Source: an optimization exercise on an open RTL-to-GDS flow (aim: small area, a short achievable clock period and few clock cycles per item). Production flows keep margins and buffers that such runs may drop. At most, simulation tests tie the RTL to the original design; equivalence was not proved. Some runs may be left out. An edit can pass the tests and still lose a function that they never use. The RTL of runs 2 to 8 was laid out without a check of its function.

**Run 1: cells coloured by class**

Scale: 1 px per micron. Fill, decap, tap and diode cells in grey.
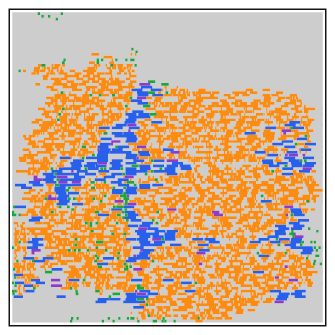
**Run 1: power grid**

Scale: 1 px per micron. Pins as bars on the die edge.
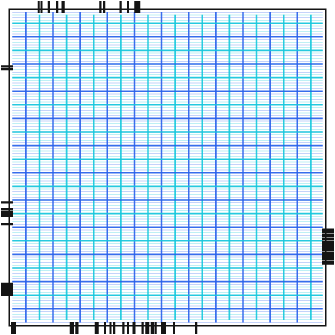
**Run 1: placement view**

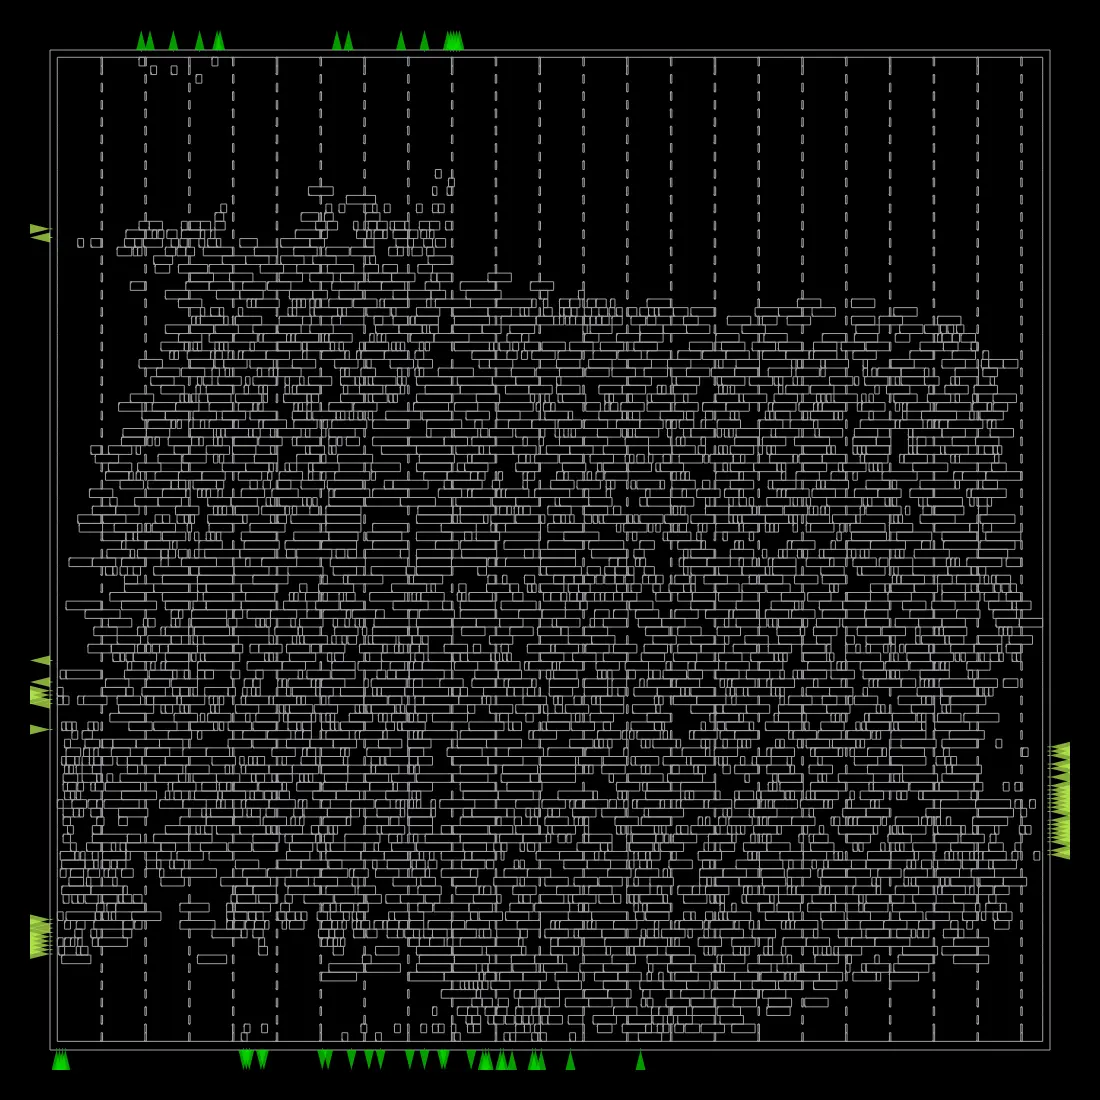
## flow/design.v in outline (module list and top-level ports)
// module dnn_fa: 11 lines
// module dnn_ha: 9 lines
// module configurable_dnn_accelerator: 2380 lines
module configurable_dnn_accelerator (
    input clk,
    input rst_n,
    input start,
    input load_params,
    input [7:0] param_data,
    input [3:0] param_addr,       
    input param_valid,
    input [7:0] input_data_0,
    input [7:0] input_data_1,
    input [7:0] input_data_2,
    input [7:0] input_data_3,
    output [15:0] output_data_0,
    output [15:0] output_data_1,
    output reg done,
    output reg valid,
    output reg params_loaded
);
  // ...
==> flow/flow/run.sh <==
#!/bin/bash
# Layout: the standard flow (standard.sh, unchanged synthesis, floorplan,
# power grid, placement, CTS and routing), with one change: the port buffers
# that global placement inserts are sky130_fd_sc_hd__buf_2 cells.  Left to
# itself buffer_ports picks clkdlybuf4s50_1, a delay cell, and the timing
# repair (footprint-matched on sky130hd) cannot swap it for a faster buffer.
# Every input and output port still gets its buffer.
set -euo pipefail
export BUFFER_PORTS_ARGS="-buffer_cell sky130_fd_sc_hd__buf_2"
bash standard.sh > standard.log 2>&1
==> flow/standard.sh <==
#!/bin/bash
# synth_recipe.tcl (not shown) runs the flow's synth.tcl, then flattens the netlist and writes it again
# the make line also repeats each setting of config.mk as NAME=value (left out here)
make -C /OpenROAD-flow-scripts/flow DESIGN_CONFIG=/design/flow/config.mk WORK_HOME=/design/flow/orfs CLKGATE_MAP_FILE= SYNTH_SCRIPT=/design/flow/synth_recipe.tcl "${@:-finish}"
==> flow/config.mk <==
export PLATFORM = sky130hd
export DESIGN_NAME = configurable_dnn_accelerator
export DESIGN_NICKNAME = configurable_dnn_accelerator
export VERILOG_FILES = /design/flow/design.v
export SDC_FILE = /design/flow/constraint.sdc
export NUM_CORES = 4
export LEC_CHECK = 0
export ABC_CLOCK_PERIOD_IN_PS = 6000
export CAP_MARGIN = 20
export CORE_MARGIN = 2
export CORE_UTILIZATION = 40
export SETUP_SLACK_MARGIN = 1.0
export SLEW_MARGIN = 20
export SYNTH_HIERARCHICAL = 1
==> flow/constraint.sdc <==
create_clock -name core_clock -period 9.0 [get_ports {clk}]
set_input_delay 1.8000 -clock core_clock [delete_from_list [all_inputs] [get_ports {clk}]]
set_output_delay 1.8000 -clock core_clock [all_outputs]
set_load 0.01 [all_outputs]
==> results.txt, run 1 <==
post-synthesis cell count=3214; clk buf depth=3; CTS buffer count=29; number of synthesized flops with an enable pin=249; H-tree levels=1; Min-Delay Path Class=register to register; Max Fclk=125 MHz; DP HPWL=87900 microns; I/O pin total=84; Port Buffers=79; top cells by area, synth=fa_1, edfxtp_1, nand2_1; number of routed nets with antenna violations=0; total gr overflow=0; Clock transition at path regs=0.06 ns; Initial Utilization=40.2%; Yosys warning total=8; reg2reg path depth=14; DP Area=0.0403 sq mm; Core Rows=114; endpoint type of the worst setup path=primary output; worst skew pair latency=0.62 ns; setup tns final=0 ns; Via density=5.55; Final setup viols=0; Post-synth ARST share=3.11%; synth cell count leaders=fa_1, nand2_1, edfxtp_1, ha_1, and2_1; GP Congestion=0.922; Die Ht=315 microns; Largest register FFs=224; # Max-Cap Violations=0; outcome=no timing/DRC/antenna violations; nets@finish=4494; Min Hold Slack=0.488 ns; Mapped Nets=4475; post-placement cell count=4401; Hold Fails Final Rpt=0; Setup WS pre-CTS=0.985 ns; share of the synthesized area in the top cell type=55.0%; Distinct cells, synth=62; Hold Path Depth=0; WL/cell=25.4 microns; Mean Syn Cell Area=12.0 sq um; Worst slew margin=42.7%; worst-case clock skew=0.0424 ns; Worst EP required=7.20 ns; post-synthesis sequential area ratio=19.8%; Die Width=315 microns; gr usage total=24.3%; vias in the first global route=28.3k; Final WS setup=1.01 ns; minimum clock period=7.99 ns; Area Growth Syn to Fin=9.51%; period utilization=88.8%; Synth Register Bits=257; most numerous cell in the Yosys netlist=fa_1; RSZ-0062 raised after global routing=yes; Slew Viols, Final=0; core box area=0.0963 sq mm; Worst R2R Setup Slack=2.58 ns; Worst setup SP type=register; drt first pass iters=5; initial antenna violation count=3; via count=25.2k; clock sinks=257; Post-Syn Area=0.0387 sq mm; Iter 0 DRT Violations=2610; crit path kind=register to primary output; final wirelength=115000 microns; critical-path maximum fanout=4; Top FF cell, synth=edfxtp_1; CP arrival=6.19 ns; Worst Tran Pin Value=0.860 ns; largest net degree at the start of global routing=125; die area=0.0993 sq mm; DR DRC count=0; area leader, netlist=fa_1; layout cell share with drive strength beyond 1=10.4%; TritonCTS clock tree=built; root buffer cell=clkbuf_16; Finished Cell Area=0.0424 sq mm; first-pass GRT wire length=177000 microns
Testbench counts for the RTL of run 1, summed over its fixed seeds: cycles 1,016, inferences 512.
## Picture notes: 'cells coloured by class'
class	colour	cells
other buffers and delay cells	green	207
flops	blue	257
all other logic	orange	2738
clock drivers and dummy loads	purple	54

## Picture notes: 'power grid'
net	colour
VDD	cyan
VSS	blue
met1 rails	115
met5 straps	22
met4 straps	22
rows	114
signal pins	84

## Picture notes: 'placement view'
Finished Core Util: 44.0%
Seq area share: 18.1%
fillers: 8868
final std cells w/o fill: 4536

[run 1: layout make-up]
| type | count | area [sq um] | share of cell area, % |
|---|---|---|---|
| inverter | 21 | 86.3 | 0.204 |
| antenna | 4 | 10.0 | 0.0236 |
| sequential | 257 | 7680 | 18.1 |
| timing repair buffer | 207 | 1560 | 3.67 |
| tap | 1276 | 1600 | 3.77 |
| multi-input combinational | 2717 | 30500 | 71.9 |
| clock inverter | 24 | 270 | 0.637 |
| clock buffer | 30 | 729 | 1.72 |
[run 1: placed cells by master (no fill, tap or decap), drive strengths merged, types with 26 or more instances in the layout]
cell type and instances:
nor2 47, o21ai 33, edfxtp 249, inv 26
buf 207, and2 147, ha 149, a21oi 46
clkbuf 30, fa 1063, nand2 1034, xnor2 36
[run 1: critical path, stage by stage, from the launching register on]
cell,delay (ns)
edfxtp_1,0.49
buf_4,0.17
buf_6,0.10
nand2_1,0.08
fa_2,0.38
fa_1,0.46
fa_1,0.51
fa_1,0.43
fa_2,0.35
fa_1,0.45
fa_1,0.54
ha_4,0.22
and3_4,0.19
nor2b_2,0.17
a2111oi_4,0.45
o31ai_2,0.14
a21oi_2,0.19
xnor2_2,0.14
buf_2,0.16
[run 1: logic make-up after synthesis]
| kind of cell | Yosys count | synth area share [%] |
|---|---|---|
| AOI/OAI and AO/OA | 156 | 2.76 |
| xor gates and xnor gates | 60 | 1.40 |
| adders and majority gates | 1212 | 59.8 |
| buffers and inverters | 240 | 2.34 |
| DFF | 257 | 19.8 |
| muxes | 4 | 0.110 |
| and+or+nand+nor | 1285 | 13.8 |
[run 1: repair_timing]
item	in CTS	in global routing
hold buffers	0	0
gates cloned	0	0
endpoints found under the setup margin	10	9
pin swaps	13	37
buffers inserted	63	14
gates resized for setup	49	42
[run 1: per-layer routing]
layer | track usage (%) | vias up | wire [microns]
li1 | - | 10100 | -
met1 | 32.2 | 13400 | 43300
met2 | 38.8 | 1381 | 55300
met3 | 5.90 | 267 | 11700
met4 | 9.23 | 0 | 5150
met5 | 0 | - | 0
**Run 1: M2 wires**

Scale: 2 px per micron.
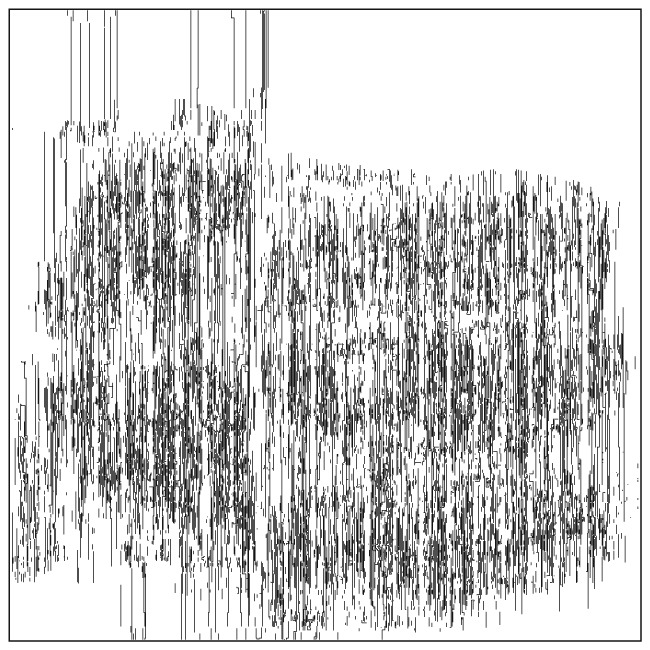

## Run 2: large edit since run 1, in outline
flow/design.v: 2400 -> 2405 lines; modules unchanged: 2
  configurable_dnn_accelerator: edited, 2380 -> 2385 lines
==> flow/flow/run.sh (replaced) <==
#!/bin/bash
# Layout: the standard flow (standard.sh, unchanged synthesis, floorplan,
# power grid, placement, CTS and routing), with one change: the port buffers
# that global placement inserts are sky130_fd_sc_hd__buf_4 cells.  Left to
# itself buffer_ports picks clkdlybuf4s50_1, a delay cell, and the timing
# repair (footprint-matched on sky130hd) cannot swap it for a faster buffer.
# Every input and output port still gets its buffer.
set -euo pipefail
export BUFFER_PORTS_ARGS="-buffer_cell sky130_fd_sc_hd__buf_4"
bash standard.sh > standard.log 2>&1
--- a/flow/config.mk
+++ b/flow/config.mk
@@ -10,5 +10,5 @@
 export CORE_MARGIN = 2
 export CORE_UTILIZATION = 40
-export SETUP_SLACK_MARGIN = 1.0
+export SETUP_SLACK_MARGIN = 1.5
 export SLEW_MARGIN = 20
 export SYNTH_HIERARCHICAL = 1
**Run 2: M2 wires**

Scale: 2 px per micron.
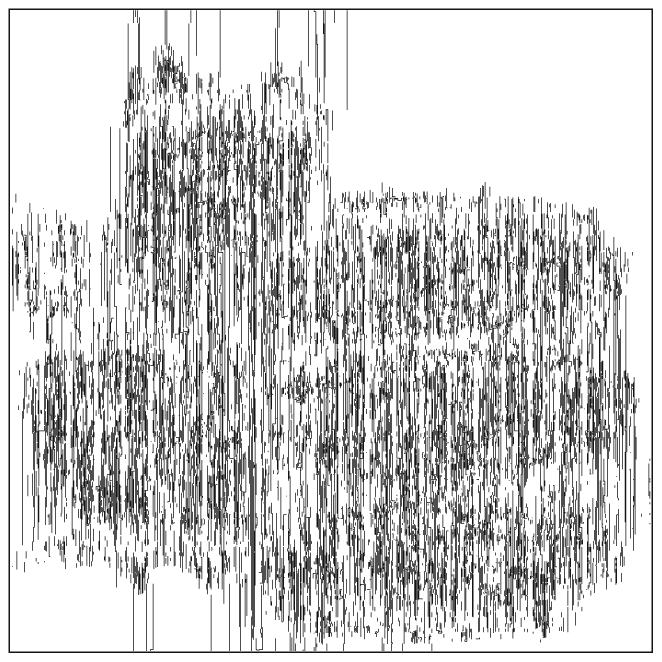
main direction	vertical
nets with wire on the layer	4098

**Run 2: clock wires, drivers and flops**

Scale: 1.5 px per micron.
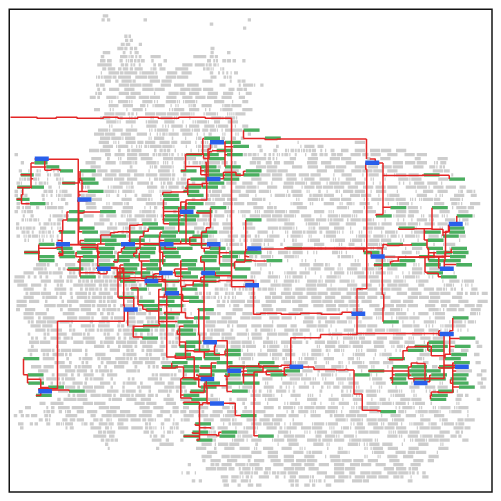
[flip-flops] green | count: 281
[clock wires] red | length: 4560 microns
[cells driving clock nets] blue | count: 31
routed clock nets	32

**Run 2: placement view**

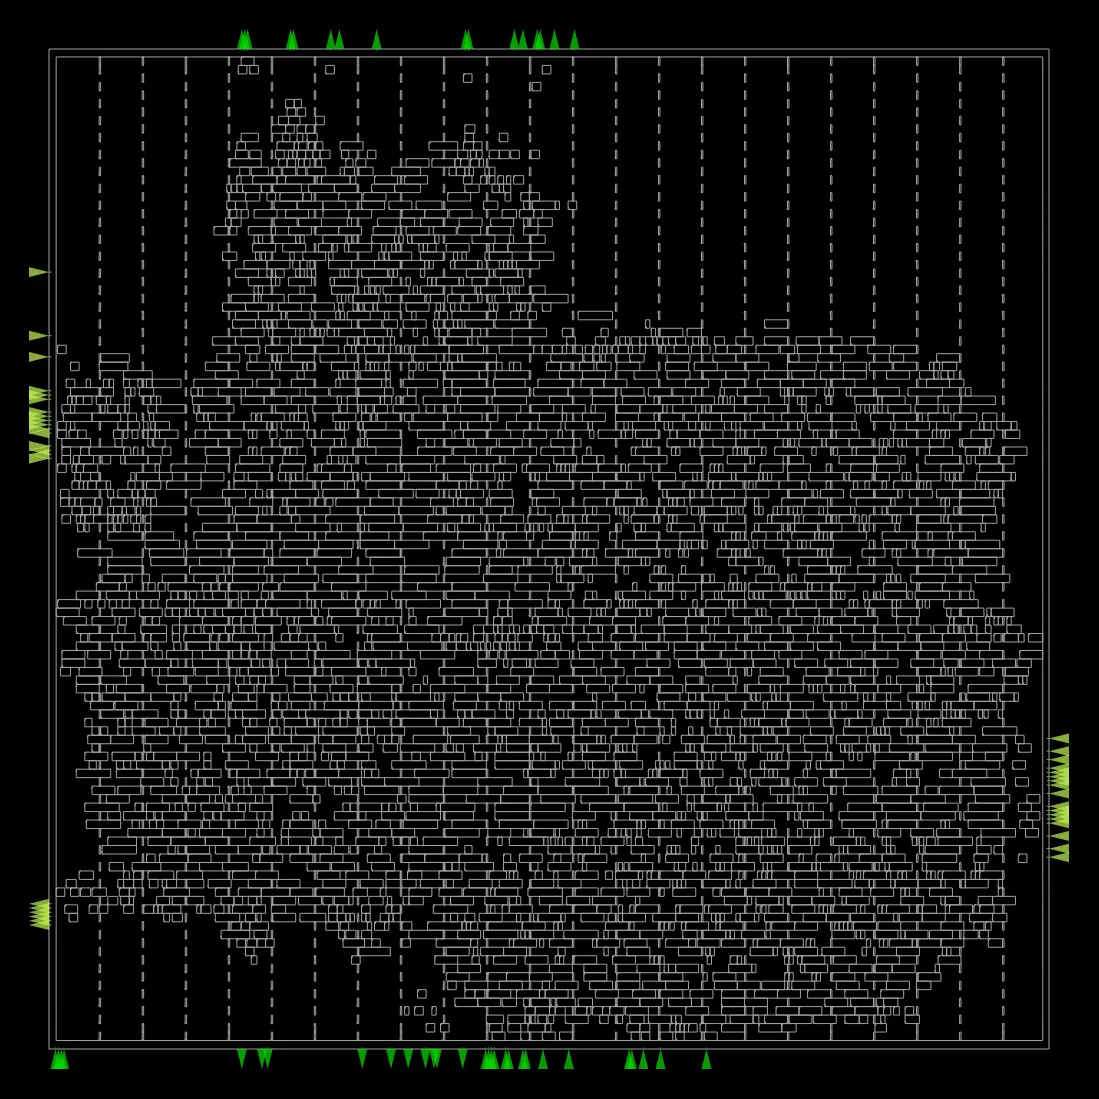
fillers: 9097
Core Rows: 116

**Run 2: cells coloured by class**

Scale: 1 px per micron. Fill, decap, tap and diode cells in grey.
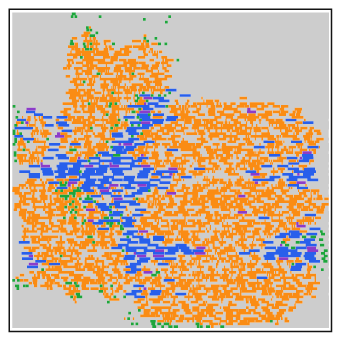
class	colour	cells
clock drivers and dummy loads	purple	57
other buffers and delay cells	green	200
flops	blue	281
all other logic	orange	2815

==> results.txt, run 2 <==
Die Width=321 microns (was 315 microns); Mean Syn Cell Area=12.2 sq um (was 12.0 sq um); post-synthesis sequential area ratio=20.9% (was 19.8%); clk buf depth=3 (unchanged); worst-case clock skew=0.0233 ns (was 0.0424 ns); Top FF cell, synth=edfxtp_1 (unchanged); Mapped Nets=4562 (was 4475); largest family of logic cells by synthesized area=adder cells (unchanged); Final setup viols=0 (unchanged); Slew Viols, Final=0 (unchanged); Min-Delay Path Class=register to register (unchanged); RSZ-0062 raised after global routing=yes (unchanged); first-pass GRT wire length=181000 microns (was 177000 microns); top cells by area, synth=fa_1, edfxtp_1, nand2_1 (unchanged); Worst R2R Setup Slack=2.49 ns (was 2.58 ns); largest net degree at the start of global routing=146 (was 125); root buffer cell=clkbuf_16 (unchanged); Worst slew margin=42.5% (was 42.7%); total gr overflow=0 (unchanged); most frequent cells in the layout=fa_1, nand2_1, edfxtp_1 (unchanged); period utilization=89.3% (was 88.8%); DP HPWL=87800 microns (was 87900 microns); Hold Fails Final Rpt=0 (unchanged); vias in the first global route=28.8k (was 28.3k); most numerous cell in the Yosys netlist=fa_1 (unchanged); Synth Area in Adders=57.7% (was 59.8%); synth cell count leaders=fa_1, nand2_1, edfxtp_1, nand2b_1, clkbuf_1 (was fa_1, nand2_1, edfxtp_1, ha_1, and2_1); multiplexer share of the synthesized area=0.0810% (was 0.110%); Worst setup SP type=register (unchanged); Initial Utilization=40.2% (about the same); CP arrival=6.24 ns (was 6.19 ns); initial antenna violation count=2 (was 3); area leader, netlist=fa_1 (unchanged); DR DRC count=0 (unchanged); Post-synth ARST share=2.85% (was 3.11%); Largest register FFs=224 (unchanged); critical-path maximum fanout=4 (unchanged); outcome=no timing/DRC/antenna violations (unchanged); Distinct cells, synth=65 (was 62); TritonCTS clock tree=built (unchanged); reg2reg path depth=18 (was 14); Compound-Gate Fraction of Synth Area=2.74% (was 2.76%); crit path kind=register to primary output (unchanged); Worst EP required=7.20 ns (about the same); Max Fclk=124 MHz (was 125 MHz); number of routed nets with antenna violations=0 (unchanged); Synth Register Bits=281 (was 257); post-synthesis cell count=3301 (was 3214); Worst Tran Pin Value=0.863 ns (was 0.860 ns); H-tree levels=1 (unchanged); Multi-input gate area=0.0315 sq mm (was 0.0305 sq mm); minimum clock period=8.04 ns (was 7.99 ns); Yosys warning total=8 (unchanged); gr usage total=23.6% (was 24.3%); WL/cell=25.1 microns (was 25.4 microns); core box area=0.0999 sq mm (was 0.0963 sq mm); Slowest-stage cell, CP=edfxtp_1 (was fa_1); nets@finish=4590 (was 4494); Cell Chain, Critical Path=nand2_1 > fa_2 > fa_2 > fa_1 > fa_1 > fa_2 > fa_1 > fa_1 > ha_4 > a21o_1 > a21o_1 > a21oi_2 > o21a_1 > a31oi_4 > or4_1 > nand3_2 > buf_4 (was buf_4 > buf_6 > nand2_1 > fa_2 > fa_1 > fa_1 > fa_1 > fa_2 > fa_1 > fa_1 > ha_4 > and3_4 > nor2b_2 > a2111oi_4 > o31ai_2 > a21oi_2 > xnor2_2 > buf_2); CTS buffer count=31 (was 29); number of synthesized flops with an enable pin=273 (was 249); Die Ht=321 microns (was 315 microns); setup tns final=0 ns (unchanged); CP most frequent cell=fa_1 (unchanged); Hold Path Depth=0 (unchanged); Finished Core Util=44.5% (was 44.0%); GP Congestion=0.945 (was 0.922); worst skew pair latency=0.64 ns (was 0.62 ns); Largest stage delay, worst path=0.56 ns (was 0.54 ns); I/O pin total=84 (unchanged); via count=25.8k (was 25.2k); Area Growth Syn to Fin=10.6% (was 9.51%); Post-Syn Area=0.0401 sq mm (was 0.0387 sq mm); most common cell after layout, fill and taps aside=fa_1 (unchanged); layout cell share with drive strength beyond 1=11.5% (was 10.4%); Via density=5.55 (about the same); Port Buffers=79 (unchanged); die area=0.103 sq mm (was 0.0993 sq mm); share of the synthesized area in the top cell type=53.0% (was 55.0%); Iter 0 DRT Violations=2533 (was 2610); final wirelength=117000 microns (was 115000 microns); CTS Hold Bufs=0 (unchanged); drt first pass iters=6 (was 5); clock sinks=281 (was 257); XOR/XNOR Fraction of Synth Area=1.13% (was 1.40%)
[run 2: what timing repair did]
action,CTS,global route
gates resized for setup,97,88
pin swaps,46,46
setup endpoints to repair,17,34
buffers inserted,94,20
[run 2: per-stage QoR]
step                      area (sq um)  std cells  hold WS [ns]  worst slack, ns
after floorplan                  40100       3301         0.424             1.52
after global placement           41600       4480         0.459            0.815
after detailed placement         41700       4480         0.460            0.873
after CTS                        43900       4631         0.478            0.930
after global routing             44400       4651         0.483            0.817
final                            44400       4652         0.475            0.965
[run 2: final cells by class]
cell class              instances  share of cell area [%]
diodes                          1                 0.00564
clock inverters                22                   0.609
flip-flops and latches        281                    18.9
repair buffers                200                    3.83
inverters                      32                   0.293
clock buffers                  35                    1.78
well taps                    1298                    3.66
multi-input cells            2783                    70.9
[run 2: logic make-up after synthesis]
family                   after synthesis
buffers and inverters                237
AO/OA/AOI/OAI                        161
adder cells (fa/ha/maj)             1212
AND/OR/NAND/NOR                     1355
multiplexers                           3
flip-flops                           281
XOR/XNOR                              52
[run 2: critical path, delay by kind of cell (launching register included)]
| family | cells | cell delay (ns) |
|---|---|---|
| compound gates | 5 | 0.75 |
| simple gates | 3 | 0.74 |
| buf+inv | 1 | 0.12 |
| fa+ha+maj | 8 | 3.41 |
| flops | 1 | 0.56 |
[run 2: routing by layer]
metal  vias up  global-route usage (%)  part of all wire [%]
met5         -                       0                     0
met2      1302                    38.2                    49
met3       161                    5.55                    10
li1      10500                       -                     -
met1     13900                    32.5                    39
met4         0                    5.41                   2.4
**Run 2: power grid**

Scale: 1 px per micron. Pins as bars on the die edge.
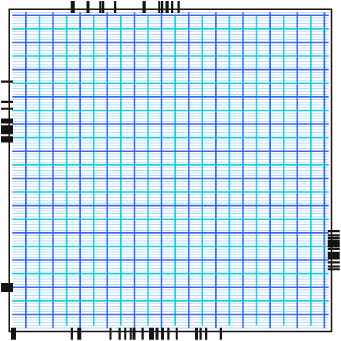

## Run 3: large edit since run 2, in outline
flow/design.v: 2405 -> 2407 lines; modules unchanged: 2
  configurable_dnn_accelerator: edited, 2385 -> 2387 lines
--- a/flow/config.mk
+++ b/flow/config.mk
@@ -6,5 +6,5 @@
 export NUM_CORES = 4
 export LEC_CHECK = 0
-export ABC_CLOCK_PERIOD_IN_PS = 6000
+export ABC_CLOCK_PERIOD_IN_PS = 1500
 export CAP_MARGIN = 20
 export CORE_MARGIN = 2
**Run 3: power grid**

Scale: 1 px per micron. Pins as bars on the die edge.
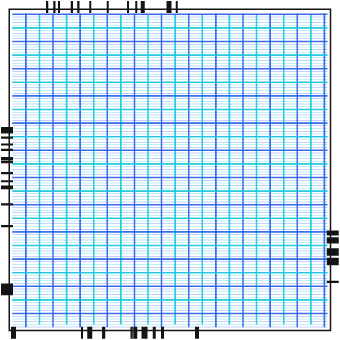
net	colour
VSS	blue
VDD	cyan
met5 straps	23
met4 straps	23
signal pins	84
met1 rails	116

**Run 3: placement view**

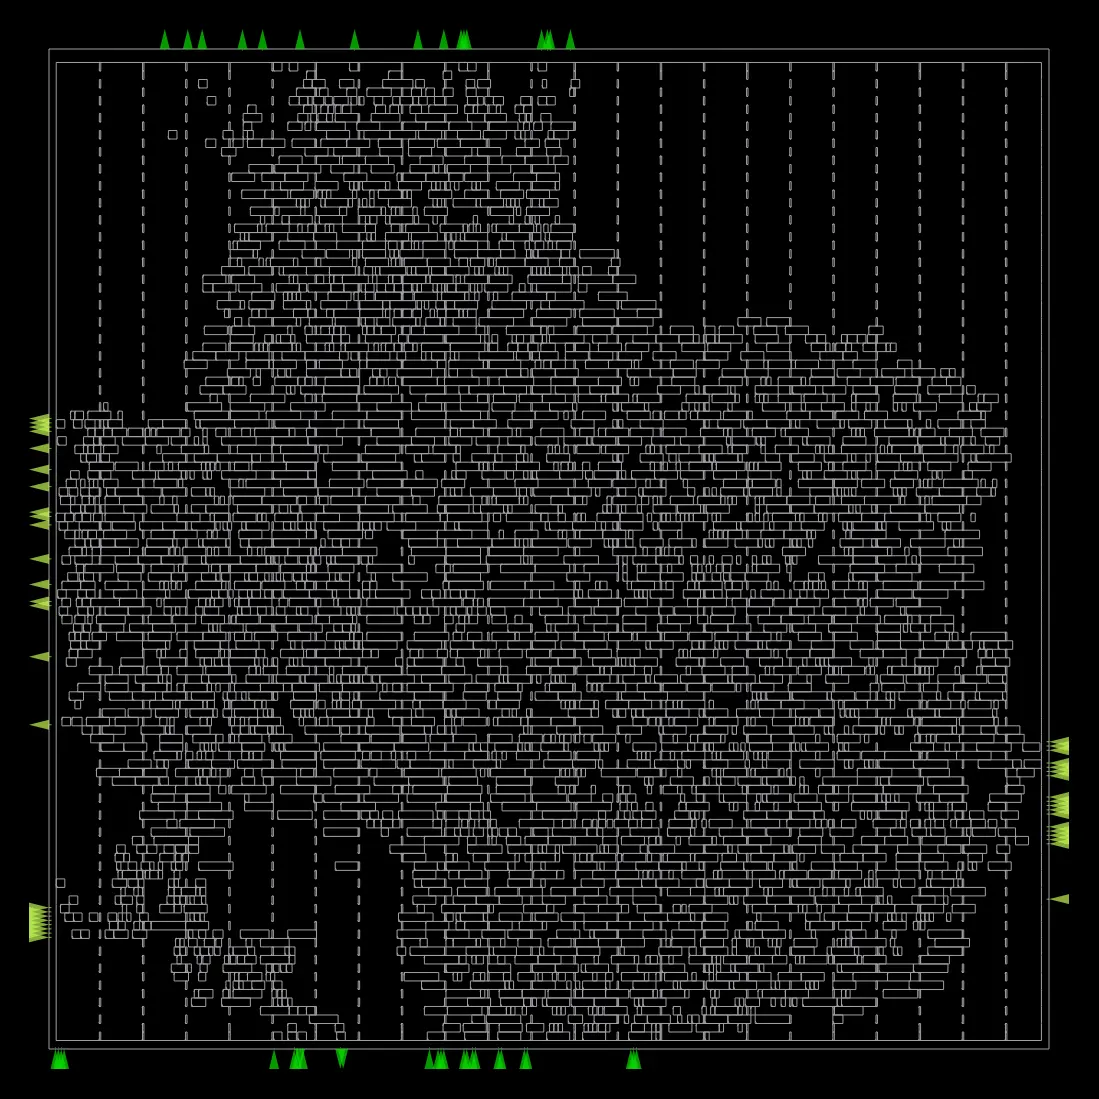
n_taps: 1287
fillers: 8942
Core Rows: 115

==> results.txt, run 3 <==
nets@finish=4628 (was 4590); crit path kind=register to primary output (unchanged); layout cell share with drive strength beyond 1=13.4% (was 11.5%); Initial Utilization=40.5% (was 40.2%); Port Buffers=79 (unchanged); synth cell count leaders=fa_1, nand2_1, edfxtp_1, nor2_1, clkbuf_1 (was fa_1, nand2_1, edfxtp_1, nand2b_1, clkbuf_1); Largest register FFs=224 (unchanged); Worst slew margin=38.0% (was 42.5%); Final setup viols=0 (unchanged); share of the synthesized area in the top cell type=53.3% (was 53.0%); largest net degree at the start of global routing=127 (was 146); # diodes=0 (was 1); Die Width=320 microns (was 321 microns); Worst R2R Setup Slack=2.43 ns (was 2.49 ns); worst-case clock skew=0.0358 ns (was 0.0233 ns); critical-path maximum fanout=3 (was 4); RSZ-0062 raised after global routing=yes (unchanged); Synth Register Bits=281 (unchanged); Slew Viols, Final=0 (unchanged); top cells by area, synth=fa_1, edfxtp_1, nand2_1 (unchanged); Largest stage delay, worst path=0.58 ns (was 0.56 ns); number of synthesized flops with an enable pin=273 (unchanged); total gr overflow=0 (unchanged); most numerous cell in the Yosys netlist=fa_1 (unchanged); CTS buffer count=35 (was 31); Post-Syn Area=0.0399 sq mm (was 0.0401 sq mm); Hold Fails Final Rpt=0 (unchanged); DR DRC count=0 (unchanged); Cell Chain, Critical Path=buf_6 > and2_4 > fa_2 > fa_2 > fa_2 > fa_1 > fa_1 > fa_1 > fa_1 > ha_4 > or3_1 > o21ai_1 > a21oi_1 > a31oi_2 > o21bai_1 > a21oi_2 > xnor2_1 > buf_4 (was nand2_1 > fa_2 > fa_2 > fa_1 > fa_1 > fa_2 > fa_1 > fa_1 > ha_4 > a21o_1 > a21o_1 > a21oi_2 > o21a_1 > a31oi_4 > or4_1 > nand3_2 > buf_4); DP HPWL=87200 microns (was 87800 microns); Clock transition at path regs=0.06 ns (was 0.08 ns); drt first pass iters=6 (unchanged); DP Area=0.0412 sq mm (was 0.0417 sq mm); CP most frequent cell=fa_1 (unchanged); Mean Syn Cell Area=12.0 sq um (was 12.2 sq um); Mapped Nets=4603 (was 4562); initial antenna violation count=0 (was 2); Stages on worst setup path=18 (was 17); minimum clock period=7.79 ns (was 8.04 ns); Min-Delay Path Class=register to register (unchanged); Via density=5.59 (was 5.55); WL/cell=25.1 microns (about the same); outcome=no timing/DRC/antenna violations (unchanged); Distinct cells, synth=57 (was 65); Setup WS pre-CTS=0.780 ns (was 0.873 ns); reg2reg path depth=17 (was 18); # Max-Cap Violations=0 (unchanged); via count=26.1k (was 25.8k); Max Fclk=128 MHz (was 124 MHz); Slowest-stage cell, CP=fa_1 (was edfxtp_1); TritonCTS clock tree=built (unchanged); Finished Cell Area=0.0445 sq mm (was 0.0444 sq mm); area leader, netlist=fa_1 (unchanged); endpoint type of the worst setup path=primary output (unchanged); period utilization=86.6% (was 89.3%); Area Growth Syn to Fin=11.5% (was 10.6%); Iter 0 DRT Violations=2544 (was 2533); post-synthesis sequential area ratio=21.0% (was 20.9%); die area=0.102 sq mm (was 0.103 sq mm); root buffer cell=clkbuf_16 (unchanged); Top FF cell, synth=edfxtp_1 (unchanged); gr usage total=23.9% (was 23.6%); Die Ht=320 microns (was 321 microns); Post-synth ARST share=2.85% (unchanged); number of routed nets with antenna violations=0 (unchanged); Worst Tran Pin Value=0.924 ns (was 0.863 ns); CP arrival=5.99 ns (was 6.24 ns); Worst EP required=7.20 ns (about the same); setup tns final=0 ns (unchanged)
**Run 3: cells coloured by class**

Scale: 1 px per micron. Fill, decap, tap and diode cells in grey.
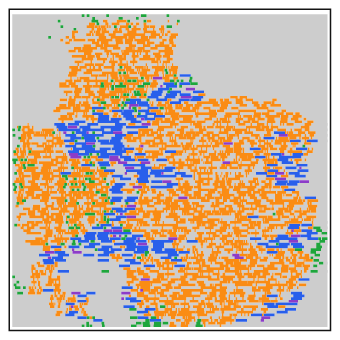
class	colour	cells
other buffers and delay cells	green	236
clock drivers and dummy loads	purple	62
all other logic	orange	2809
flops	blue	281

**Run 3: M2 wires**

Scale: 2 px per micron.
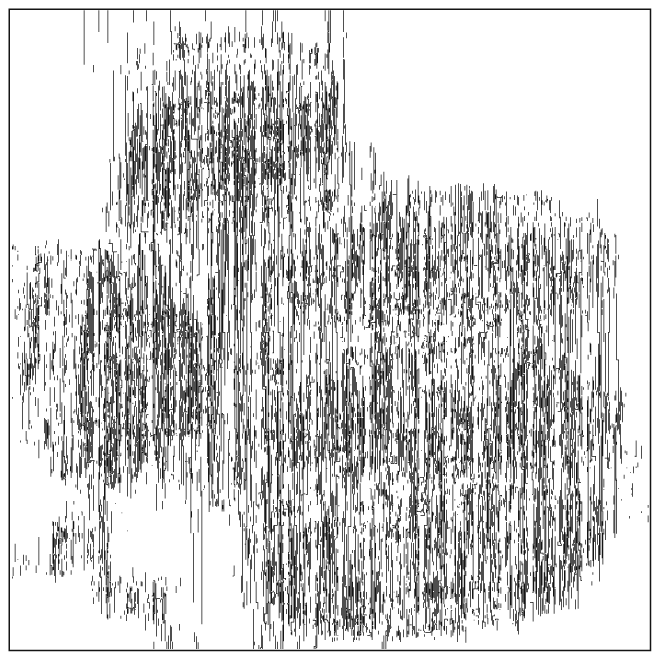
share of all routed wire	47%
nets with wire on the layer	4163
longest straight run	122 microns

## run 3: changes by cell type after synthesis, sizes merged, moves of 7 or more
cell and change:
nand2b -161, nor2 +143, clkbuf +22, buf +21
nor2b -16, or2 +14, a21oi +10, nand2 -10
a21o +9, nand4 -8, nor3 -7
## run 3: per-stage QoR
step	utilization (%)	hold WS, ns
finish	45.1	0.461
global route	45.1	0.476
CTS	44.5	0.459
detailed placement	41.8	0.444
global placement	41.8	0.444
floorplan	-	0.424
## run 3: worst reg2reg max path, delay by kind of cell (launching register included)
family | cells | cell delay, ns
compound gates | 3 | 0.62
simple gates | 4 | 1.11
flops | 1 | 0.59
xor+xnor | 1 | 0.20
buf+inv | 1 | 0.18
fa+ha+maj | 8 | 3.63
## run 3: cells by family after synthesis
group	synth area share [%]
DFF	21.0
adders and majority gates	58.1
and+or+nand+nor	14.2
muxes	0.100
xor gates and xnor gates	1.23
buffers and inverters	2.63
AOI/OAI and AO/OA	2.68
## run 3: area by class of cell
type,instances,share of cell area (%)
Inverter,28,0.253
Tap cell,1287,3.62
Clock inverter,24,0.624
Clock buffer,38,1.99
Sequential cell,281,18.9
Timing Repair Buffer,236,4.93
Multi-Input combinational cell,2781,69.7
## run 3: timing repair
item                                    in CTS  in global routing
endpoints found under the setup margin      17                 42
hold endpoints to repair                     0                  0
pin swaps                                   61                 37
resized for setup                          120                107
buffers inserted                           125                 24
cloned                                       0                  0
## run 3: per-layer routing
layer	routed length, microns	global-route usage [%]	up-vias
met5	154	1.23	-
met4	4620	8.79	2
met3	11900	6.40	233
met2	54900	37.2	1420
met1	45600	32.0	13900
li1	-	-	10600
**Run 3: clock wires, drivers and flops**

Scale: 1.5 px per micron.
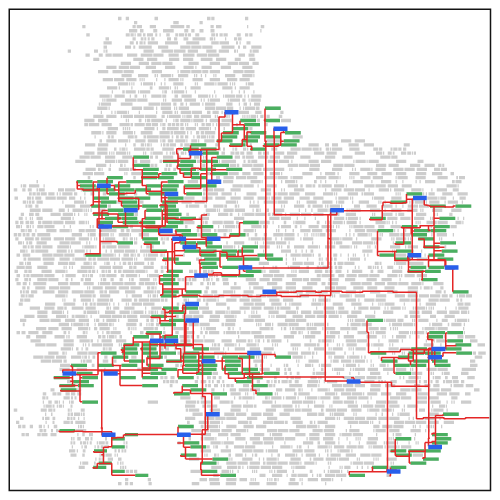

==> run 4: changes to the inputs <==
--- a/flow/config.mk
+++ b/flow/config.mk
@@ -7,3 +7,3 @@
 export LEC_CHECK = 0
-export ABC_CLOCK_PERIOD_IN_PS = 1500
+export ABC_CLOCK_PERIOD_IN_PS = 6000
 export CAP_MARGIN = 20
@@ -11,3 +11,3 @@
 export CORE_UTILIZATION = 40
-export SETUP_SLACK_MARGIN = 1.5
+export SETUP_SLACK_MARGIN = 1.0
 export SLEW_MARGIN = 20
**Run 4: clock wires, drivers and flops**

Scale: 1.5 px per micron.
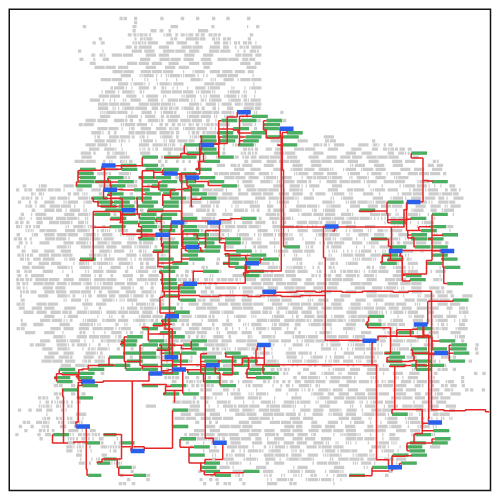
[clock wires] red | length: 4550 microns
[cells driving clock nets] blue | count: 34
[flip-flops] green | count: 281
routed clock nets	35

**Run 4: placement view**

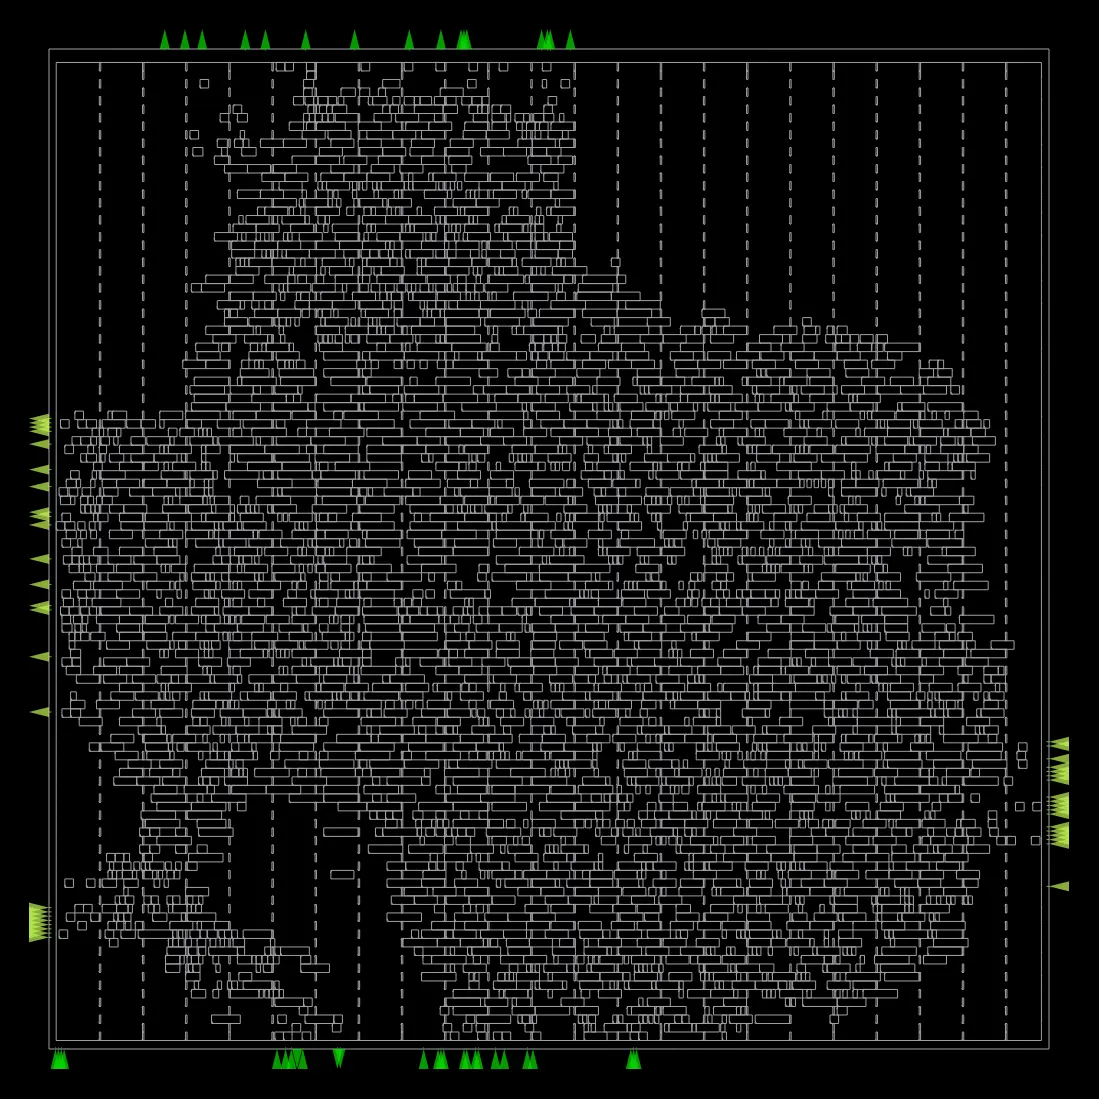
Seq area share: 19.3%
core box area: 0.0986 sq mm
final std cells w/o fill: 4656
fillers: 9035
Finished Core Util: 44.2%

==> results.txt, run 4 <==
Area Growth Syn to Fin=9.17% (was 11.5%); via count=25.8k (was 26.1k); Die Ht=320 microns (unchanged); # diodes=0 (unchanged); grt met1 use=31.9% (was 32.0%); share of the synthesized area in the top cell type=53.3% (unchanged); Hold Fails Final Rpt=0 (unchanged); top cells by area, synth=fa_1, edfxtp_1, nand2_1 (unchanged); Top FF cell, synth=edfxtp_1 (unchanged); die area=0.102 sq mm (unchanged); GRT busiest layer=met2 (unchanged); H-tree levels=2 (unchanged); TritonCTS clock tree=built (unchanged); nets@finish=4609 (was 4628); met3 Use GR=6.52% (was 6.40%); initial antenna violation count=1 (was 0); Yosys warning total=8 (unchanged); Worst EP required=7.20 ns (about the same); period utilization=88.4% (was 86.6%); Final setup viols=0 (unchanged); critical-path maximum fanout=4 (was 3); Via density=5.53 (was 5.59); DP Area=0.0414 sq mm (was 0.0412 sq mm); vias in the first global route=29.0k (about the same); post-synthesis sequential area ratio=21.0% (unchanged); gr usage total=23.8% (was 23.9%); Largest register FFs=224 (unchanged); CTS buffer count=34 (was 35); number of synthesized flops with an enable pin=273 (unchanged); I/O pin total=84 (unchanged); CP most frequent cell=fa_1 (unchanged); Worst slew margin=37.1% (was 38.0%); RSZ-0062 raised after global routing=yes (unchanged); Post-Syn Area=0.0399 sq mm (unchanged); Mapped Nets=4603 (unchanged); DP HPWL=89500 microns (was 87200 microns); reg2reg path depth=17 (unchanged); Mean Syn Cell Area=12.0 sq um (unchanged); Distinct cells, synth=57 (unchanged); outcome=no timing/DRC/antenna violations (unchanged); total gr overflow=0 (unchanged); # Max-Cap Violations=0 (unchanged); final wirelength=116000 microns (was 117000 microns); Worst setup SP type=register (unchanged); clock sinks=281 (unchanged); setup tns final=0 ns (unchanged); CP arrival=6.16 ns (was 5.99 ns); most numerous cell in the Yosys netlist=fa_1 (unchanged); Worst R2R Setup Slack=2.18 ns (was 2.43 ns); crit path kind=register to primary output (unchanged); worst-case clock skew=0.0302 ns (was 0.0358 ns); largest net degree at the start of global routing=123 (was 127); post-placement cell count=4487 (was 4464); clk buf depth=3 (unchanged); Port Buffers=79 (unchanged); Slew Viols, Final=0 (unchanged); Max Fclk=126 MHz (was 128 MHz)
**Run 4: power grid**

Scale: 1 px per micron. Pins as bars on the die edge.
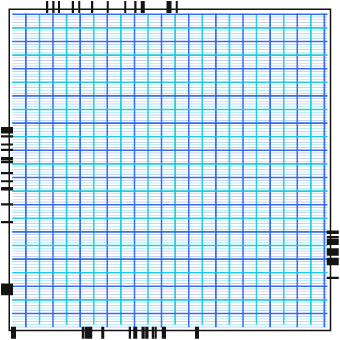
net	colour
VSS	blue
VDD	cyan
met4 straps	23
rows	115

**Run 4: M2 wires**

Scale: 2 px per micron.
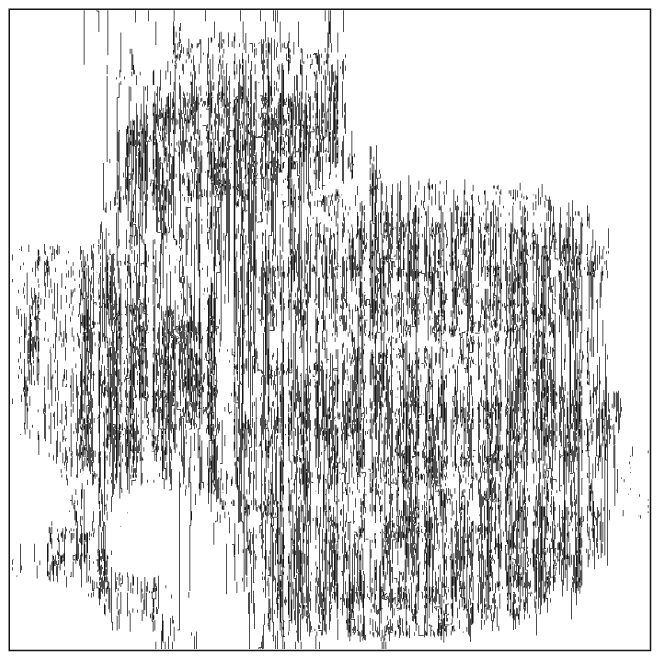
share of all routed wire	47%
main direction	vertical
longest straight run	107 microns
wire length on this layer	54.2 mm

## run 4: cell counts after synthesis
Identical to the previous run, type by type.
## run 4: final cells by class
type,count,area (sq um),share of cell area (%)
inverters,28,113,0.259
clock inverters,21,258,0.592
flip-flops and latches,281,8400,19.3
multi-input cells,2781,30600,70.3
clock buffers,40,873,2.01
repair buffers,218,1690,3.87
well taps,1287,1610,3.70
## run 4: stage by stage
stage | hold WS (ns) | setup WS (ns)
finish | 0.467 | 1.04
global route | 0.491 | 0.794
CTS | 0.468 | 0.933
detailed placement | 0.455 | 0.603
global placement | 0.464 | 0.643
floorplan | 0.424 | 1.42
## run 4: cell families (layout without fill, tap and decap cells)
group | count (synthesis) | in the layout | synth area share (%)
AO/OA/AOI/OAI | 169 | 169 | 2.68
XOR/XNOR | 55 | 55 | 1.23
adder cells (fa/ha/maj) | 1216 | 1216 | 58.1
buffers and inverters | 276 | 307 | 2.63
flip-flops | 281 | 281 | 21.0
multiplexers | 4 | 4 | 0.100
AND/OR/NAND/NOR | 1337 | 1337 | 14.2
## run 4: timing repair
| item | in CTS | in global routing |
|---|---|---|
| endpoints found under the setup margin | 9 | 25 |
| hold buffers | 0 | 0 |
| pin swaps | 3 | 12 |
| buffers inserted | 53 | 55 |
| resized for setup | 7 | 33 |
## run 4: metal layers
metal	vias up	wire length [microns]
met5	-	0
met4	0	4760
met3	224	12300
met2	1363	54200
met1	13700	45000
li1	10500	-
**Run 4: cells coloured by class**

Scale: 1 px per micron. Fill, decap, tap and diode cells in grey.
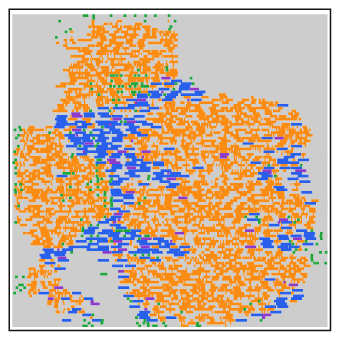

==> run 5: too many edits to list; what changed since run 4 <==
flow/design.v: 2407 -> 2450 lines; modules unchanged: 2
  dnn_bpp: new, 10 lines
  configurable_dnn_accelerator: edited, 2387 -> 2420 lines
==> module dnn_bpp as of run 5 <==
module dnn_bpp (
    input  a,
    input  b,
    input  one,
    input  two,
    input  neg,
    output y
);
    assign y = ~(((a & one) | (b & two)) ^ neg);
endmodule
--- a/flow/config.mk
+++ b/flow/config.mk
@@ -10,5 +10,5 @@
 export CORE_MARGIN = 2
 export CORE_UTILIZATION = 40
-export SETUP_SLACK_MARGIN = 1.0
+export SETUP_SLACK_MARGIN = 1.5
 export SLEW_MARGIN = 20
 export SYNTH_HIERARCHICAL = 1
**Run 5: cells coloured by class**

Scale: 1 px per micron. Fill, decap, tap and diode cells in grey.
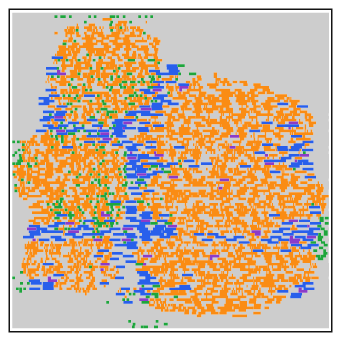
class	colour	cells
clock drivers and dummy loads	purple	62
all other logic	orange	2938
other buffers and delay cells	green	345
flops	blue	264

**Run 5: placement view**

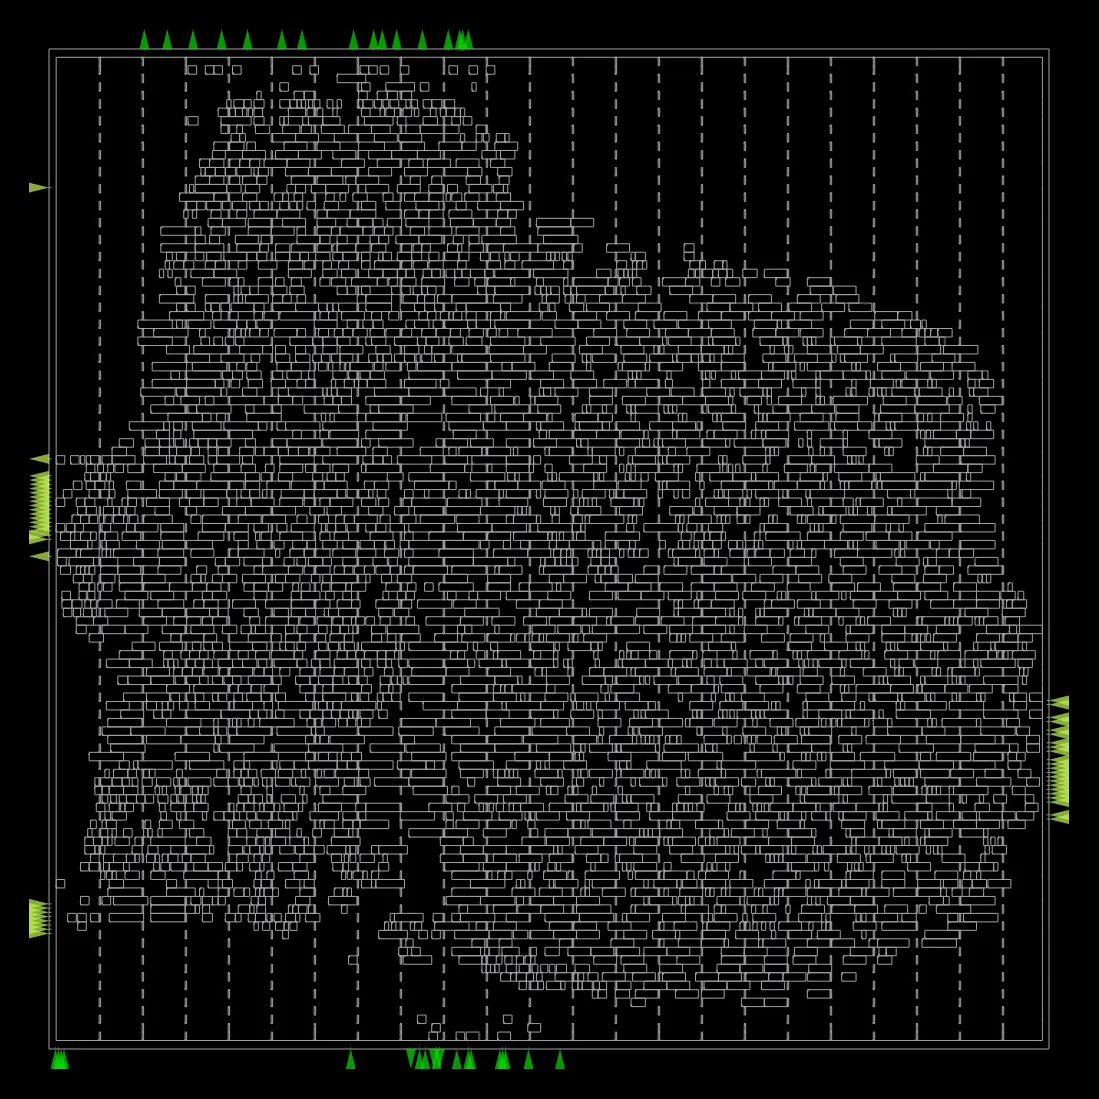
core box area: 0.0999 sq mm
Seq cells: 264

==> results.txt, run 5 <==
outcome=no timing/DRC/antenna violations (unchanged); clock sinks=264 (was 281); Die Ht=321 microns (was 320 microns); number of synthesized flops with an enable pin=256 (was 273); root buffer cell=clkbuf_16 (unchanged); Setup WS pre-CTS=0.908 ns (was 0.603 ns); H-tree levels=2 (unchanged); GP Congestion=0.904 (was 0.919); clk buf depth=3 (unchanged); Slew Viols, Final=0 (unchanged); CP arrival=5.94 ns (was 6.16 ns); Final setup viols=0 (unchanged); Largest register FFs=224 (unchanged); Min-Delay Path Class=register to register (unchanged); most numerous cell in the Yosys netlist=fa_1 (unchanged); Initial Utilization=40.2% (was 40.5%); number of routed nets with antenna violations=0 (unchanged); minimum clock period=7.74 ns (was 7.96 ns); via count=27.8k (was 25.8k); TritonCTS clock tree=built (unchanged); initial antenna violation count=1 (unchanged); vias in the first global route=30.0k (was 29.0k); Mapped Nets=4512 (was 4603); Post-synth ARST share=3.03% (was 2.85%); Clock transition at path regs=0.07 ns (was 0.06 ns); Port Buffers=79 (unchanged); die area=0.103 sq mm (was 0.102 sq mm); DP HPWL=89600 microns (was 89500 microns); CTS buffer count=35 (was 34); Cell Chain, Critical Path=buf_4 > nand2_1 > o21ai_4 > a22oi_2 > xor2_1 > fa_1 > fa_2 > fa_2 > fa_1 > fa_1 > ha_4 > nand4_1 > inv_2 > o211ai_1 > a311oi_2 > buf_4 > a221oi_4 > xnor2_1 > buf_4 (was buf_4 > nand2_1 > fa_1 > fa_1 > fa_1 > fa_1 > fa_1 > fa_1 > ha_1 > or3_1 > o21bai_2 > a221oi_2 > buf_4 > o21bai_1 > a21o_1 > xnor2_1 > buf_4); Largest stage delay, worst path=0.61 ns (was 0.57 ns); CTS Hold Bufs=0 (unchanged); Post-Syn Area=0.0402 sq mm (was 0.0399 sq mm); Worst EP required=7.20 ns (about the same); met3 Use GR=5.52% (was 6.52%); Area Growth Syn to Fin=13.9% (was 9.17%); most common cell after layout, fill and taps aside=fa_1 (unchanged); Synth Register Bits=264 (was 281); DR DRC count=0 (unchanged); Max Fclk=129 MHz (was 126 MHz); Worst setup SP type=register (unchanged); first-pass GRT wire length=188000 microns (was 180000 microns); worst skew pair latency=0.59 ns (was 0.58 ns); total gr overflow=0 (unchanged); Mean Syn Cell Area=11.9 sq um (was 12.0 sq um); Die Width=321 microns (was 320 microns); layout cell share with drive strength beyond 1=18.5% (was 10.3%); top cells by area, synth=fa_1, edfxtp_1, nand2_1 (unchanged); # Max-Cap Violations=0 (unchanged); met2 Use GR=38.2% (was 37.2%); synth cell count leaders=fa_1, nand2_1, edfxtp_1, xor2_1, ha_1 (was fa_1, nand2_1, edfxtp_1, nor2_1, clkbuf_1); RSZ-0062 raised after global routing=yes (unchanged); Distinct cells, synth=70 (was 57); endpoint type of the worst setup path=primary output (unchanged); post-synthesis cell count=3384 (was 3338); Final WS setup=1.26 ns (was 1.04 ns); Worst R2R Setup Slack=2.50 ns (was 2.18 ns); setup tns final=0 ns (unchanged); reg2reg path depth=17 (unchanged); Top FF cell, synth=edfxtp_1 (unchanged); GRT busiest layer=met2 (unchanged); critical-path maximum fanout=4 (unchanged); crit path kind=register to primary output (unchanged); WL/cell=24.7 microns (was 25.0 microns); share of the synthesized area in the top cell type=44.9% (was 53.3%); period utilization=86.0% (was 88.4%); Slowest-stage cell, CP=fa_1 (unchanged); Yosys warning total=8 (unchanged); worst-case clock skew=0.0367 ns (was 0.0302 ns); area leader, netlist=fa_1 (unchanged); Worst slew margin=32.8% (was 37.1%); gr usage total=24.4% (was 23.8%); Iter 0 DRT Violations=2631 (was 2641); Hold Fails Final Rpt=0 (unchanged); final wirelength=121000 microns (was 116000 microns); largest net degree at the start of global routing=132 (was 123); most frequent cells in the layout=fa_1, nand2_1, buf_4 (was fa_1, nand2_1, edfxtp_1); Hold Path Depth=0 (unchanged); final std cells w/o fill=4908 (was 4656); Via density=5.66 (was 5.53); grt met1 use=34.0% (was 31.9%); post-synthesis sequential area ratio=19.6% (was 21.0%); Worst Tran Pin Value=1.01 ns (was 0.944 ns); post-placement cell count=4644 (was 4487); Core Rows=116 (was 115); I/O pin total=84 (unchanged); nets@finish=4712 (was 4609); drt first pass iters=5 (unchanged)
**Run 5: M2 wires**

Scale: 2 px per micron.
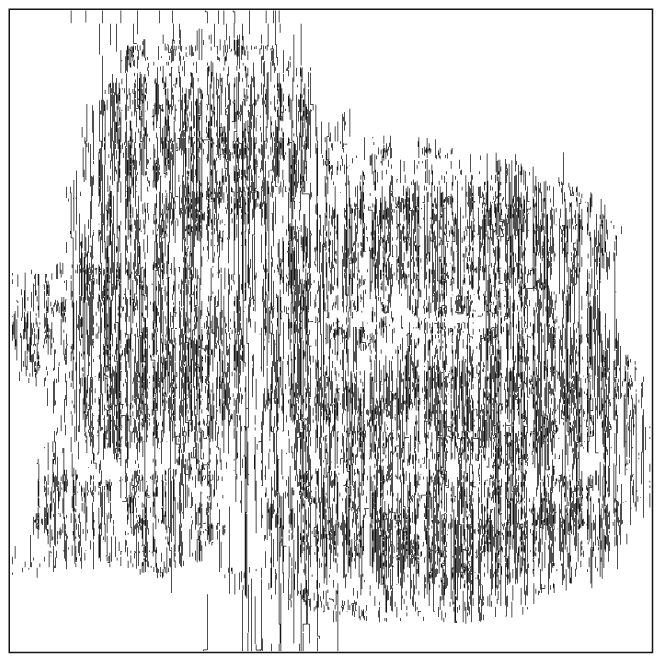
nets with wire on the layer	4148
main direction	vertical
longest straight run	115 microns

**Run 5: power grid**

Scale: 1 px per micron. Pins as bars on the die edge.
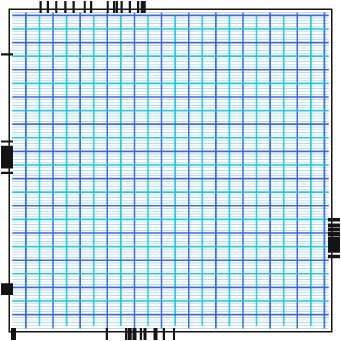
net	colour
VSS	blue
VDD	cyan
met4 straps	23
met5 straps	23
signal pins	84
rows	116
met1 rails	117

run 5: cell count changes after synthesis, sizes merged, moves of 24 or more:
cell / before / now
nand2: 865 / 762
nor2: 214 / 76
and2: 126 / 102
clkbuf: 174 / 125
fa: 1063 / 901
ha: 153 / 178
o21ai: 33 / 75
xor2: 19 / 239
a22oi: 3 / 168
inv: 28 / 60
or2: 38 / 1
run 5: stage by stage:
stage / hold slack [ns] / util [%] / instance area, sq um
floorplan: 0.424 / - / 40200
global placement: 0.455 / 42.3 / 42200
detailed placement: 0.449 / 42.3 / 42200
CTS: 0.469 / 45.2 / 45100
global route: 0.487 / 45.8 / 45800
finish: 0.464 / 45.8 / 45800
run 5: timing repair:
action,in CTS,in global routing
setup endpoints to repair,16,34
setup buffers,164,37
resized for setup,72,76
pin swaps,41,58
run 5: cell families (layout without fill, tap and decap cells):
| family | after synthesis | in the layout | synth area share, % |
|---|---|---|---|
| AOI/OAI and AO/OA | 465 | 465 | 10.2 |
| xor gates and xnor gates | 293 | 293 | 6.41 |
| other | 0 | 1 | 0 |
| buffers and inverters | 242 | 467 | 2.28 |
| and+or+nand+nor | 1040 | 1040 | 11.0 |
| adders and majority gates | 1079 | 1079 | 50.4 |
| muxes | 1 | 1 | 0.0280 |
| DFF | 264 | 264 | 19.6 |
run 5: layout make-up:
cell class,count,area (sq um)
fillers,9047,54100
multi-input cells,2878,31900
flip-flops and latches,264,7890
repair buffers,345,2950
well taps,1298,1620
clock buffers,41,898
clock inverters,21,248
inverters,60,229
diodes,1,2.50
run 5: worst max-delay path, delay by kind of cell (launching register included):
family          cells  cell delay (ns)
flops               1             0.51
buf+inv             4             0.63
simple gates        2             0.21
xor+xnor            2             0.35
compound gates      5             0.95
fa+ha+maj           6             2.73
run 5: per-layer routing:
metal | vias to the layer above | part of all wire, %
li1 | 11600 | -
met1 | 14600 | 40
met2 | 1388 | 47
met3 | 200 | 10
met4 | 0 | 3.3
met5 | - | 0
**Run 5: clock wires, drivers and flops**

Scale: 1.5 px per micron.
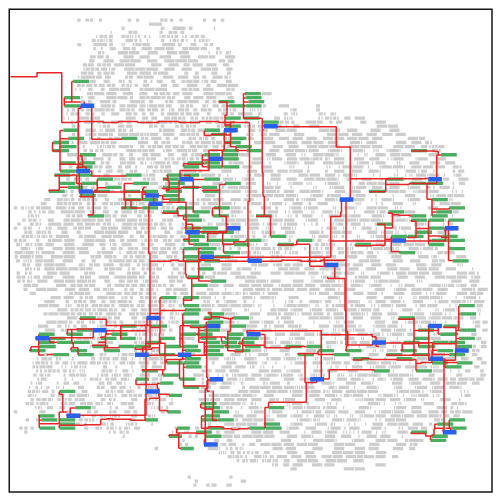

## Run 6: large edit since run 5, in outline
flow/design.v: 2450 -> 2624 lines; modules unchanged: 3
  dnn_addn: new, 7 lines
  dnn_pp3: new, 11 lines
  dnn_pp2: new, 9 lines
  configurable_dnn_accelerator: edited, 2420 -> 2567 lines
==> module dnn_addn as of run 6 <==
module dnn_addn (
    input  [15:0] a,
    input  [15:0] b,
    output [15:0] y
);
    assign y = ~(a + b);
endmodule
==> module dnn_pp2 as of run 6 <==
module dnn_pp2 (
    input  a1,
    input  b1,
    input  a2,
    input  b2,
    output y
);
    assign y = ~((a1 & b1) | (a2 & b2));
endmodule
==> module dnn_pp3 as of run 6 <==
module dnn_pp3 (
    input  a1,
    input  b1,
    input  a2,
    input  b2,
    input  a3,
    input  b3,
    output y
);
    assign y = ~((a1 & b1) | (a2 & b2) | (a3 & b3));
endmodule
--- a/flow/config.mk
+++ b/flow/config.mk
@@ -10,5 +10,5 @@
 export CORE_MARGIN = 2
 export CORE_UTILIZATION = 40
-export SETUP_SLACK_MARGIN = 1.5
+export SETUP_SLACK_MARGIN = 1.0
 export SLEW_MARGIN = 20
 export SYNTH_HIERARCHICAL = 1
**Run 6: clock wires, drivers and flops**

Scale: 1.5 px per micron.
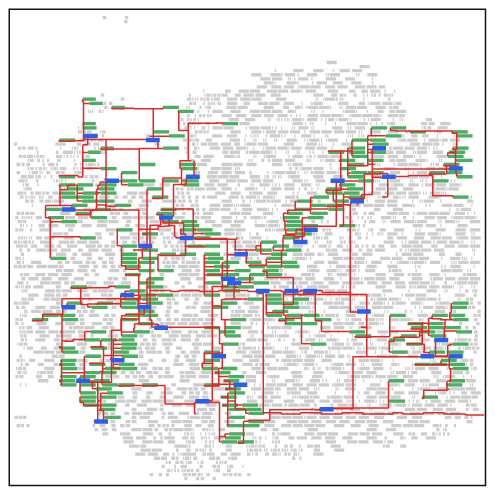
[cells driving clock nets] blue | count: 36
[clock wires] red | length: 4980 microns
[flip-flops] green | count: 311
routed clock nets	37

**Run 6: M2 wires**

Scale: 2 px per micron.
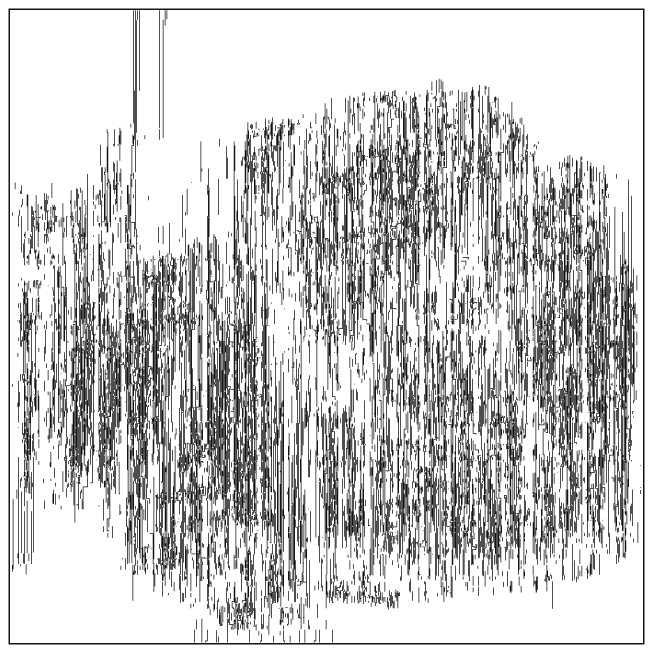
nets with wire on the layer	3737
main direction	vertical

==> results.txt, run 6 <==
most common cell after layout, fill and taps aside=fa_1 (unchanged); Hold Path Depth=0 (unchanged); Port Buffers=79 (unchanged); CTS Hold Bufs=0 (unchanged); worst-case clock skew=0.0287 ns (was 0.0367 ns); Synth Register Bits=311 (was 264); Multi-input gate area=0.0292 sq mm (was 0.0319 sq mm); clock sinks=311 (was 264); Post-Syn Area=0.0391 sq mm (was 0.0402 sq mm); Mapped Nets=4241 (was 4512); Worst EP required=7.20 ns (about the same); # Max-Cap Violations=0 (unchanged); Area Growth Syn to Fin=8.32% (was 13.9%); Core Rows=114 (was 116); setup tns final=0 ns (unchanged); number of synthesized flops with an enable pin=303 (was 256); synth cell count leaders=fa_1, nand2_1, edfxtp_1, a222oi_1, ha_1 (was fa_1, nand2_1, edfxtp_1, xor2_1, ha_1); core box area=0.0967 sq mm (was 0.0999 sq mm); Die Ht=317 microns (was 321 microns); endpoint type of the worst setup path=primary output (unchanged); crit path kind=register to primary output (unchanged); CP arrival=6.09 ns (was 5.94 ns); Max Fclk=127 MHz (was 129 MHz); worst skew pair latency=0.58 ns (was 0.59 ns); Slew Viols, Final=0 (unchanged); Worst slew margin=26.0% (was 32.8%); gr usage total=26.0% (was 24.4%); GP Congestion=0.924 (was 0.904); RSZ-0062 raised after global routing=no (was yes); final wirelength=126000 microns (was 121000 microns); root buffer cell=clkbuf_16 (unchanged); Slowest-stage cell, CP=a222oi_1 (was fa_1); most frequent cells in the layout=fa_1, nand2_1, edfxtp_1 (was fa_1, nand2_1, buf_4); layout cell share with drive strength beyond 1=7.69% (was 18.5%); most numerous cell in the Yosys netlist=fa_1 (unchanged); post-synthesis cell count=3123 (was 3384); Mean Syn Cell Area=12.5 sq um (was 11.9 sq um); share of the synthesized area in the top cell type=47.0% (was 44.9%); number of routed nets with antenna violations=0 (unchanged); nets@finish=4241 (was 4712); Die Width=317 microns (was 321 microns); Worst Tran Pin Value=1.10 ns (was 1.01 ns); CP most frequent cell=fa_1; Final setup viols=0 (unchanged); H-tree levels=2 (unchanged); critical-path maximum fanout=10 (was 4); clk buf depth=3 (unchanged); fillers=8919 (was 9047); CTS buffer count=36 (was 35); minimum clock period=7.89 ns (was 7.74 ns); post-synthesis sequential area ratio=23.8% (was 19.6%); Via density=6.19 (was 5.66); area leader, netlist=fa_1 (unchanged); DR DRC count=0 (unchanged); Clock transition at path regs=0.06 ns (was 0.07 ns); Finished Core Util=43.8% (was 45.8%); largest net degree at the start of global routing=118 (was 132); Min-Delay Path Class=register to register (unchanged); reg2reg path depth=15 (was 17); Largest register FFs=224 (unchanged); Reg area=0.00930 sq mm (was 0.00789 sq mm); Initial Utilization=40.4% (was 40.2%); outcome=no timing/DRC/antenna violations (unchanged); Setup WS pre-CTS=0.956 ns (was 0.908 ns); TritonCTS clock tree=built (unchanged); DP HPWL=95000 microns (was 89600 microns); initial antenna violation count=0 (was 1); Worst R2R Setup Slack=2.41 ns (was 2.50 ns); Post-synth ARST share=2.57% (was 3.03%); die area=0.100 sq mm (was 0.103 sq mm); Top FF cell, synth=edfxtp_1 (unchanged); I/O pin total=84 (unchanged); Worst setup SP type=register (unchanged); vias in the first global route=29.4k (was 30.0k); Iter 0 DRT Violations=4147 (was 2631); Cell Chain, Critical Path=nor2b_4 > a222oi_1 > fa_1 > fa_1 > fa_1 > fa_1 > fa_1 > ha_4 > nand4_1 > inv_1 > nand2_1 > o2111ai_4 > nand2_1 > o211ai_1 > buf_4 (was buf_4 > nand2_1 > o21ai_4 > a22oi_2 > xor2_1 > fa_1 > fa_2 > fa_2 > fa_1 > fa_1 > ha_4 > nand4_1 > inv_2 > o211ai_1 > a311oi_2 > buf_4 > a221oi_4 > xnor2_1 > buf_4); Largest stage delay, worst path=0.79 ns (was 0.61 ns); via count=27.4k (was 27.8k); Yosys warning total=8 (unchanged); top cells by area, synth=fa_1, edfxtp_1, nand2_1 (unchanged); Hold Fails Final Rpt=0 (unchanged); Final WS setup=1.11 ns (was 1.26 ns); total gr overflow=0 (unchanged); first-pass GRT wire length=192000 microns (was 188000 microns); period utilization=87.7% (was 86.0%); Distinct cells, synth=65 (was 70); drt first pass iters=14 (was 5); WL/cell=28.6 microns (was 24.7 microns)
**Run 6: power grid**

Scale: 1 px per micron. Pins as bars on the die edge.
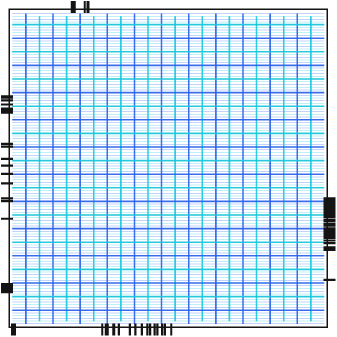
net	colour
VDD	cyan
VSS	blue
signal pins	84
met1 rails	115
met4 straps	22
rows	114
met5 straps	22

**Run 6: cells coloured by class**

Scale: 1 px per micron. Fill, decap, tap and diode cells in grey.
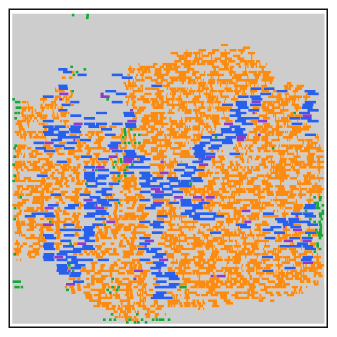
class	colour	cells
clock drivers and dummy loads	purple	61
other buffers and delay cells	green	122
all other logic	orange	2652
flops	blue	311

run 6: repair_timing:
item,in CTS,in global routing
pin swaps,7,21
gates resized for setup,15,22
setup buffers,0,11
endpoints found under the setup margin,10,12
run 6: cell type report:
class | instances | area share (%)
multi-input combinational | 2620 | 68.9
sequential | 311 | 22.0
tap | 1276 | 3.77
clock buffer | 39 | 2.21
timing repair buffer | 122 | 2.19
clock inverter | 22 | 0.627
inverter | 32 | 0.302
antenna | 1 | 0.00591
run 6: kinds of logic after synthesis:
group,share of synthesized area [%]
XOR/XNOR,1.20
multiplexers,0.0769
flip-flops,23.8
AND/OR/NAND/NOR,11.7
buffers and inverters,1.86
adder cells (fa/ha/maj),51.9
AO/OA/AOI/OAI,9.51
run 6: through the flow:
stage	instances	hold WS, ns	cell area, sq um
floorplan	3123	0.424	39100
detailed placement	4350	0.454	40900
finish	4423	0.482	42300
global route	4422	0.494	42300
CTS	4411	0.483	42100
global placement	4350	0.444	40900
run 6: routing by layer:
layer / global-route usage [%] / routed length, microns / vias to the layer above
met3: 6.77 / 14400 / 342
met5: 0 / 0 / -
met4: 9.54 / 5500 / 0
met2: 40.6 / 58100 / 1858
li1: - / - / 10900
met1: 35.1 / 48300 / 14200
run 6: critical path: cells and delay by family, from the launching register on:
kind | cells | cell delay, ns
AOI/OAI and AO/OA | 3 | 1.25
DFF | 1 | 0.51
and+or+nand+nor | 4 | 0.67
buffers and inverters | 2 | 0.30
adders and majority gates | 6 | 2.81
**Run 6: placement view**

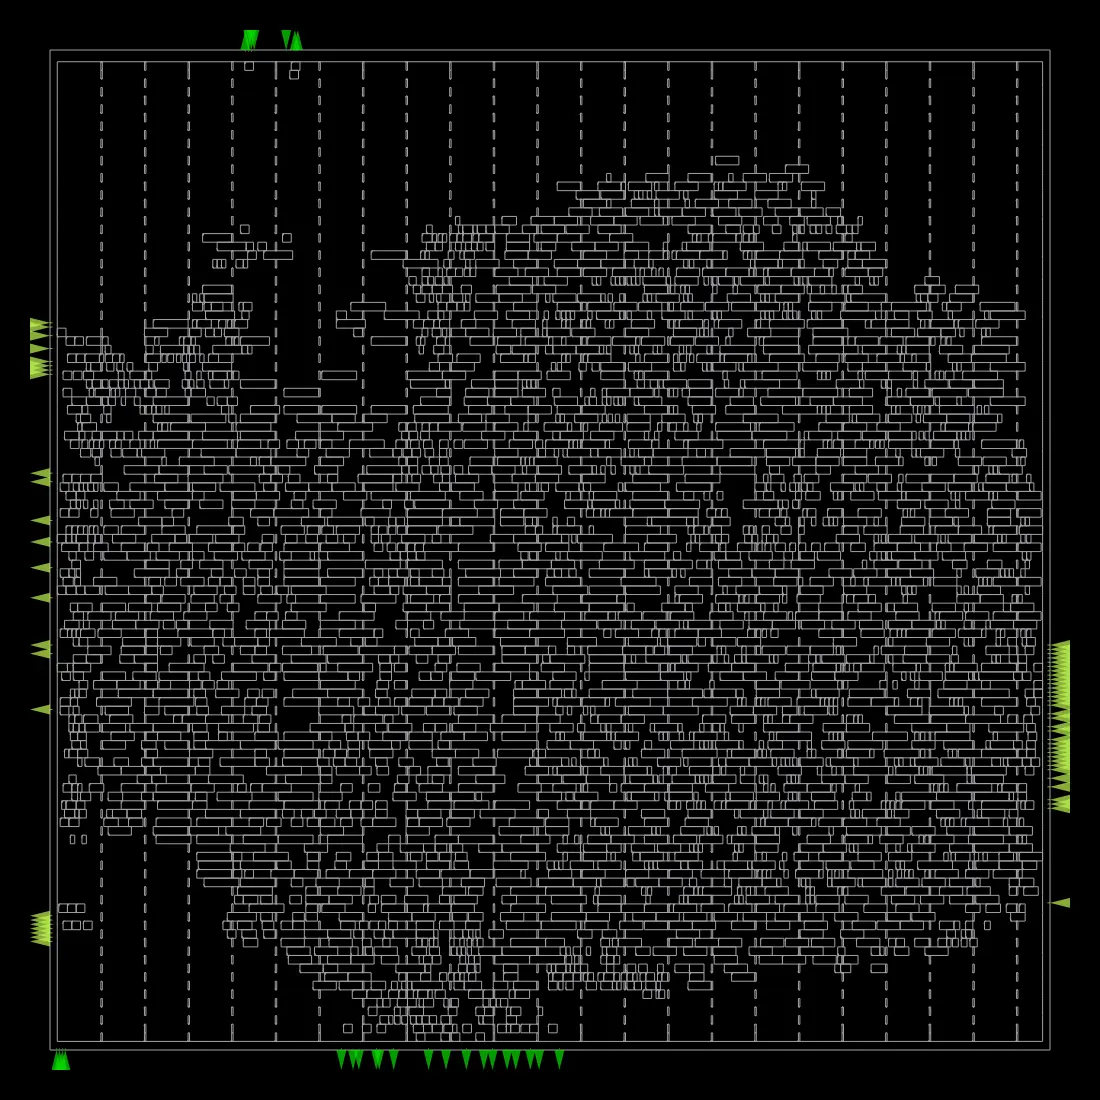

## Run 7: large edit since run 6, in outline
flow/design.v: 2624 -> 2644 lines; modules unchanged: 6
  dnn_pp3p: new, 11 lines
  dnn_pp2p: new, 9 lines
  configurable_dnn_accelerator: edited, 2567 -> 2567 lines
==> module dnn_pp2p as of run 7 <==
module dnn_pp2p (
    input  a1,
    input  b1,
    input  a2,
    input  b2,
    output y
);
    assign y = (a1 & b1) | (a2 & b2);
endmodule
==> module dnn_pp3p as of run 7 <==
module dnn_pp3p (
    input  a1,
    input  b1,
    input  a2,
    input  b2,
    input  a3,
    input  b3,
    output y
);
    assign y = (a1 & b1) | (a2 & b2) | (a3 & b3);
endmodule
**Run 7: placement view**

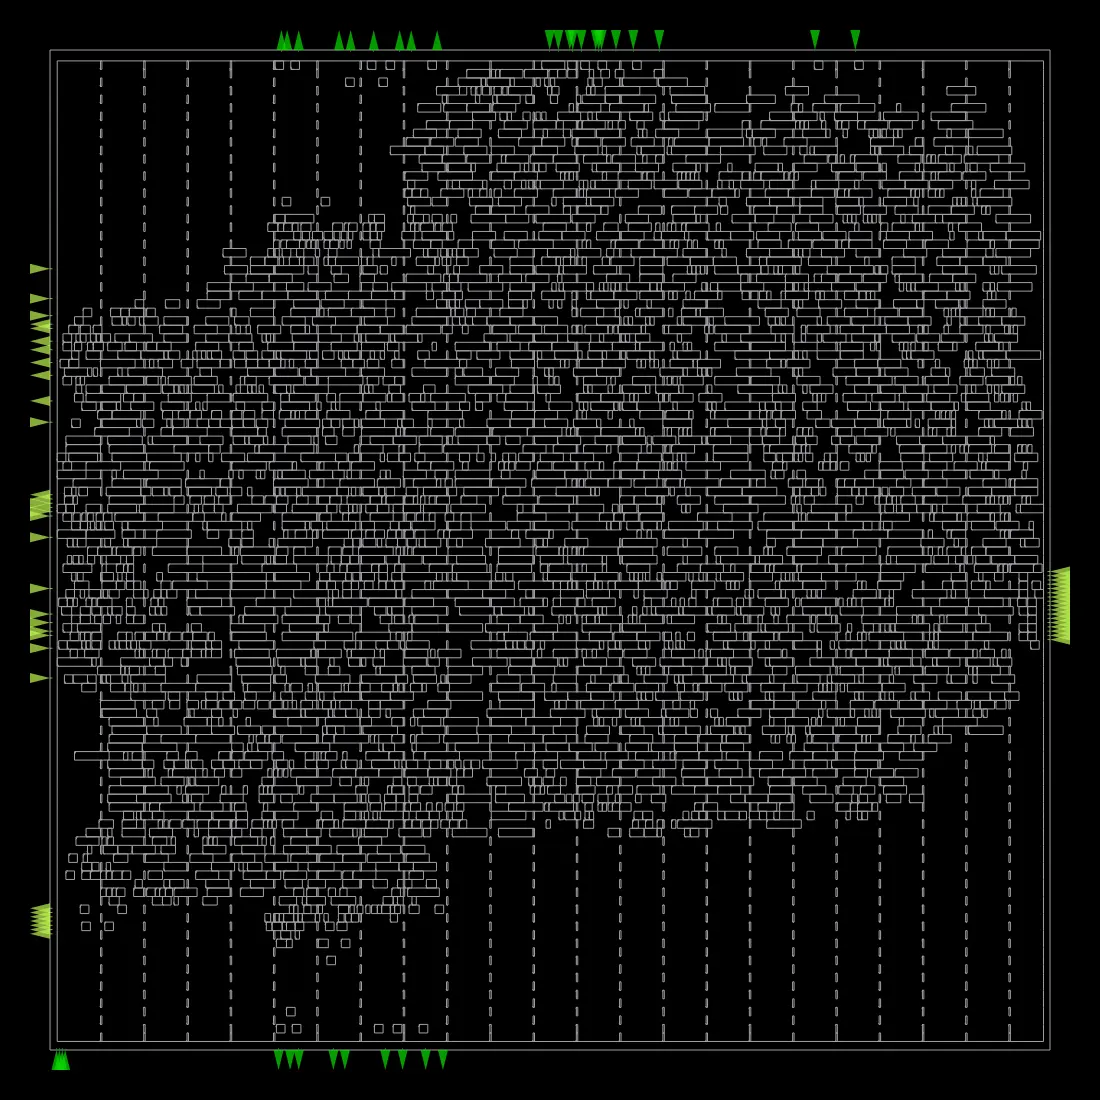
Seq area share: 21.4%
Seq cells: 311

**Run 7: cells coloured by class**

Scale: 1 px per micron. Fill, decap, tap and diode cells in grey.
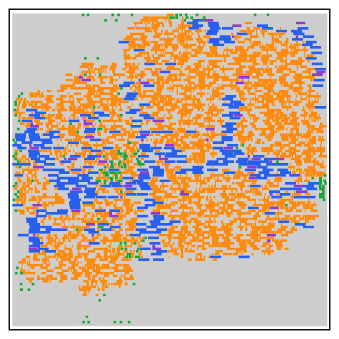
class	colour	cells
other buffers and delay cells	green	152
flops	blue	311
clock drivers and dummy loads	purple	69
all other logic	orange	2802

**Run 7: clock wires, drivers and flops**

Scale: 1.5 px per micron.
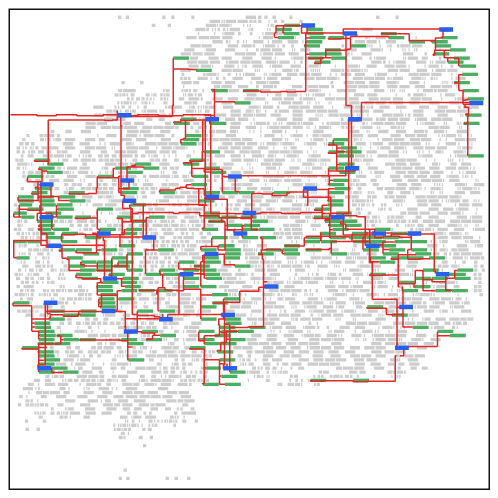
[flip-flops] green | count: 311
[cells driving clock nets] blue | count: 38
[clock wires] red | length: 5360 microns
routed clock nets	39

**Run 7: power grid**

Scale: 1 px per micron. Pins as bars on the die edge.
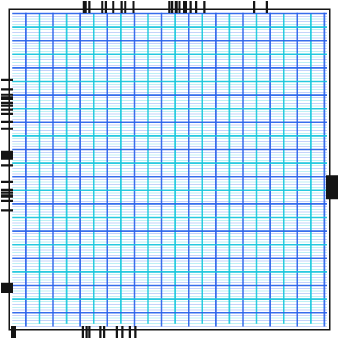
net	colour
VDD	cyan
VSS	blue
met1 rails	116
met5 straps	23

==> results.txt, run 7 <==
endpoint type of the worst setup path=primary output (unchanged); period utilization=88.1% (was 87.7%); Distinct cells, synth=68 (was 65); via count=28.1k (was 27.4k); DP HPWL=93100 microns (was 95000 microns); Mean Syn Cell Area=12.1 sq um (was 12.5 sq um); nets@finish=4418 (was 4241); outcome=no timing/DRC/antenna violations (unchanged); Finished Cell Area=0.0434 sq mm (was 0.0423 sq mm); post-placement cell count=4511 (was 4350); worst skew pair latency=0.61 ns (was 0.58 ns); most numerous cell in the Yosys netlist=fa_1 (unchanged); DP Area=0.0415 sq mm (was 0.0409 sq mm); Min-Delay Path Class=register to register (unchanged); critical-path maximum fanout=5 (was 10); Post-synth ARST share=2.57% (unchanged); Yosys warning total=8 (unchanged); Die Width=319 microns (was 317 microns); Hold Fails Final Rpt=0 (unchanged); CTS buffer count=38 (was 36); RSZ-0062 raised after global routing=yes (was no); Mapped Nets=4384 (was 4241); DR DRC count=0 (unchanged); share of the synthesized area in the top cell type=46.3% (was 47.0%); Worst EP required=7.20 ns (about the same); Final setup viols=0 (unchanged); Worst setup SP type=register (unchanged); Worst Tran Pin Value=1.02 ns (was 1.10 ns); CTS Hold Bufs=0 (unchanged); Synth Register Bits=311 (unchanged); setup tns final=0 ns (unchanged); # diodes=0 (was 1); final std cells w/o fill=4621 (was 4423); Clock transition at path regs=0.06 ns (about the same); H-tree levels=2 (unchanged); reg2reg path depth=16 (was 15); layout cell share with drive strength beyond 1=9.36% (was 7.69%); GP Congestion=0.918 (was 0.924); Post-Syn Area=0.0397 sq mm (was 0.0391 sq mm); root buffer cell=clkbuf_16 (unchanged); initial antenna violation count=3 (was 0); Slew Viols, Final=0 (unchanged); core box area=0.0984 sq mm (was 0.0967 sq mm); total gr overflow=0 (unchanged); most frequent cells in the layout=fa_1, nand2_1, edfxtp_1 (unchanged); Area Growth Syn to Fin=9.34% (was 8.32%); Die Ht=319 microns (was 317 microns); post-synthesis cell count=3271 (was 3123); Core Rows=115 (was 114); Setup WS pre-CTS=0.842 ns (was 0.956 ns); Final WS setup=1.07 ns (was 1.11 ns); number of routed nets with antenna violations=0 (unchanged); post-synthesis sequential area ratio=23.4% (was 23.8%); die area=0.102 sq mm (was 0.100 sq mm); largest net degree at the start of global routing=136 (was 118); Hold Path Depth=0 (unchanged); most common cell after layout, fill and taps aside=fa_1 (unchanged); CP arrival=6.13 ns (was 6.09 ns); first-pass GRT wire length=192000 microns (about the same); clk buf depth=3 (unchanged); I/O pin total=84 (unchanged); Worst slew margin=32.2% (was 26.0%); Largest register FFs=224 (unchanged); TritonCTS clock tree=built (unchanged); crit path kind=register to primary output (unchanged); minimum clock period=7.93 ns (was 7.89 ns); vias in the first global route=29.5k (was 29.4k); Iter 0 DRT Violations=4752 (was 4147); Max Fclk=126 MHz (was 127 MHz); drt first pass iters=17 (was 14); worst-case clock skew=0.0287 ns (about the same); Min Hold Slack=0.470 ns (was 0.482 ns); final wirelength=126000 microns (about the same); Initial Utilization=40.3% (was 40.4%); clock sinks=311 (unchanged); Via density=6.09 (was 6.19); Top FF cell, synth=edfxtp_1 (unchanged); gr usage total=25.2% (was 26.0%); Port Buffers=79 (unchanged); area leader, netlist=fa_1 (unchanged); # Max-Cap Violations=0 (unchanged); top cells by area, synth=fa_1, edfxtp_1, nand2_1 (unchanged); Worst R2R Setup Slack=2.42 ns (was 2.41 ns); synth cell count leaders=fa_1, nand2_1, edfxtp_1, inv_1, a222oi_1 (was fa_1, nand2_1, edfxtp_1, a222oi_1, ha_1); number of synthesized flops with an enable pin=303 (unchanged); WL/cell=27.2 microns (was 28.6 microns)
==> run 7: kinds of logic (layout without fill, tap and decap cells) <==
logic type	count (synthesis)	in the layout	share of synthesized area, %
AOI/OAI and AO/OA	449	449	9.59
xor gates and xnor gates	49	49	1.14
adders and majority gates	1064	1064	50.9
buffers and inverters	388	450	3.69
DFF	311	311	23.4
muxes	10	10	0.265
and+or+nand+nor	1000	1001	11.0
==> run 7: layout make-up <==
cell class | instances | area (sq um)
Fill cell | 9093 | 55000
Multi-Input combinational cell | 2573 | 29200
Sequential cell | 311 | 9300
Tap cell | 1287 | 1610
Timing Repair Buffer | 152 | 1220
Clock buffer | 42 | 966
Inverter | 229 | 867
Clock inverter | 27 | 265
==> run 7: per-layer routing <==
layer,track usage (%),routed length [microns],vias to the layer above
met4,9.16,5540,4
met1,34.2,47500,14600
met2,40.0,58800,1942
li1,-,-,11200
met5,0,27,-
met3,5.32,13800,333
==> run 7: timing repair <==
item | in CTS | in global routing
endpoints found under the setup margin | 7 | 9
hold endpoints to repair | 0 | 0
pin swaps | 32 | 30
setup buffers | 32 | 8
resized for setup | 52 | 46
cloned | 1 | 0
==> run 7: worst max-delay path, stage by stage, from the launching register on <==
cell,delay (ns)
edfxtp_1,0.56
nor2b_4,0.21
buf_12,0.13
a222oi_1,0.42
inv_1,0.14
fa_2,0.62
fa_2,0.46
fa_2,0.38
fa_1,0.53
fa_1,0.47
ha_4,0.28
a21oi_2,0.13
o21ai_2,0.07
or3_1,0.32
o221a_4,0.24
o41ai_4,0.26
xnor2_2,0.18
buf_4,0.16
==> run 7: metrics by stage <==
stage / utilization [%]
after floorplan: -
after global placement: 42.2
after detailed placement: 42.2
after CTS: 43.9
after global routing: 44.1
final: 44.1
**Run 7: M2 wires**

Scale: 2 px per micron.
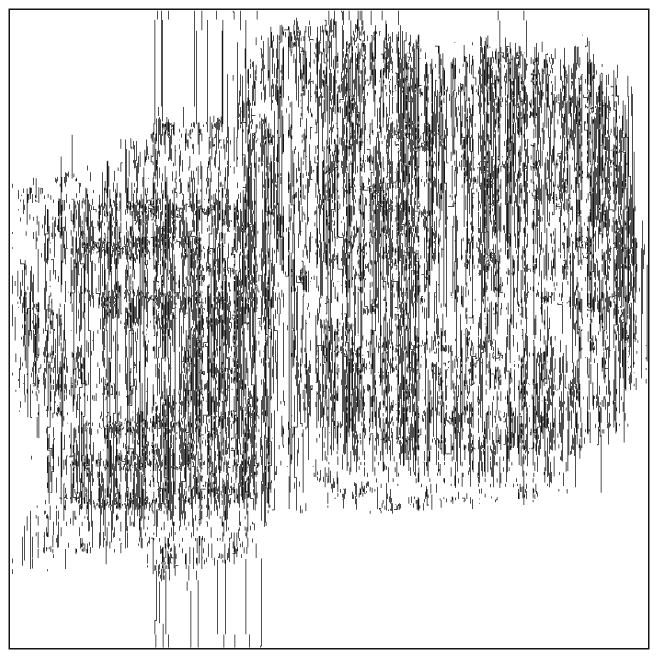

==> run 8: too many edits to list; what changed since run 7 <==
flow/design.v: 2644 -> 2806 lines; modules unchanged: 8
  configurable_dnn_accelerator: edited, 2567 -> 2729 lines
**Run 8: M2 wires**

Scale: 2 px per micron.
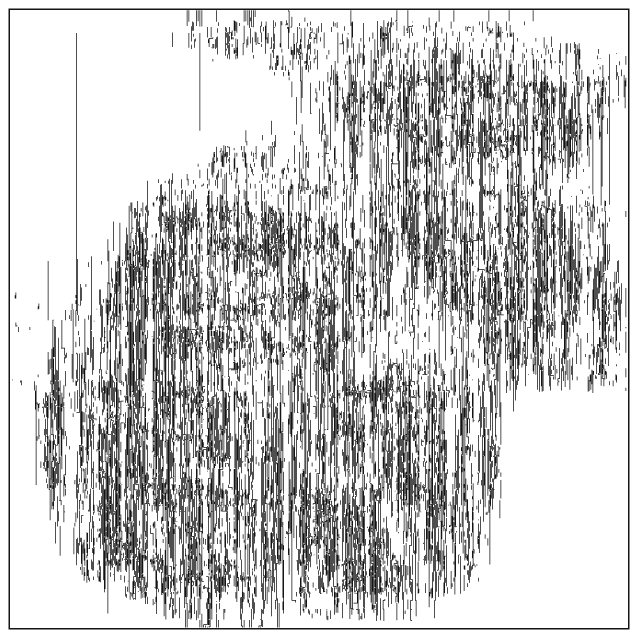
wire length on this layer	56.6 mm
nets with wire on the layer	3756
share of all routed wire	44%
main direction	vertical

**Run 8: clock wires, drivers and flops**

Scale: 1.5 px per micron.
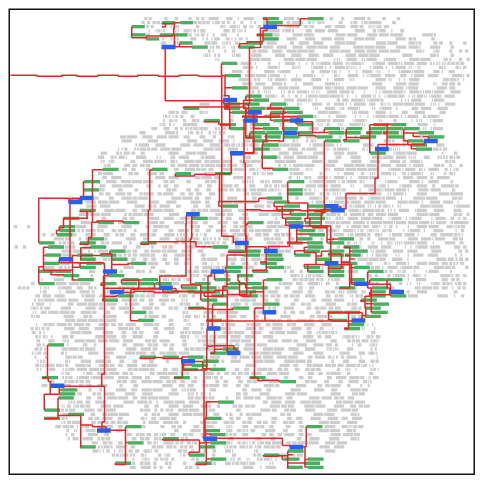
[flip-flops] green | count: 257
[clock wires] red | length: 4690 microns
[cells driving clock nets] blue | count: 35
flops lie	all over the die

**Run 8: cells coloured by class**

Scale: 1 px per micron. Fill, decap, tap and diode cells in grey.
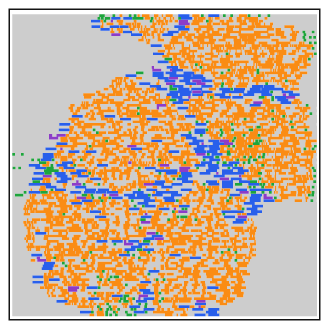
class	colour	cells
clock drivers and dummy loads	purple	61
other buffers and delay cells	green	272
flops	blue	257
all other logic	orange	2641

**Run 8: power grid**

Scale: 1 px per micron. Pins as bars on the die edge.
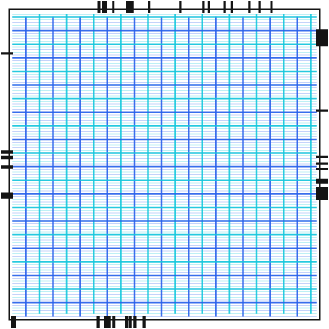
net	colour
VDD	cyan
VSS	blue
signal pins	84
met5 straps	22

==> results.txt, run 8 <==
outcome=no timing/DRC/antenna violations (unchanged); CP most frequent cell=fa_1 (was fa_2); initial antenna violation count=4 (was 3); layout cell share with drive strength beyond 1=14.2% (was 9.36%); Finished Core Util=46.0% (was 44.1%); Mean Syn Cell Area=12.5 sq um (was 12.1 sq um); top cells by area, synth=fa_1, edfxtp_1, a222oi_1 (was fa_1, edfxtp_1, nand2_1); post-synthesis cell count=2970 (was 3271); Clock transition at path regs=0.06 ns (about the same); Via density=6.47 (was 6.09); Top FF cell, synth=edfxtp_1 (unchanged); largest net degree at the start of global routing=155 (was 136); DP HPWL=98800 microns (was 93100 microns); most common cell after layout, fill and taps aside=fa_1 (unchanged); CP arrival=6.07 ns (was 6.13 ns); Die Ht=309 microns (was 319 microns); WL/cell=28.6 microns (was 27.2 microns); H-tree levels=2 (unchanged); crit path kind=register to primary output (unchanged); Distinct cells, synth=64 (was 68); Min-Delay Path Class=register to register (unchanged); Worst R2R Setup Slack=1.43 ns (was 2.42 ns); critical-path maximum fanout=7 (was 5); share of the synthesized area in the top cell type=42.0% (was 46.3%); Core Rows=111 (was 115); GP Congestion=0.966 (was 0.918); Iter 0 DRT Violations=6416 (was 4752); first-pass GRT wire length=192000 microns (about the same); Port Buffers=79 (unchanged); Synth Register Bits=257 (was 311); Slowest-stage cell, CP=fa_1 (was fa_2); Worst slew margin=17.8% (was 32.2%); Worst setup SP type=register (unchanged); Post-Syn Area=0.0372 sq mm (was 0.0397 sq mm); vias in the first global route=30.2k (was 29.5k); # Max-Cap Violations=0 (unchanged); clk buf depth=3 (unchanged); Largest register FFs=224 (unchanged); die area=0.0955 sq mm (was 0.102 sq mm); Hold Path Depth=0 (unchanged); period utilization=87.4% (was 88.1%); Largest stage delay, worst path=0.56 ns (was 0.62 ns); grt met1 use=37.5% (was 34.2%); nets@finish=4261 (was 4418); clock sinks=257 (was 311); Die Width=309 microns (was 319 microns); setup tns final=0 ns (unchanged); TritonCTS clock tree=built (unchanged); Max Fclk=127 MHz (was 126 MHz); fillers=8396 (was 9093); DP Area=0.0400 sq mm (was 0.0415 sq mm); worst skew pair latency=0.57 ns (was 0.61 ns); I/O pin total=84 (unchanged); GRT busiest layer=met2 (unchanged); post-placement cell count=4327 (was 4511); Multi-input gate area=0.0292 sq mm (about the same); core box area=0.0919 sq mm (was 0.0984 sq mm); worst-case clock skew=0.0430 ns (was 0.0287 ns); DR DRC count=0 (unchanged); WP buf/inv=4 (was 3); cell family with most CP delay=adder cells (unchanged); Post-synth ARST share=3.11% (was 2.57%); met2 Use GR=41.3% (was 40.0%); minimum clock period=7.87 ns (was 7.93 ns); post-synthesis sequential area ratio=20.6% (was 23.4%); via count=29.0k (was 28.1k); Cell Chain, Critical Path=buf_4 > buf_6 > buf_4 > nand2_1 > fa_1 > fa_1 > fa_1 > fa_1 > fa_1 > fa_1 > fa_1 > ha_2 > a21oi_2 > o21bai_1 > nand3_1 > nand2_1 > a41oi_2 > xnor2_1 > buf_4 (was nor2b_4 > buf_12 > a222oi_1 > inv_1 > fa_2 > fa_2 > fa_2 > fa_1 > fa_1 > ha_4 > a21oi_2 > o21ai_2 > or3_1 > o221a_4 > o41ai_4 > xnor2_2 > buf_4); most numerous cell in the Yosys netlist=fa_1 (unchanged); endpoint type of the worst setup path=primary output (unchanged); Reg area=0.00768 sq mm (was 0.00930 sq mm); Stages on worst setup path=19 (was 17); # diodes=0 (unchanged); Final setup viols=0 (unchanged); synth cell count leaders=fa_1, nand2_1, a222oi_1, edfxtp_1, ha_1 (was fa_1, nand2_1, edfxtp_1, inv_1, a222oi_1); Initial Utilization=40.5% (was 40.3%); Slew Viols, Final=0 (unchanged); Hold Fails Final Rpt=0 (unchanged); gr usage total=27.1% (was 25.2%); Mapped Nets=4024 (was 4384); final std cells w/o fill=4474 (was 4621); total gr overflow=0 (unchanged); CTS Hold Bufs=0 (unchanged)
-- run 8: cell families after synthesis --
kind of cell / count (synthesis) / share of synthesized area (%)
compound gates: 720 / 16.8
xor+xnor: 101 / 2.40
fa+ha+maj: 1005 / 49.6
buf+inv: 175 / 1.79
flops: 257 / 20.6
mux: 4 / 0.111
simple gates: 708 / 8.69
-- run 8: worst register-to-register path, cell delays in order (launching register included) --
cell,delay [ns]
edfxtp_1,0.65
ha_1,0.27
inv_1,0.06
fa_1,0.40
nor2b_1,0.12
o21ai_0,0.10
a21boi_0,0.29
o21a_1,0.15
nor2_1,0.05
xnor2_1,0.41
a222oi_1,0.21
fa_1,0.59
fa_1,0.43
fa_1,0.47
fa_1,0.40
fa_1,0.53
fa_1,0.42
ha_1,0.38
a211oi_1,0.26
nor2_1,0.07
a211o_1,0.29
o2bb2ai_1,0.21
or4_1,0.49
o31ai_1,0.11
-- run 8: per-layer routing --
metal / routed length [microns] / vias up
li1: - / 11800
met2: 56600 / 2144
met5: 22 / -
met3: 15900 / 321
met4: 6430 / 4
met1: 48900 / 14700
-- run 8: cell type report --
type | instances | area share, %
clock inverter | 20 | 0.447
sequential | 257 | 18.2
inverter | 103 | 0.933
clock buffer | 41 | 2.23
multi-input combinational | 2538 | 69.2
tap | 1243 | 3.68
timing repair buffer | 272 | 5.34
-- run 8: what timing repair did --
item                       CTS  global route
resized for setup           28            42
buffers inserted            59            27
cloned                       0             0
setup endpoints to repair   11            35
pin swaps                   11            23
**Run 8: placement view**

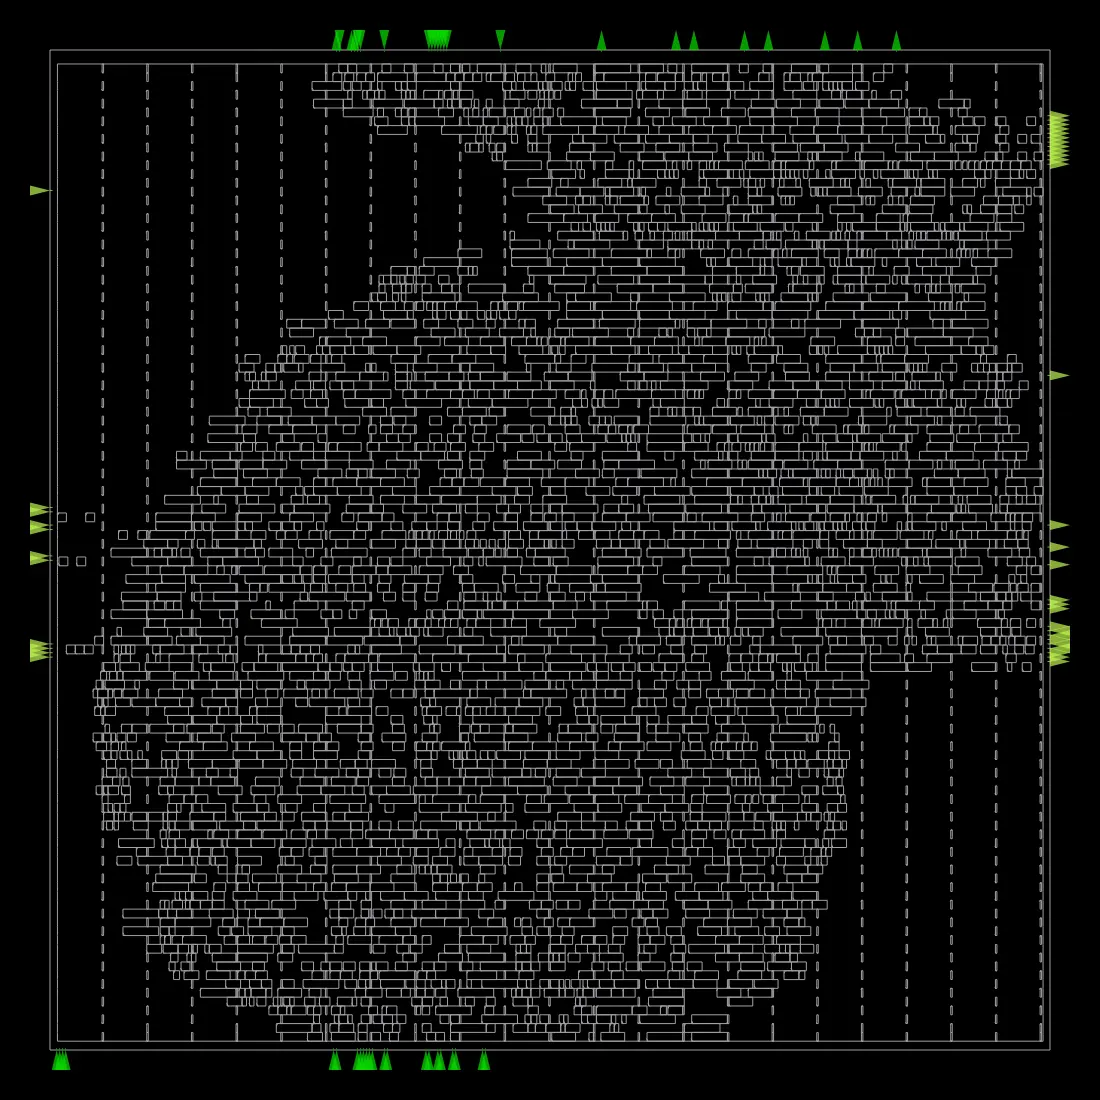

--- run 9: outline of the changes from run 8 ---
flow/design.v: 2806 -> 2745 lines; modules unchanged: 3
  configurable_dnn_accelerator: edited, 2729 -> 2714 lines
  removed: dnn_bpp, dnn_addn, dnn_pp2, dnn_pp3p, dnn_pp2p
**Run 9: placement view**

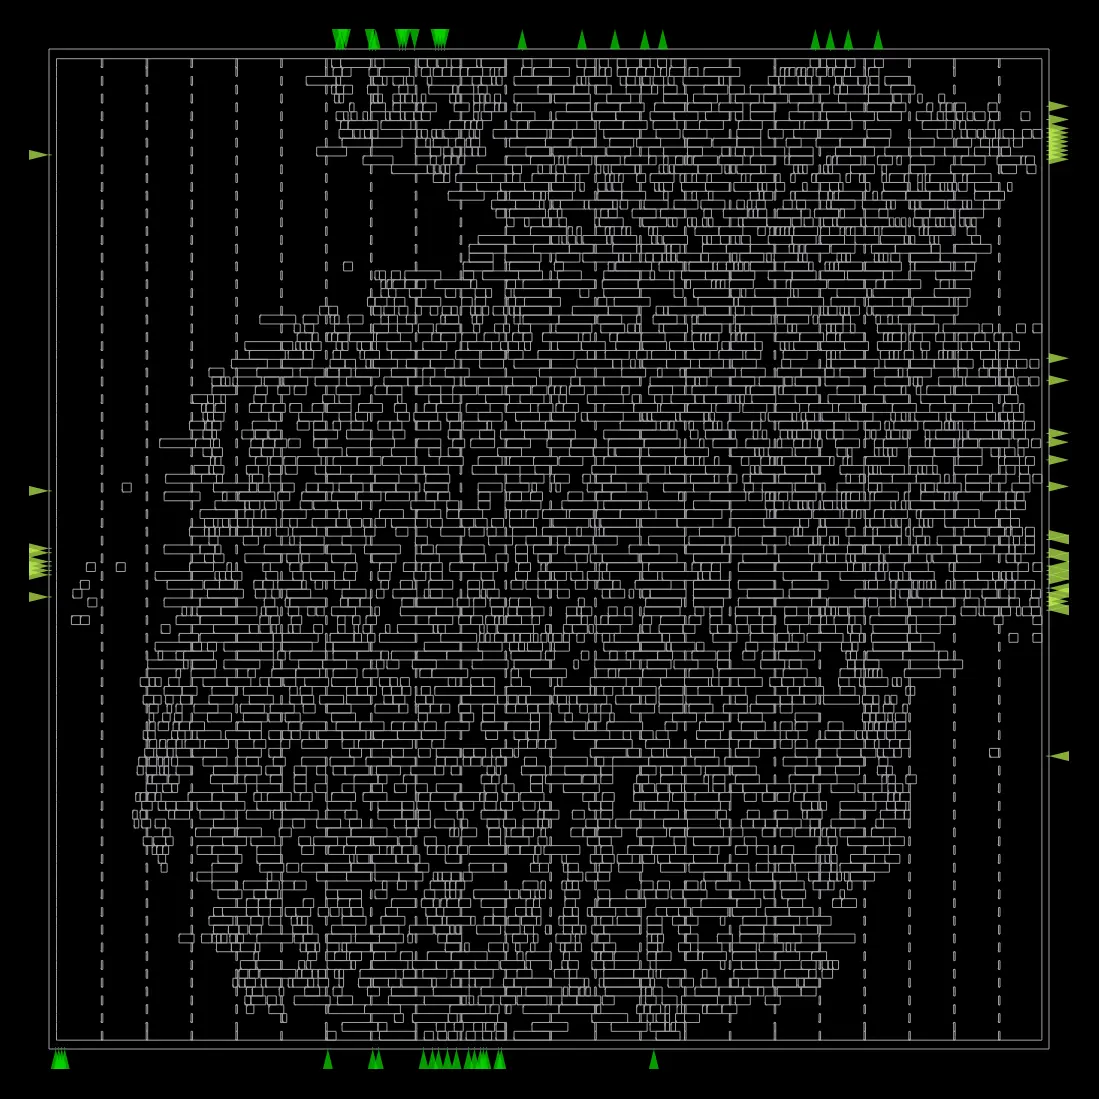
Seq area share: 18.4%
final std cells w/o fill: 4432
Core Rows: 111
Seq cells: 257
core box area: 0.0915 sq mm

**Run 9: M2 wires**

Scale: 2 px per micron.
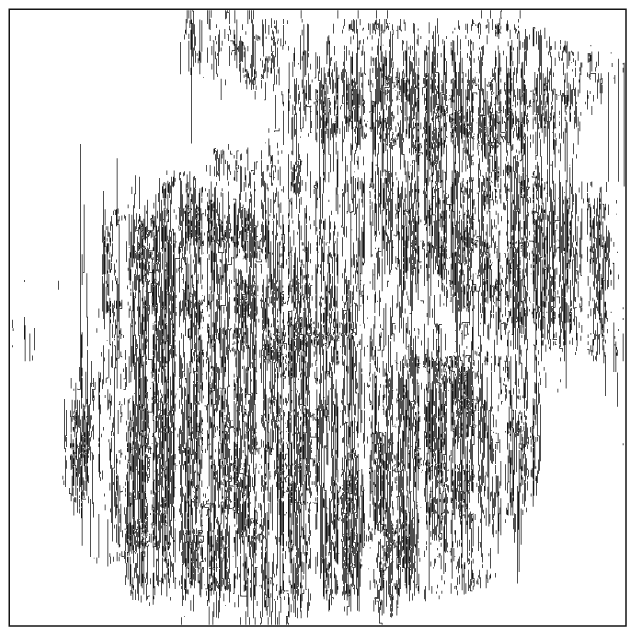
share of all routed wire	44%
longest straight run	123 microns
main direction	vertical
nets with wire on the layer	3774

==> results.txt, run 9 <==
reg2reg path depth=23 (unchanged); gr usage total=28.3% (was 27.1%); Largest stage delay, worst path=0.58 ns (was 0.56 ns); Finished Core Util=45.7% (was 46.0%); Worst slew margin=17.2% (was 17.8%); critical-path maximum fanout=6 (was 7); outcome=no timing/DRC/antenna violations (unchanged); layout cell share with drive strength beyond 1=12.4% (was 14.2%); Reg area=0.00768 sq mm (unchanged); TritonCTS clock tree=built (unchanged); total gr overflow=0 (unchanged); endpoint type of the worst setup path=primary output (unchanged); vias in the first global route=30.1k (was 30.2k); cell family with most CP delay=adder cells (unchanged); Die Width=308 microns (was 309 microns); Hold Path Depth=0 (unchanged); I/O pin total=84 (unchanged); via count=29.1k (was 29.0k); Worst R2R Setup Slack=1.36 ns (was 1.43 ns); Worst setup SP type=register (unchanged); CTS buffer count=34 (was 35); Via density=6.57 (was 6.47); worst skew pair latency=0.59 ns (was 0.57 ns); CP most frequent cell=fa_1 (unchanged); # Max-Cap Violations=0 (unchanged); worst-case clock skew=0.0404 ns (was 0.0430 ns); top cells by area, synth=fa_1, edfxtp_1, a222oi_1 (unchanged); number of synthesized flops with an enable pin=249 (unchanged); synth cell count leaders=fa_1, nand2_1, a222oi_1, edfxtp_1, ha_1 (unchanged); share of the synthesized area in the top cell type=42.4% (was 42.0%); most numerous cell in the Yosys netlist=fa_1 (unchanged); Port Buffers=79 (unchanged); post-synthesis sequential area ratio=20.8% (was 20.6%); number of routed nets with antenna violations=0 (unchanged); Max Fclk=128 MHz (was 127 MHz); H-tree levels=2 (unchanged); WL/cell=29.9 microns (was 28.6 microns); Final WS setup=1.20 ns (was 1.13 ns); Final setup viols=0 (unchanged); Clock transition at path regs=0.08 ns (was 0.06 ns); WP buf/inv=2 (was 4); setup tns final=0 ns (unchanged); clock sinks=257 (unchanged); Mean Syn Cell Area=12.4 sq um (was 12.5 sq um); period utilization=86.7% (was 87.4%); Hold Fails Final Rpt=0 (unchanged); Slowest-stage cell, CP=fa_1 (unchanged); GP Congestion=0.980 (was 0.966); CP arrival=6.00 ns (was 6.07 ns); Post-synth ARST share=3.11% (unchanged); first-pass GRT wire length=198000 microns (was 192000 microns); Min-Delay Path Class=register to register (unchanged); fillers=8360 (was 8396); Post-Syn Area=0.0369 sq mm (was 0.0372 sq mm); clk buf depth=3 (unchanged); final wirelength=132000 microns (was 128000 microns); Mapped Nets=4029 (was 4024); Multi-input gate area=0.0288 sq mm (was 0.0292 sq mm); initial antenna violation count=2 (was 4); DP HPWL=101000 microns (was 98800 microns); post-synthesis cell count=2975 (was 2970); Worst Tran Pin Value=1.24 ns (was 1.23 ns); Slew Viols, Final=0 (unchanged); minimum clock period=7.80 ns (was 7.87 ns); Stages on worst setup path=17 (was 19); Distinct cells, synth=60 (was 64); Setup WS pre-CTS=0.799 ns (was 1.02 ns); RSZ-0062 raised after global routing=no (was yes); root buffer cell=clkbuf_16 (unchanged); Area Growth Syn to Fin=13.4% (was 13.6%); most common cell after layout, fill and taps aside=fa_1 (unchanged); Die Ht=308 microns (was 309 microns); Cell Chain, Critical Path=buf_6 > and2_1 > fa_2 > fa_1 > fa_1 > fa_1 > fa_2 > fa_1 > fa_1 > ha_4 > a41oi_1 > o21ai_1 > a31oi_2 > o21bai_2 > a221oi_2 > xnor2_1 > buf_4 (was buf_4 > buf_6 > buf_4 > nand2_1 > fa_1 > fa_1 > fa_1 > fa_1 > fa_1 > fa_1 > fa_1 > ha_2 > a21oi_2 > o21bai_1 > nand3_1 > nand2_1 > a41oi_2 > xnor2_1 > buf_4); CTS Hold Bufs=0 (unchanged); Iter 0 DRT Violations=6796 (was 6416); crit path kind=register to primary output (unchanged); largest net degree at the start of global routing=127 (was 155); Top FF cell, synth=edfxtp_1 (unchanged); area leader, netlist=fa_1 (unchanged); nets@finish=4273 (was 4261); DR DRC count=0 (unchanged); Worst EP required=7.20 ns (about the same); Yosys warning total=8 (unchanged); Synth Register Bits=257 (unchanged); Largest register FFs=224 (unchanged); die area=0.0946 sq mm (was 0.0955 sq mm); Initial Utilization=40.3% (was 40.5%); drt first pass iters=17 (unchanged); most frequent cells in the layout=fa_1, nand2_1, a222oi_1 (unchanged)
Testbench counts for the RTL of run 9, summed over its fixed seeds: cycles 1,016, inferences 512.
**Run 9: clock wires, drivers and flops**

Scale: 1.5 px per micron.
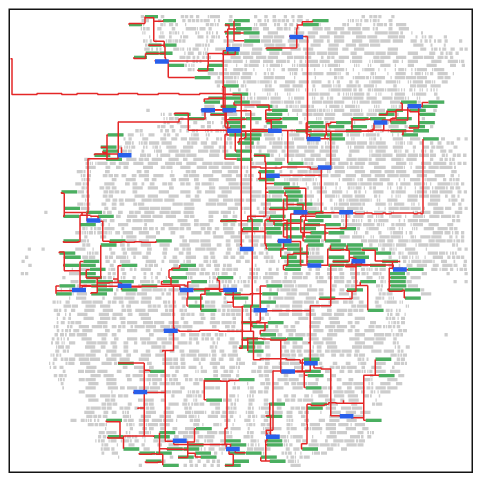
[cells driving clock nets] blue | count: 34
[clock wires] red | length: 4800 microns
[flip-flops] green | count: 257
routed clock nets	35

**Run 9: cells coloured by class**

Scale: 1 px per micron. Fill, decap, tap and diode cells in grey.
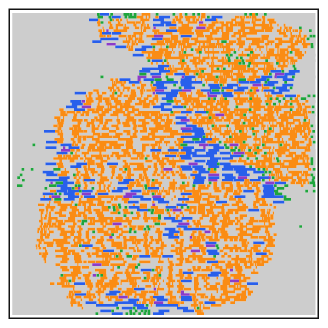
class	colour	cells
clock drivers and dummy loads	purple	62
all other logic	orange	2646
flops	blue	257
other buffers and delay cells	green	280

-- run 9: per-layer routing --
layer  routed length, microns  part of all wire (%)  GRT usage [%]  vias to the layer above
met3                    18200                    14           8.37                      363
met2                    57600                    44           42.6                     2200
met1                    49700                    38           38.1                    14700
met4                     6850                   5.2           12.1                        4
li1                         -                     -              -                    11800
met5                       24                 0.018              0                        -
-- run 9: kinds of logic (layout without fill, tap and decap cells) --
family	Yosys count	count (layout)	share of synthesized area, %
other	0	1	0
AND/OR/NAND/NOR	754	754	9.41
flip-flops	257	257	20.8
buffers and inverters	167	437	1.72
AO/OA/AOI/OAI	689	689	15.6
multiplexers	1	1	0.0271
adder cells (fa/ha/maj)	1005	1005	50.0
XOR/XNOR	102	102	2.42
-- run 9: stage by stage --
stage,cell area [sq um],cells,hold WS (ns)
final,41800,4432,0.468
after detailed placement,39400,4251,0.465
after floorplan,36900,2975,0.424
after CTS,41400,4403,0.480
after global routing,41800,4431,0.480
after global placement,39400,4251,0.461
-- run 9: final cells by class --
class,instances,area share [%]
Antenna cell,1,0.00599
Clock buffer,37,2.06
Clock inverter,25,0.694
Inverter,95,0.871
Multi-Input combinational cell,2551,68.9
Sequential cell,257,18.4
Tap cell,1186,3.55
Timing Repair Buffer,280,5.50
-- run 9: worst register-to-register path, cell delays in order, from the launching register on --
cell and delay, ns:
edfxtp_1 0.64, ha_1 0.26, inv_1 0.05, fa_1 0.40, nor2b_1 0.11, o21ai_0 0.10
a21boi_0 0.27, o21a_1 0.15, nor2_1 0.06, xnor2_2 0.18, a222oi_1 0.37, fa_1 0.50
fa_1 0.56, fa_1 0.48, fa_1 0.40, fa_1 0.51, fa_1 0.42, ha_1 0.41
a21oi_1 0.21, o211ai_1 0.10, a31o_2 0.25, a221oi_2 0.36, xnor2_2 0.22, nor4_2 0.41
-- run 9: repair_timing --
item	in CTS	in global routing
setup buffers	90	28
pin swaps	0	15
resized for setup	4	35
endpoints found under the setup margin	11	19

[port drivers added, routing unchanged]
The flow's constraints put no driver on any port. The routed layouts listed below were extracted and timed again, unchanged, in two steps.
Step 1 sets driving cells, clkbuf_16 on the clock port and buf_2 on the other inputs (assumed; they add their load-dependent delay and slew).
Step 2 moves the port delays by t, midway between the first and last clock arrival at a register: inputs arrive t later, outputs are due t later. That takes back most of the time a late clock gives input paths.
Slacks: no drivers / after step 1 / after step 2; pairs: no drivers / after step 1.
run | t (ns) | setup slack, ns | worst register clock-pin slew, ns
run 1 | 0.667 | 1.009 / 0.943 / 0.830 | 0.08 / 0.08
run 2 | 0.697 | 0.965 / 0.896 / 0.991 | 0.08 / 0.08
run 3 | 0.629 | 1.210 / 1.147 / 1.016 | 0.07 / 0.07
run 4 | 0.627 | 1.045 / 0.982 / 0.694 | 0.07 / 0.07
run 5 | 0.647 | 1.257 / 1.186 / 1.003 | 0.07 / 0.07
run 6 | 0.630 | 1.110 / 1.044 / 0.916 | 0.07 / 0.07
run 7 | 0.652 | 1.069 / 1.010 / 0.744 | 0.07 / 0.07
run 8 | 0.609 | 1.133 / 1.072 / 0.949 | 0.07 / 0.07
run 9 | 0.631 | 1.199 / 1.135 / 0.744 | 0.08 / 0.08
After both steps setup and hold are still met in every run listed. The setup slack of run 9, which loses most, moves by -0.064 ns with the drivers and by -0.455 ns with both steps.
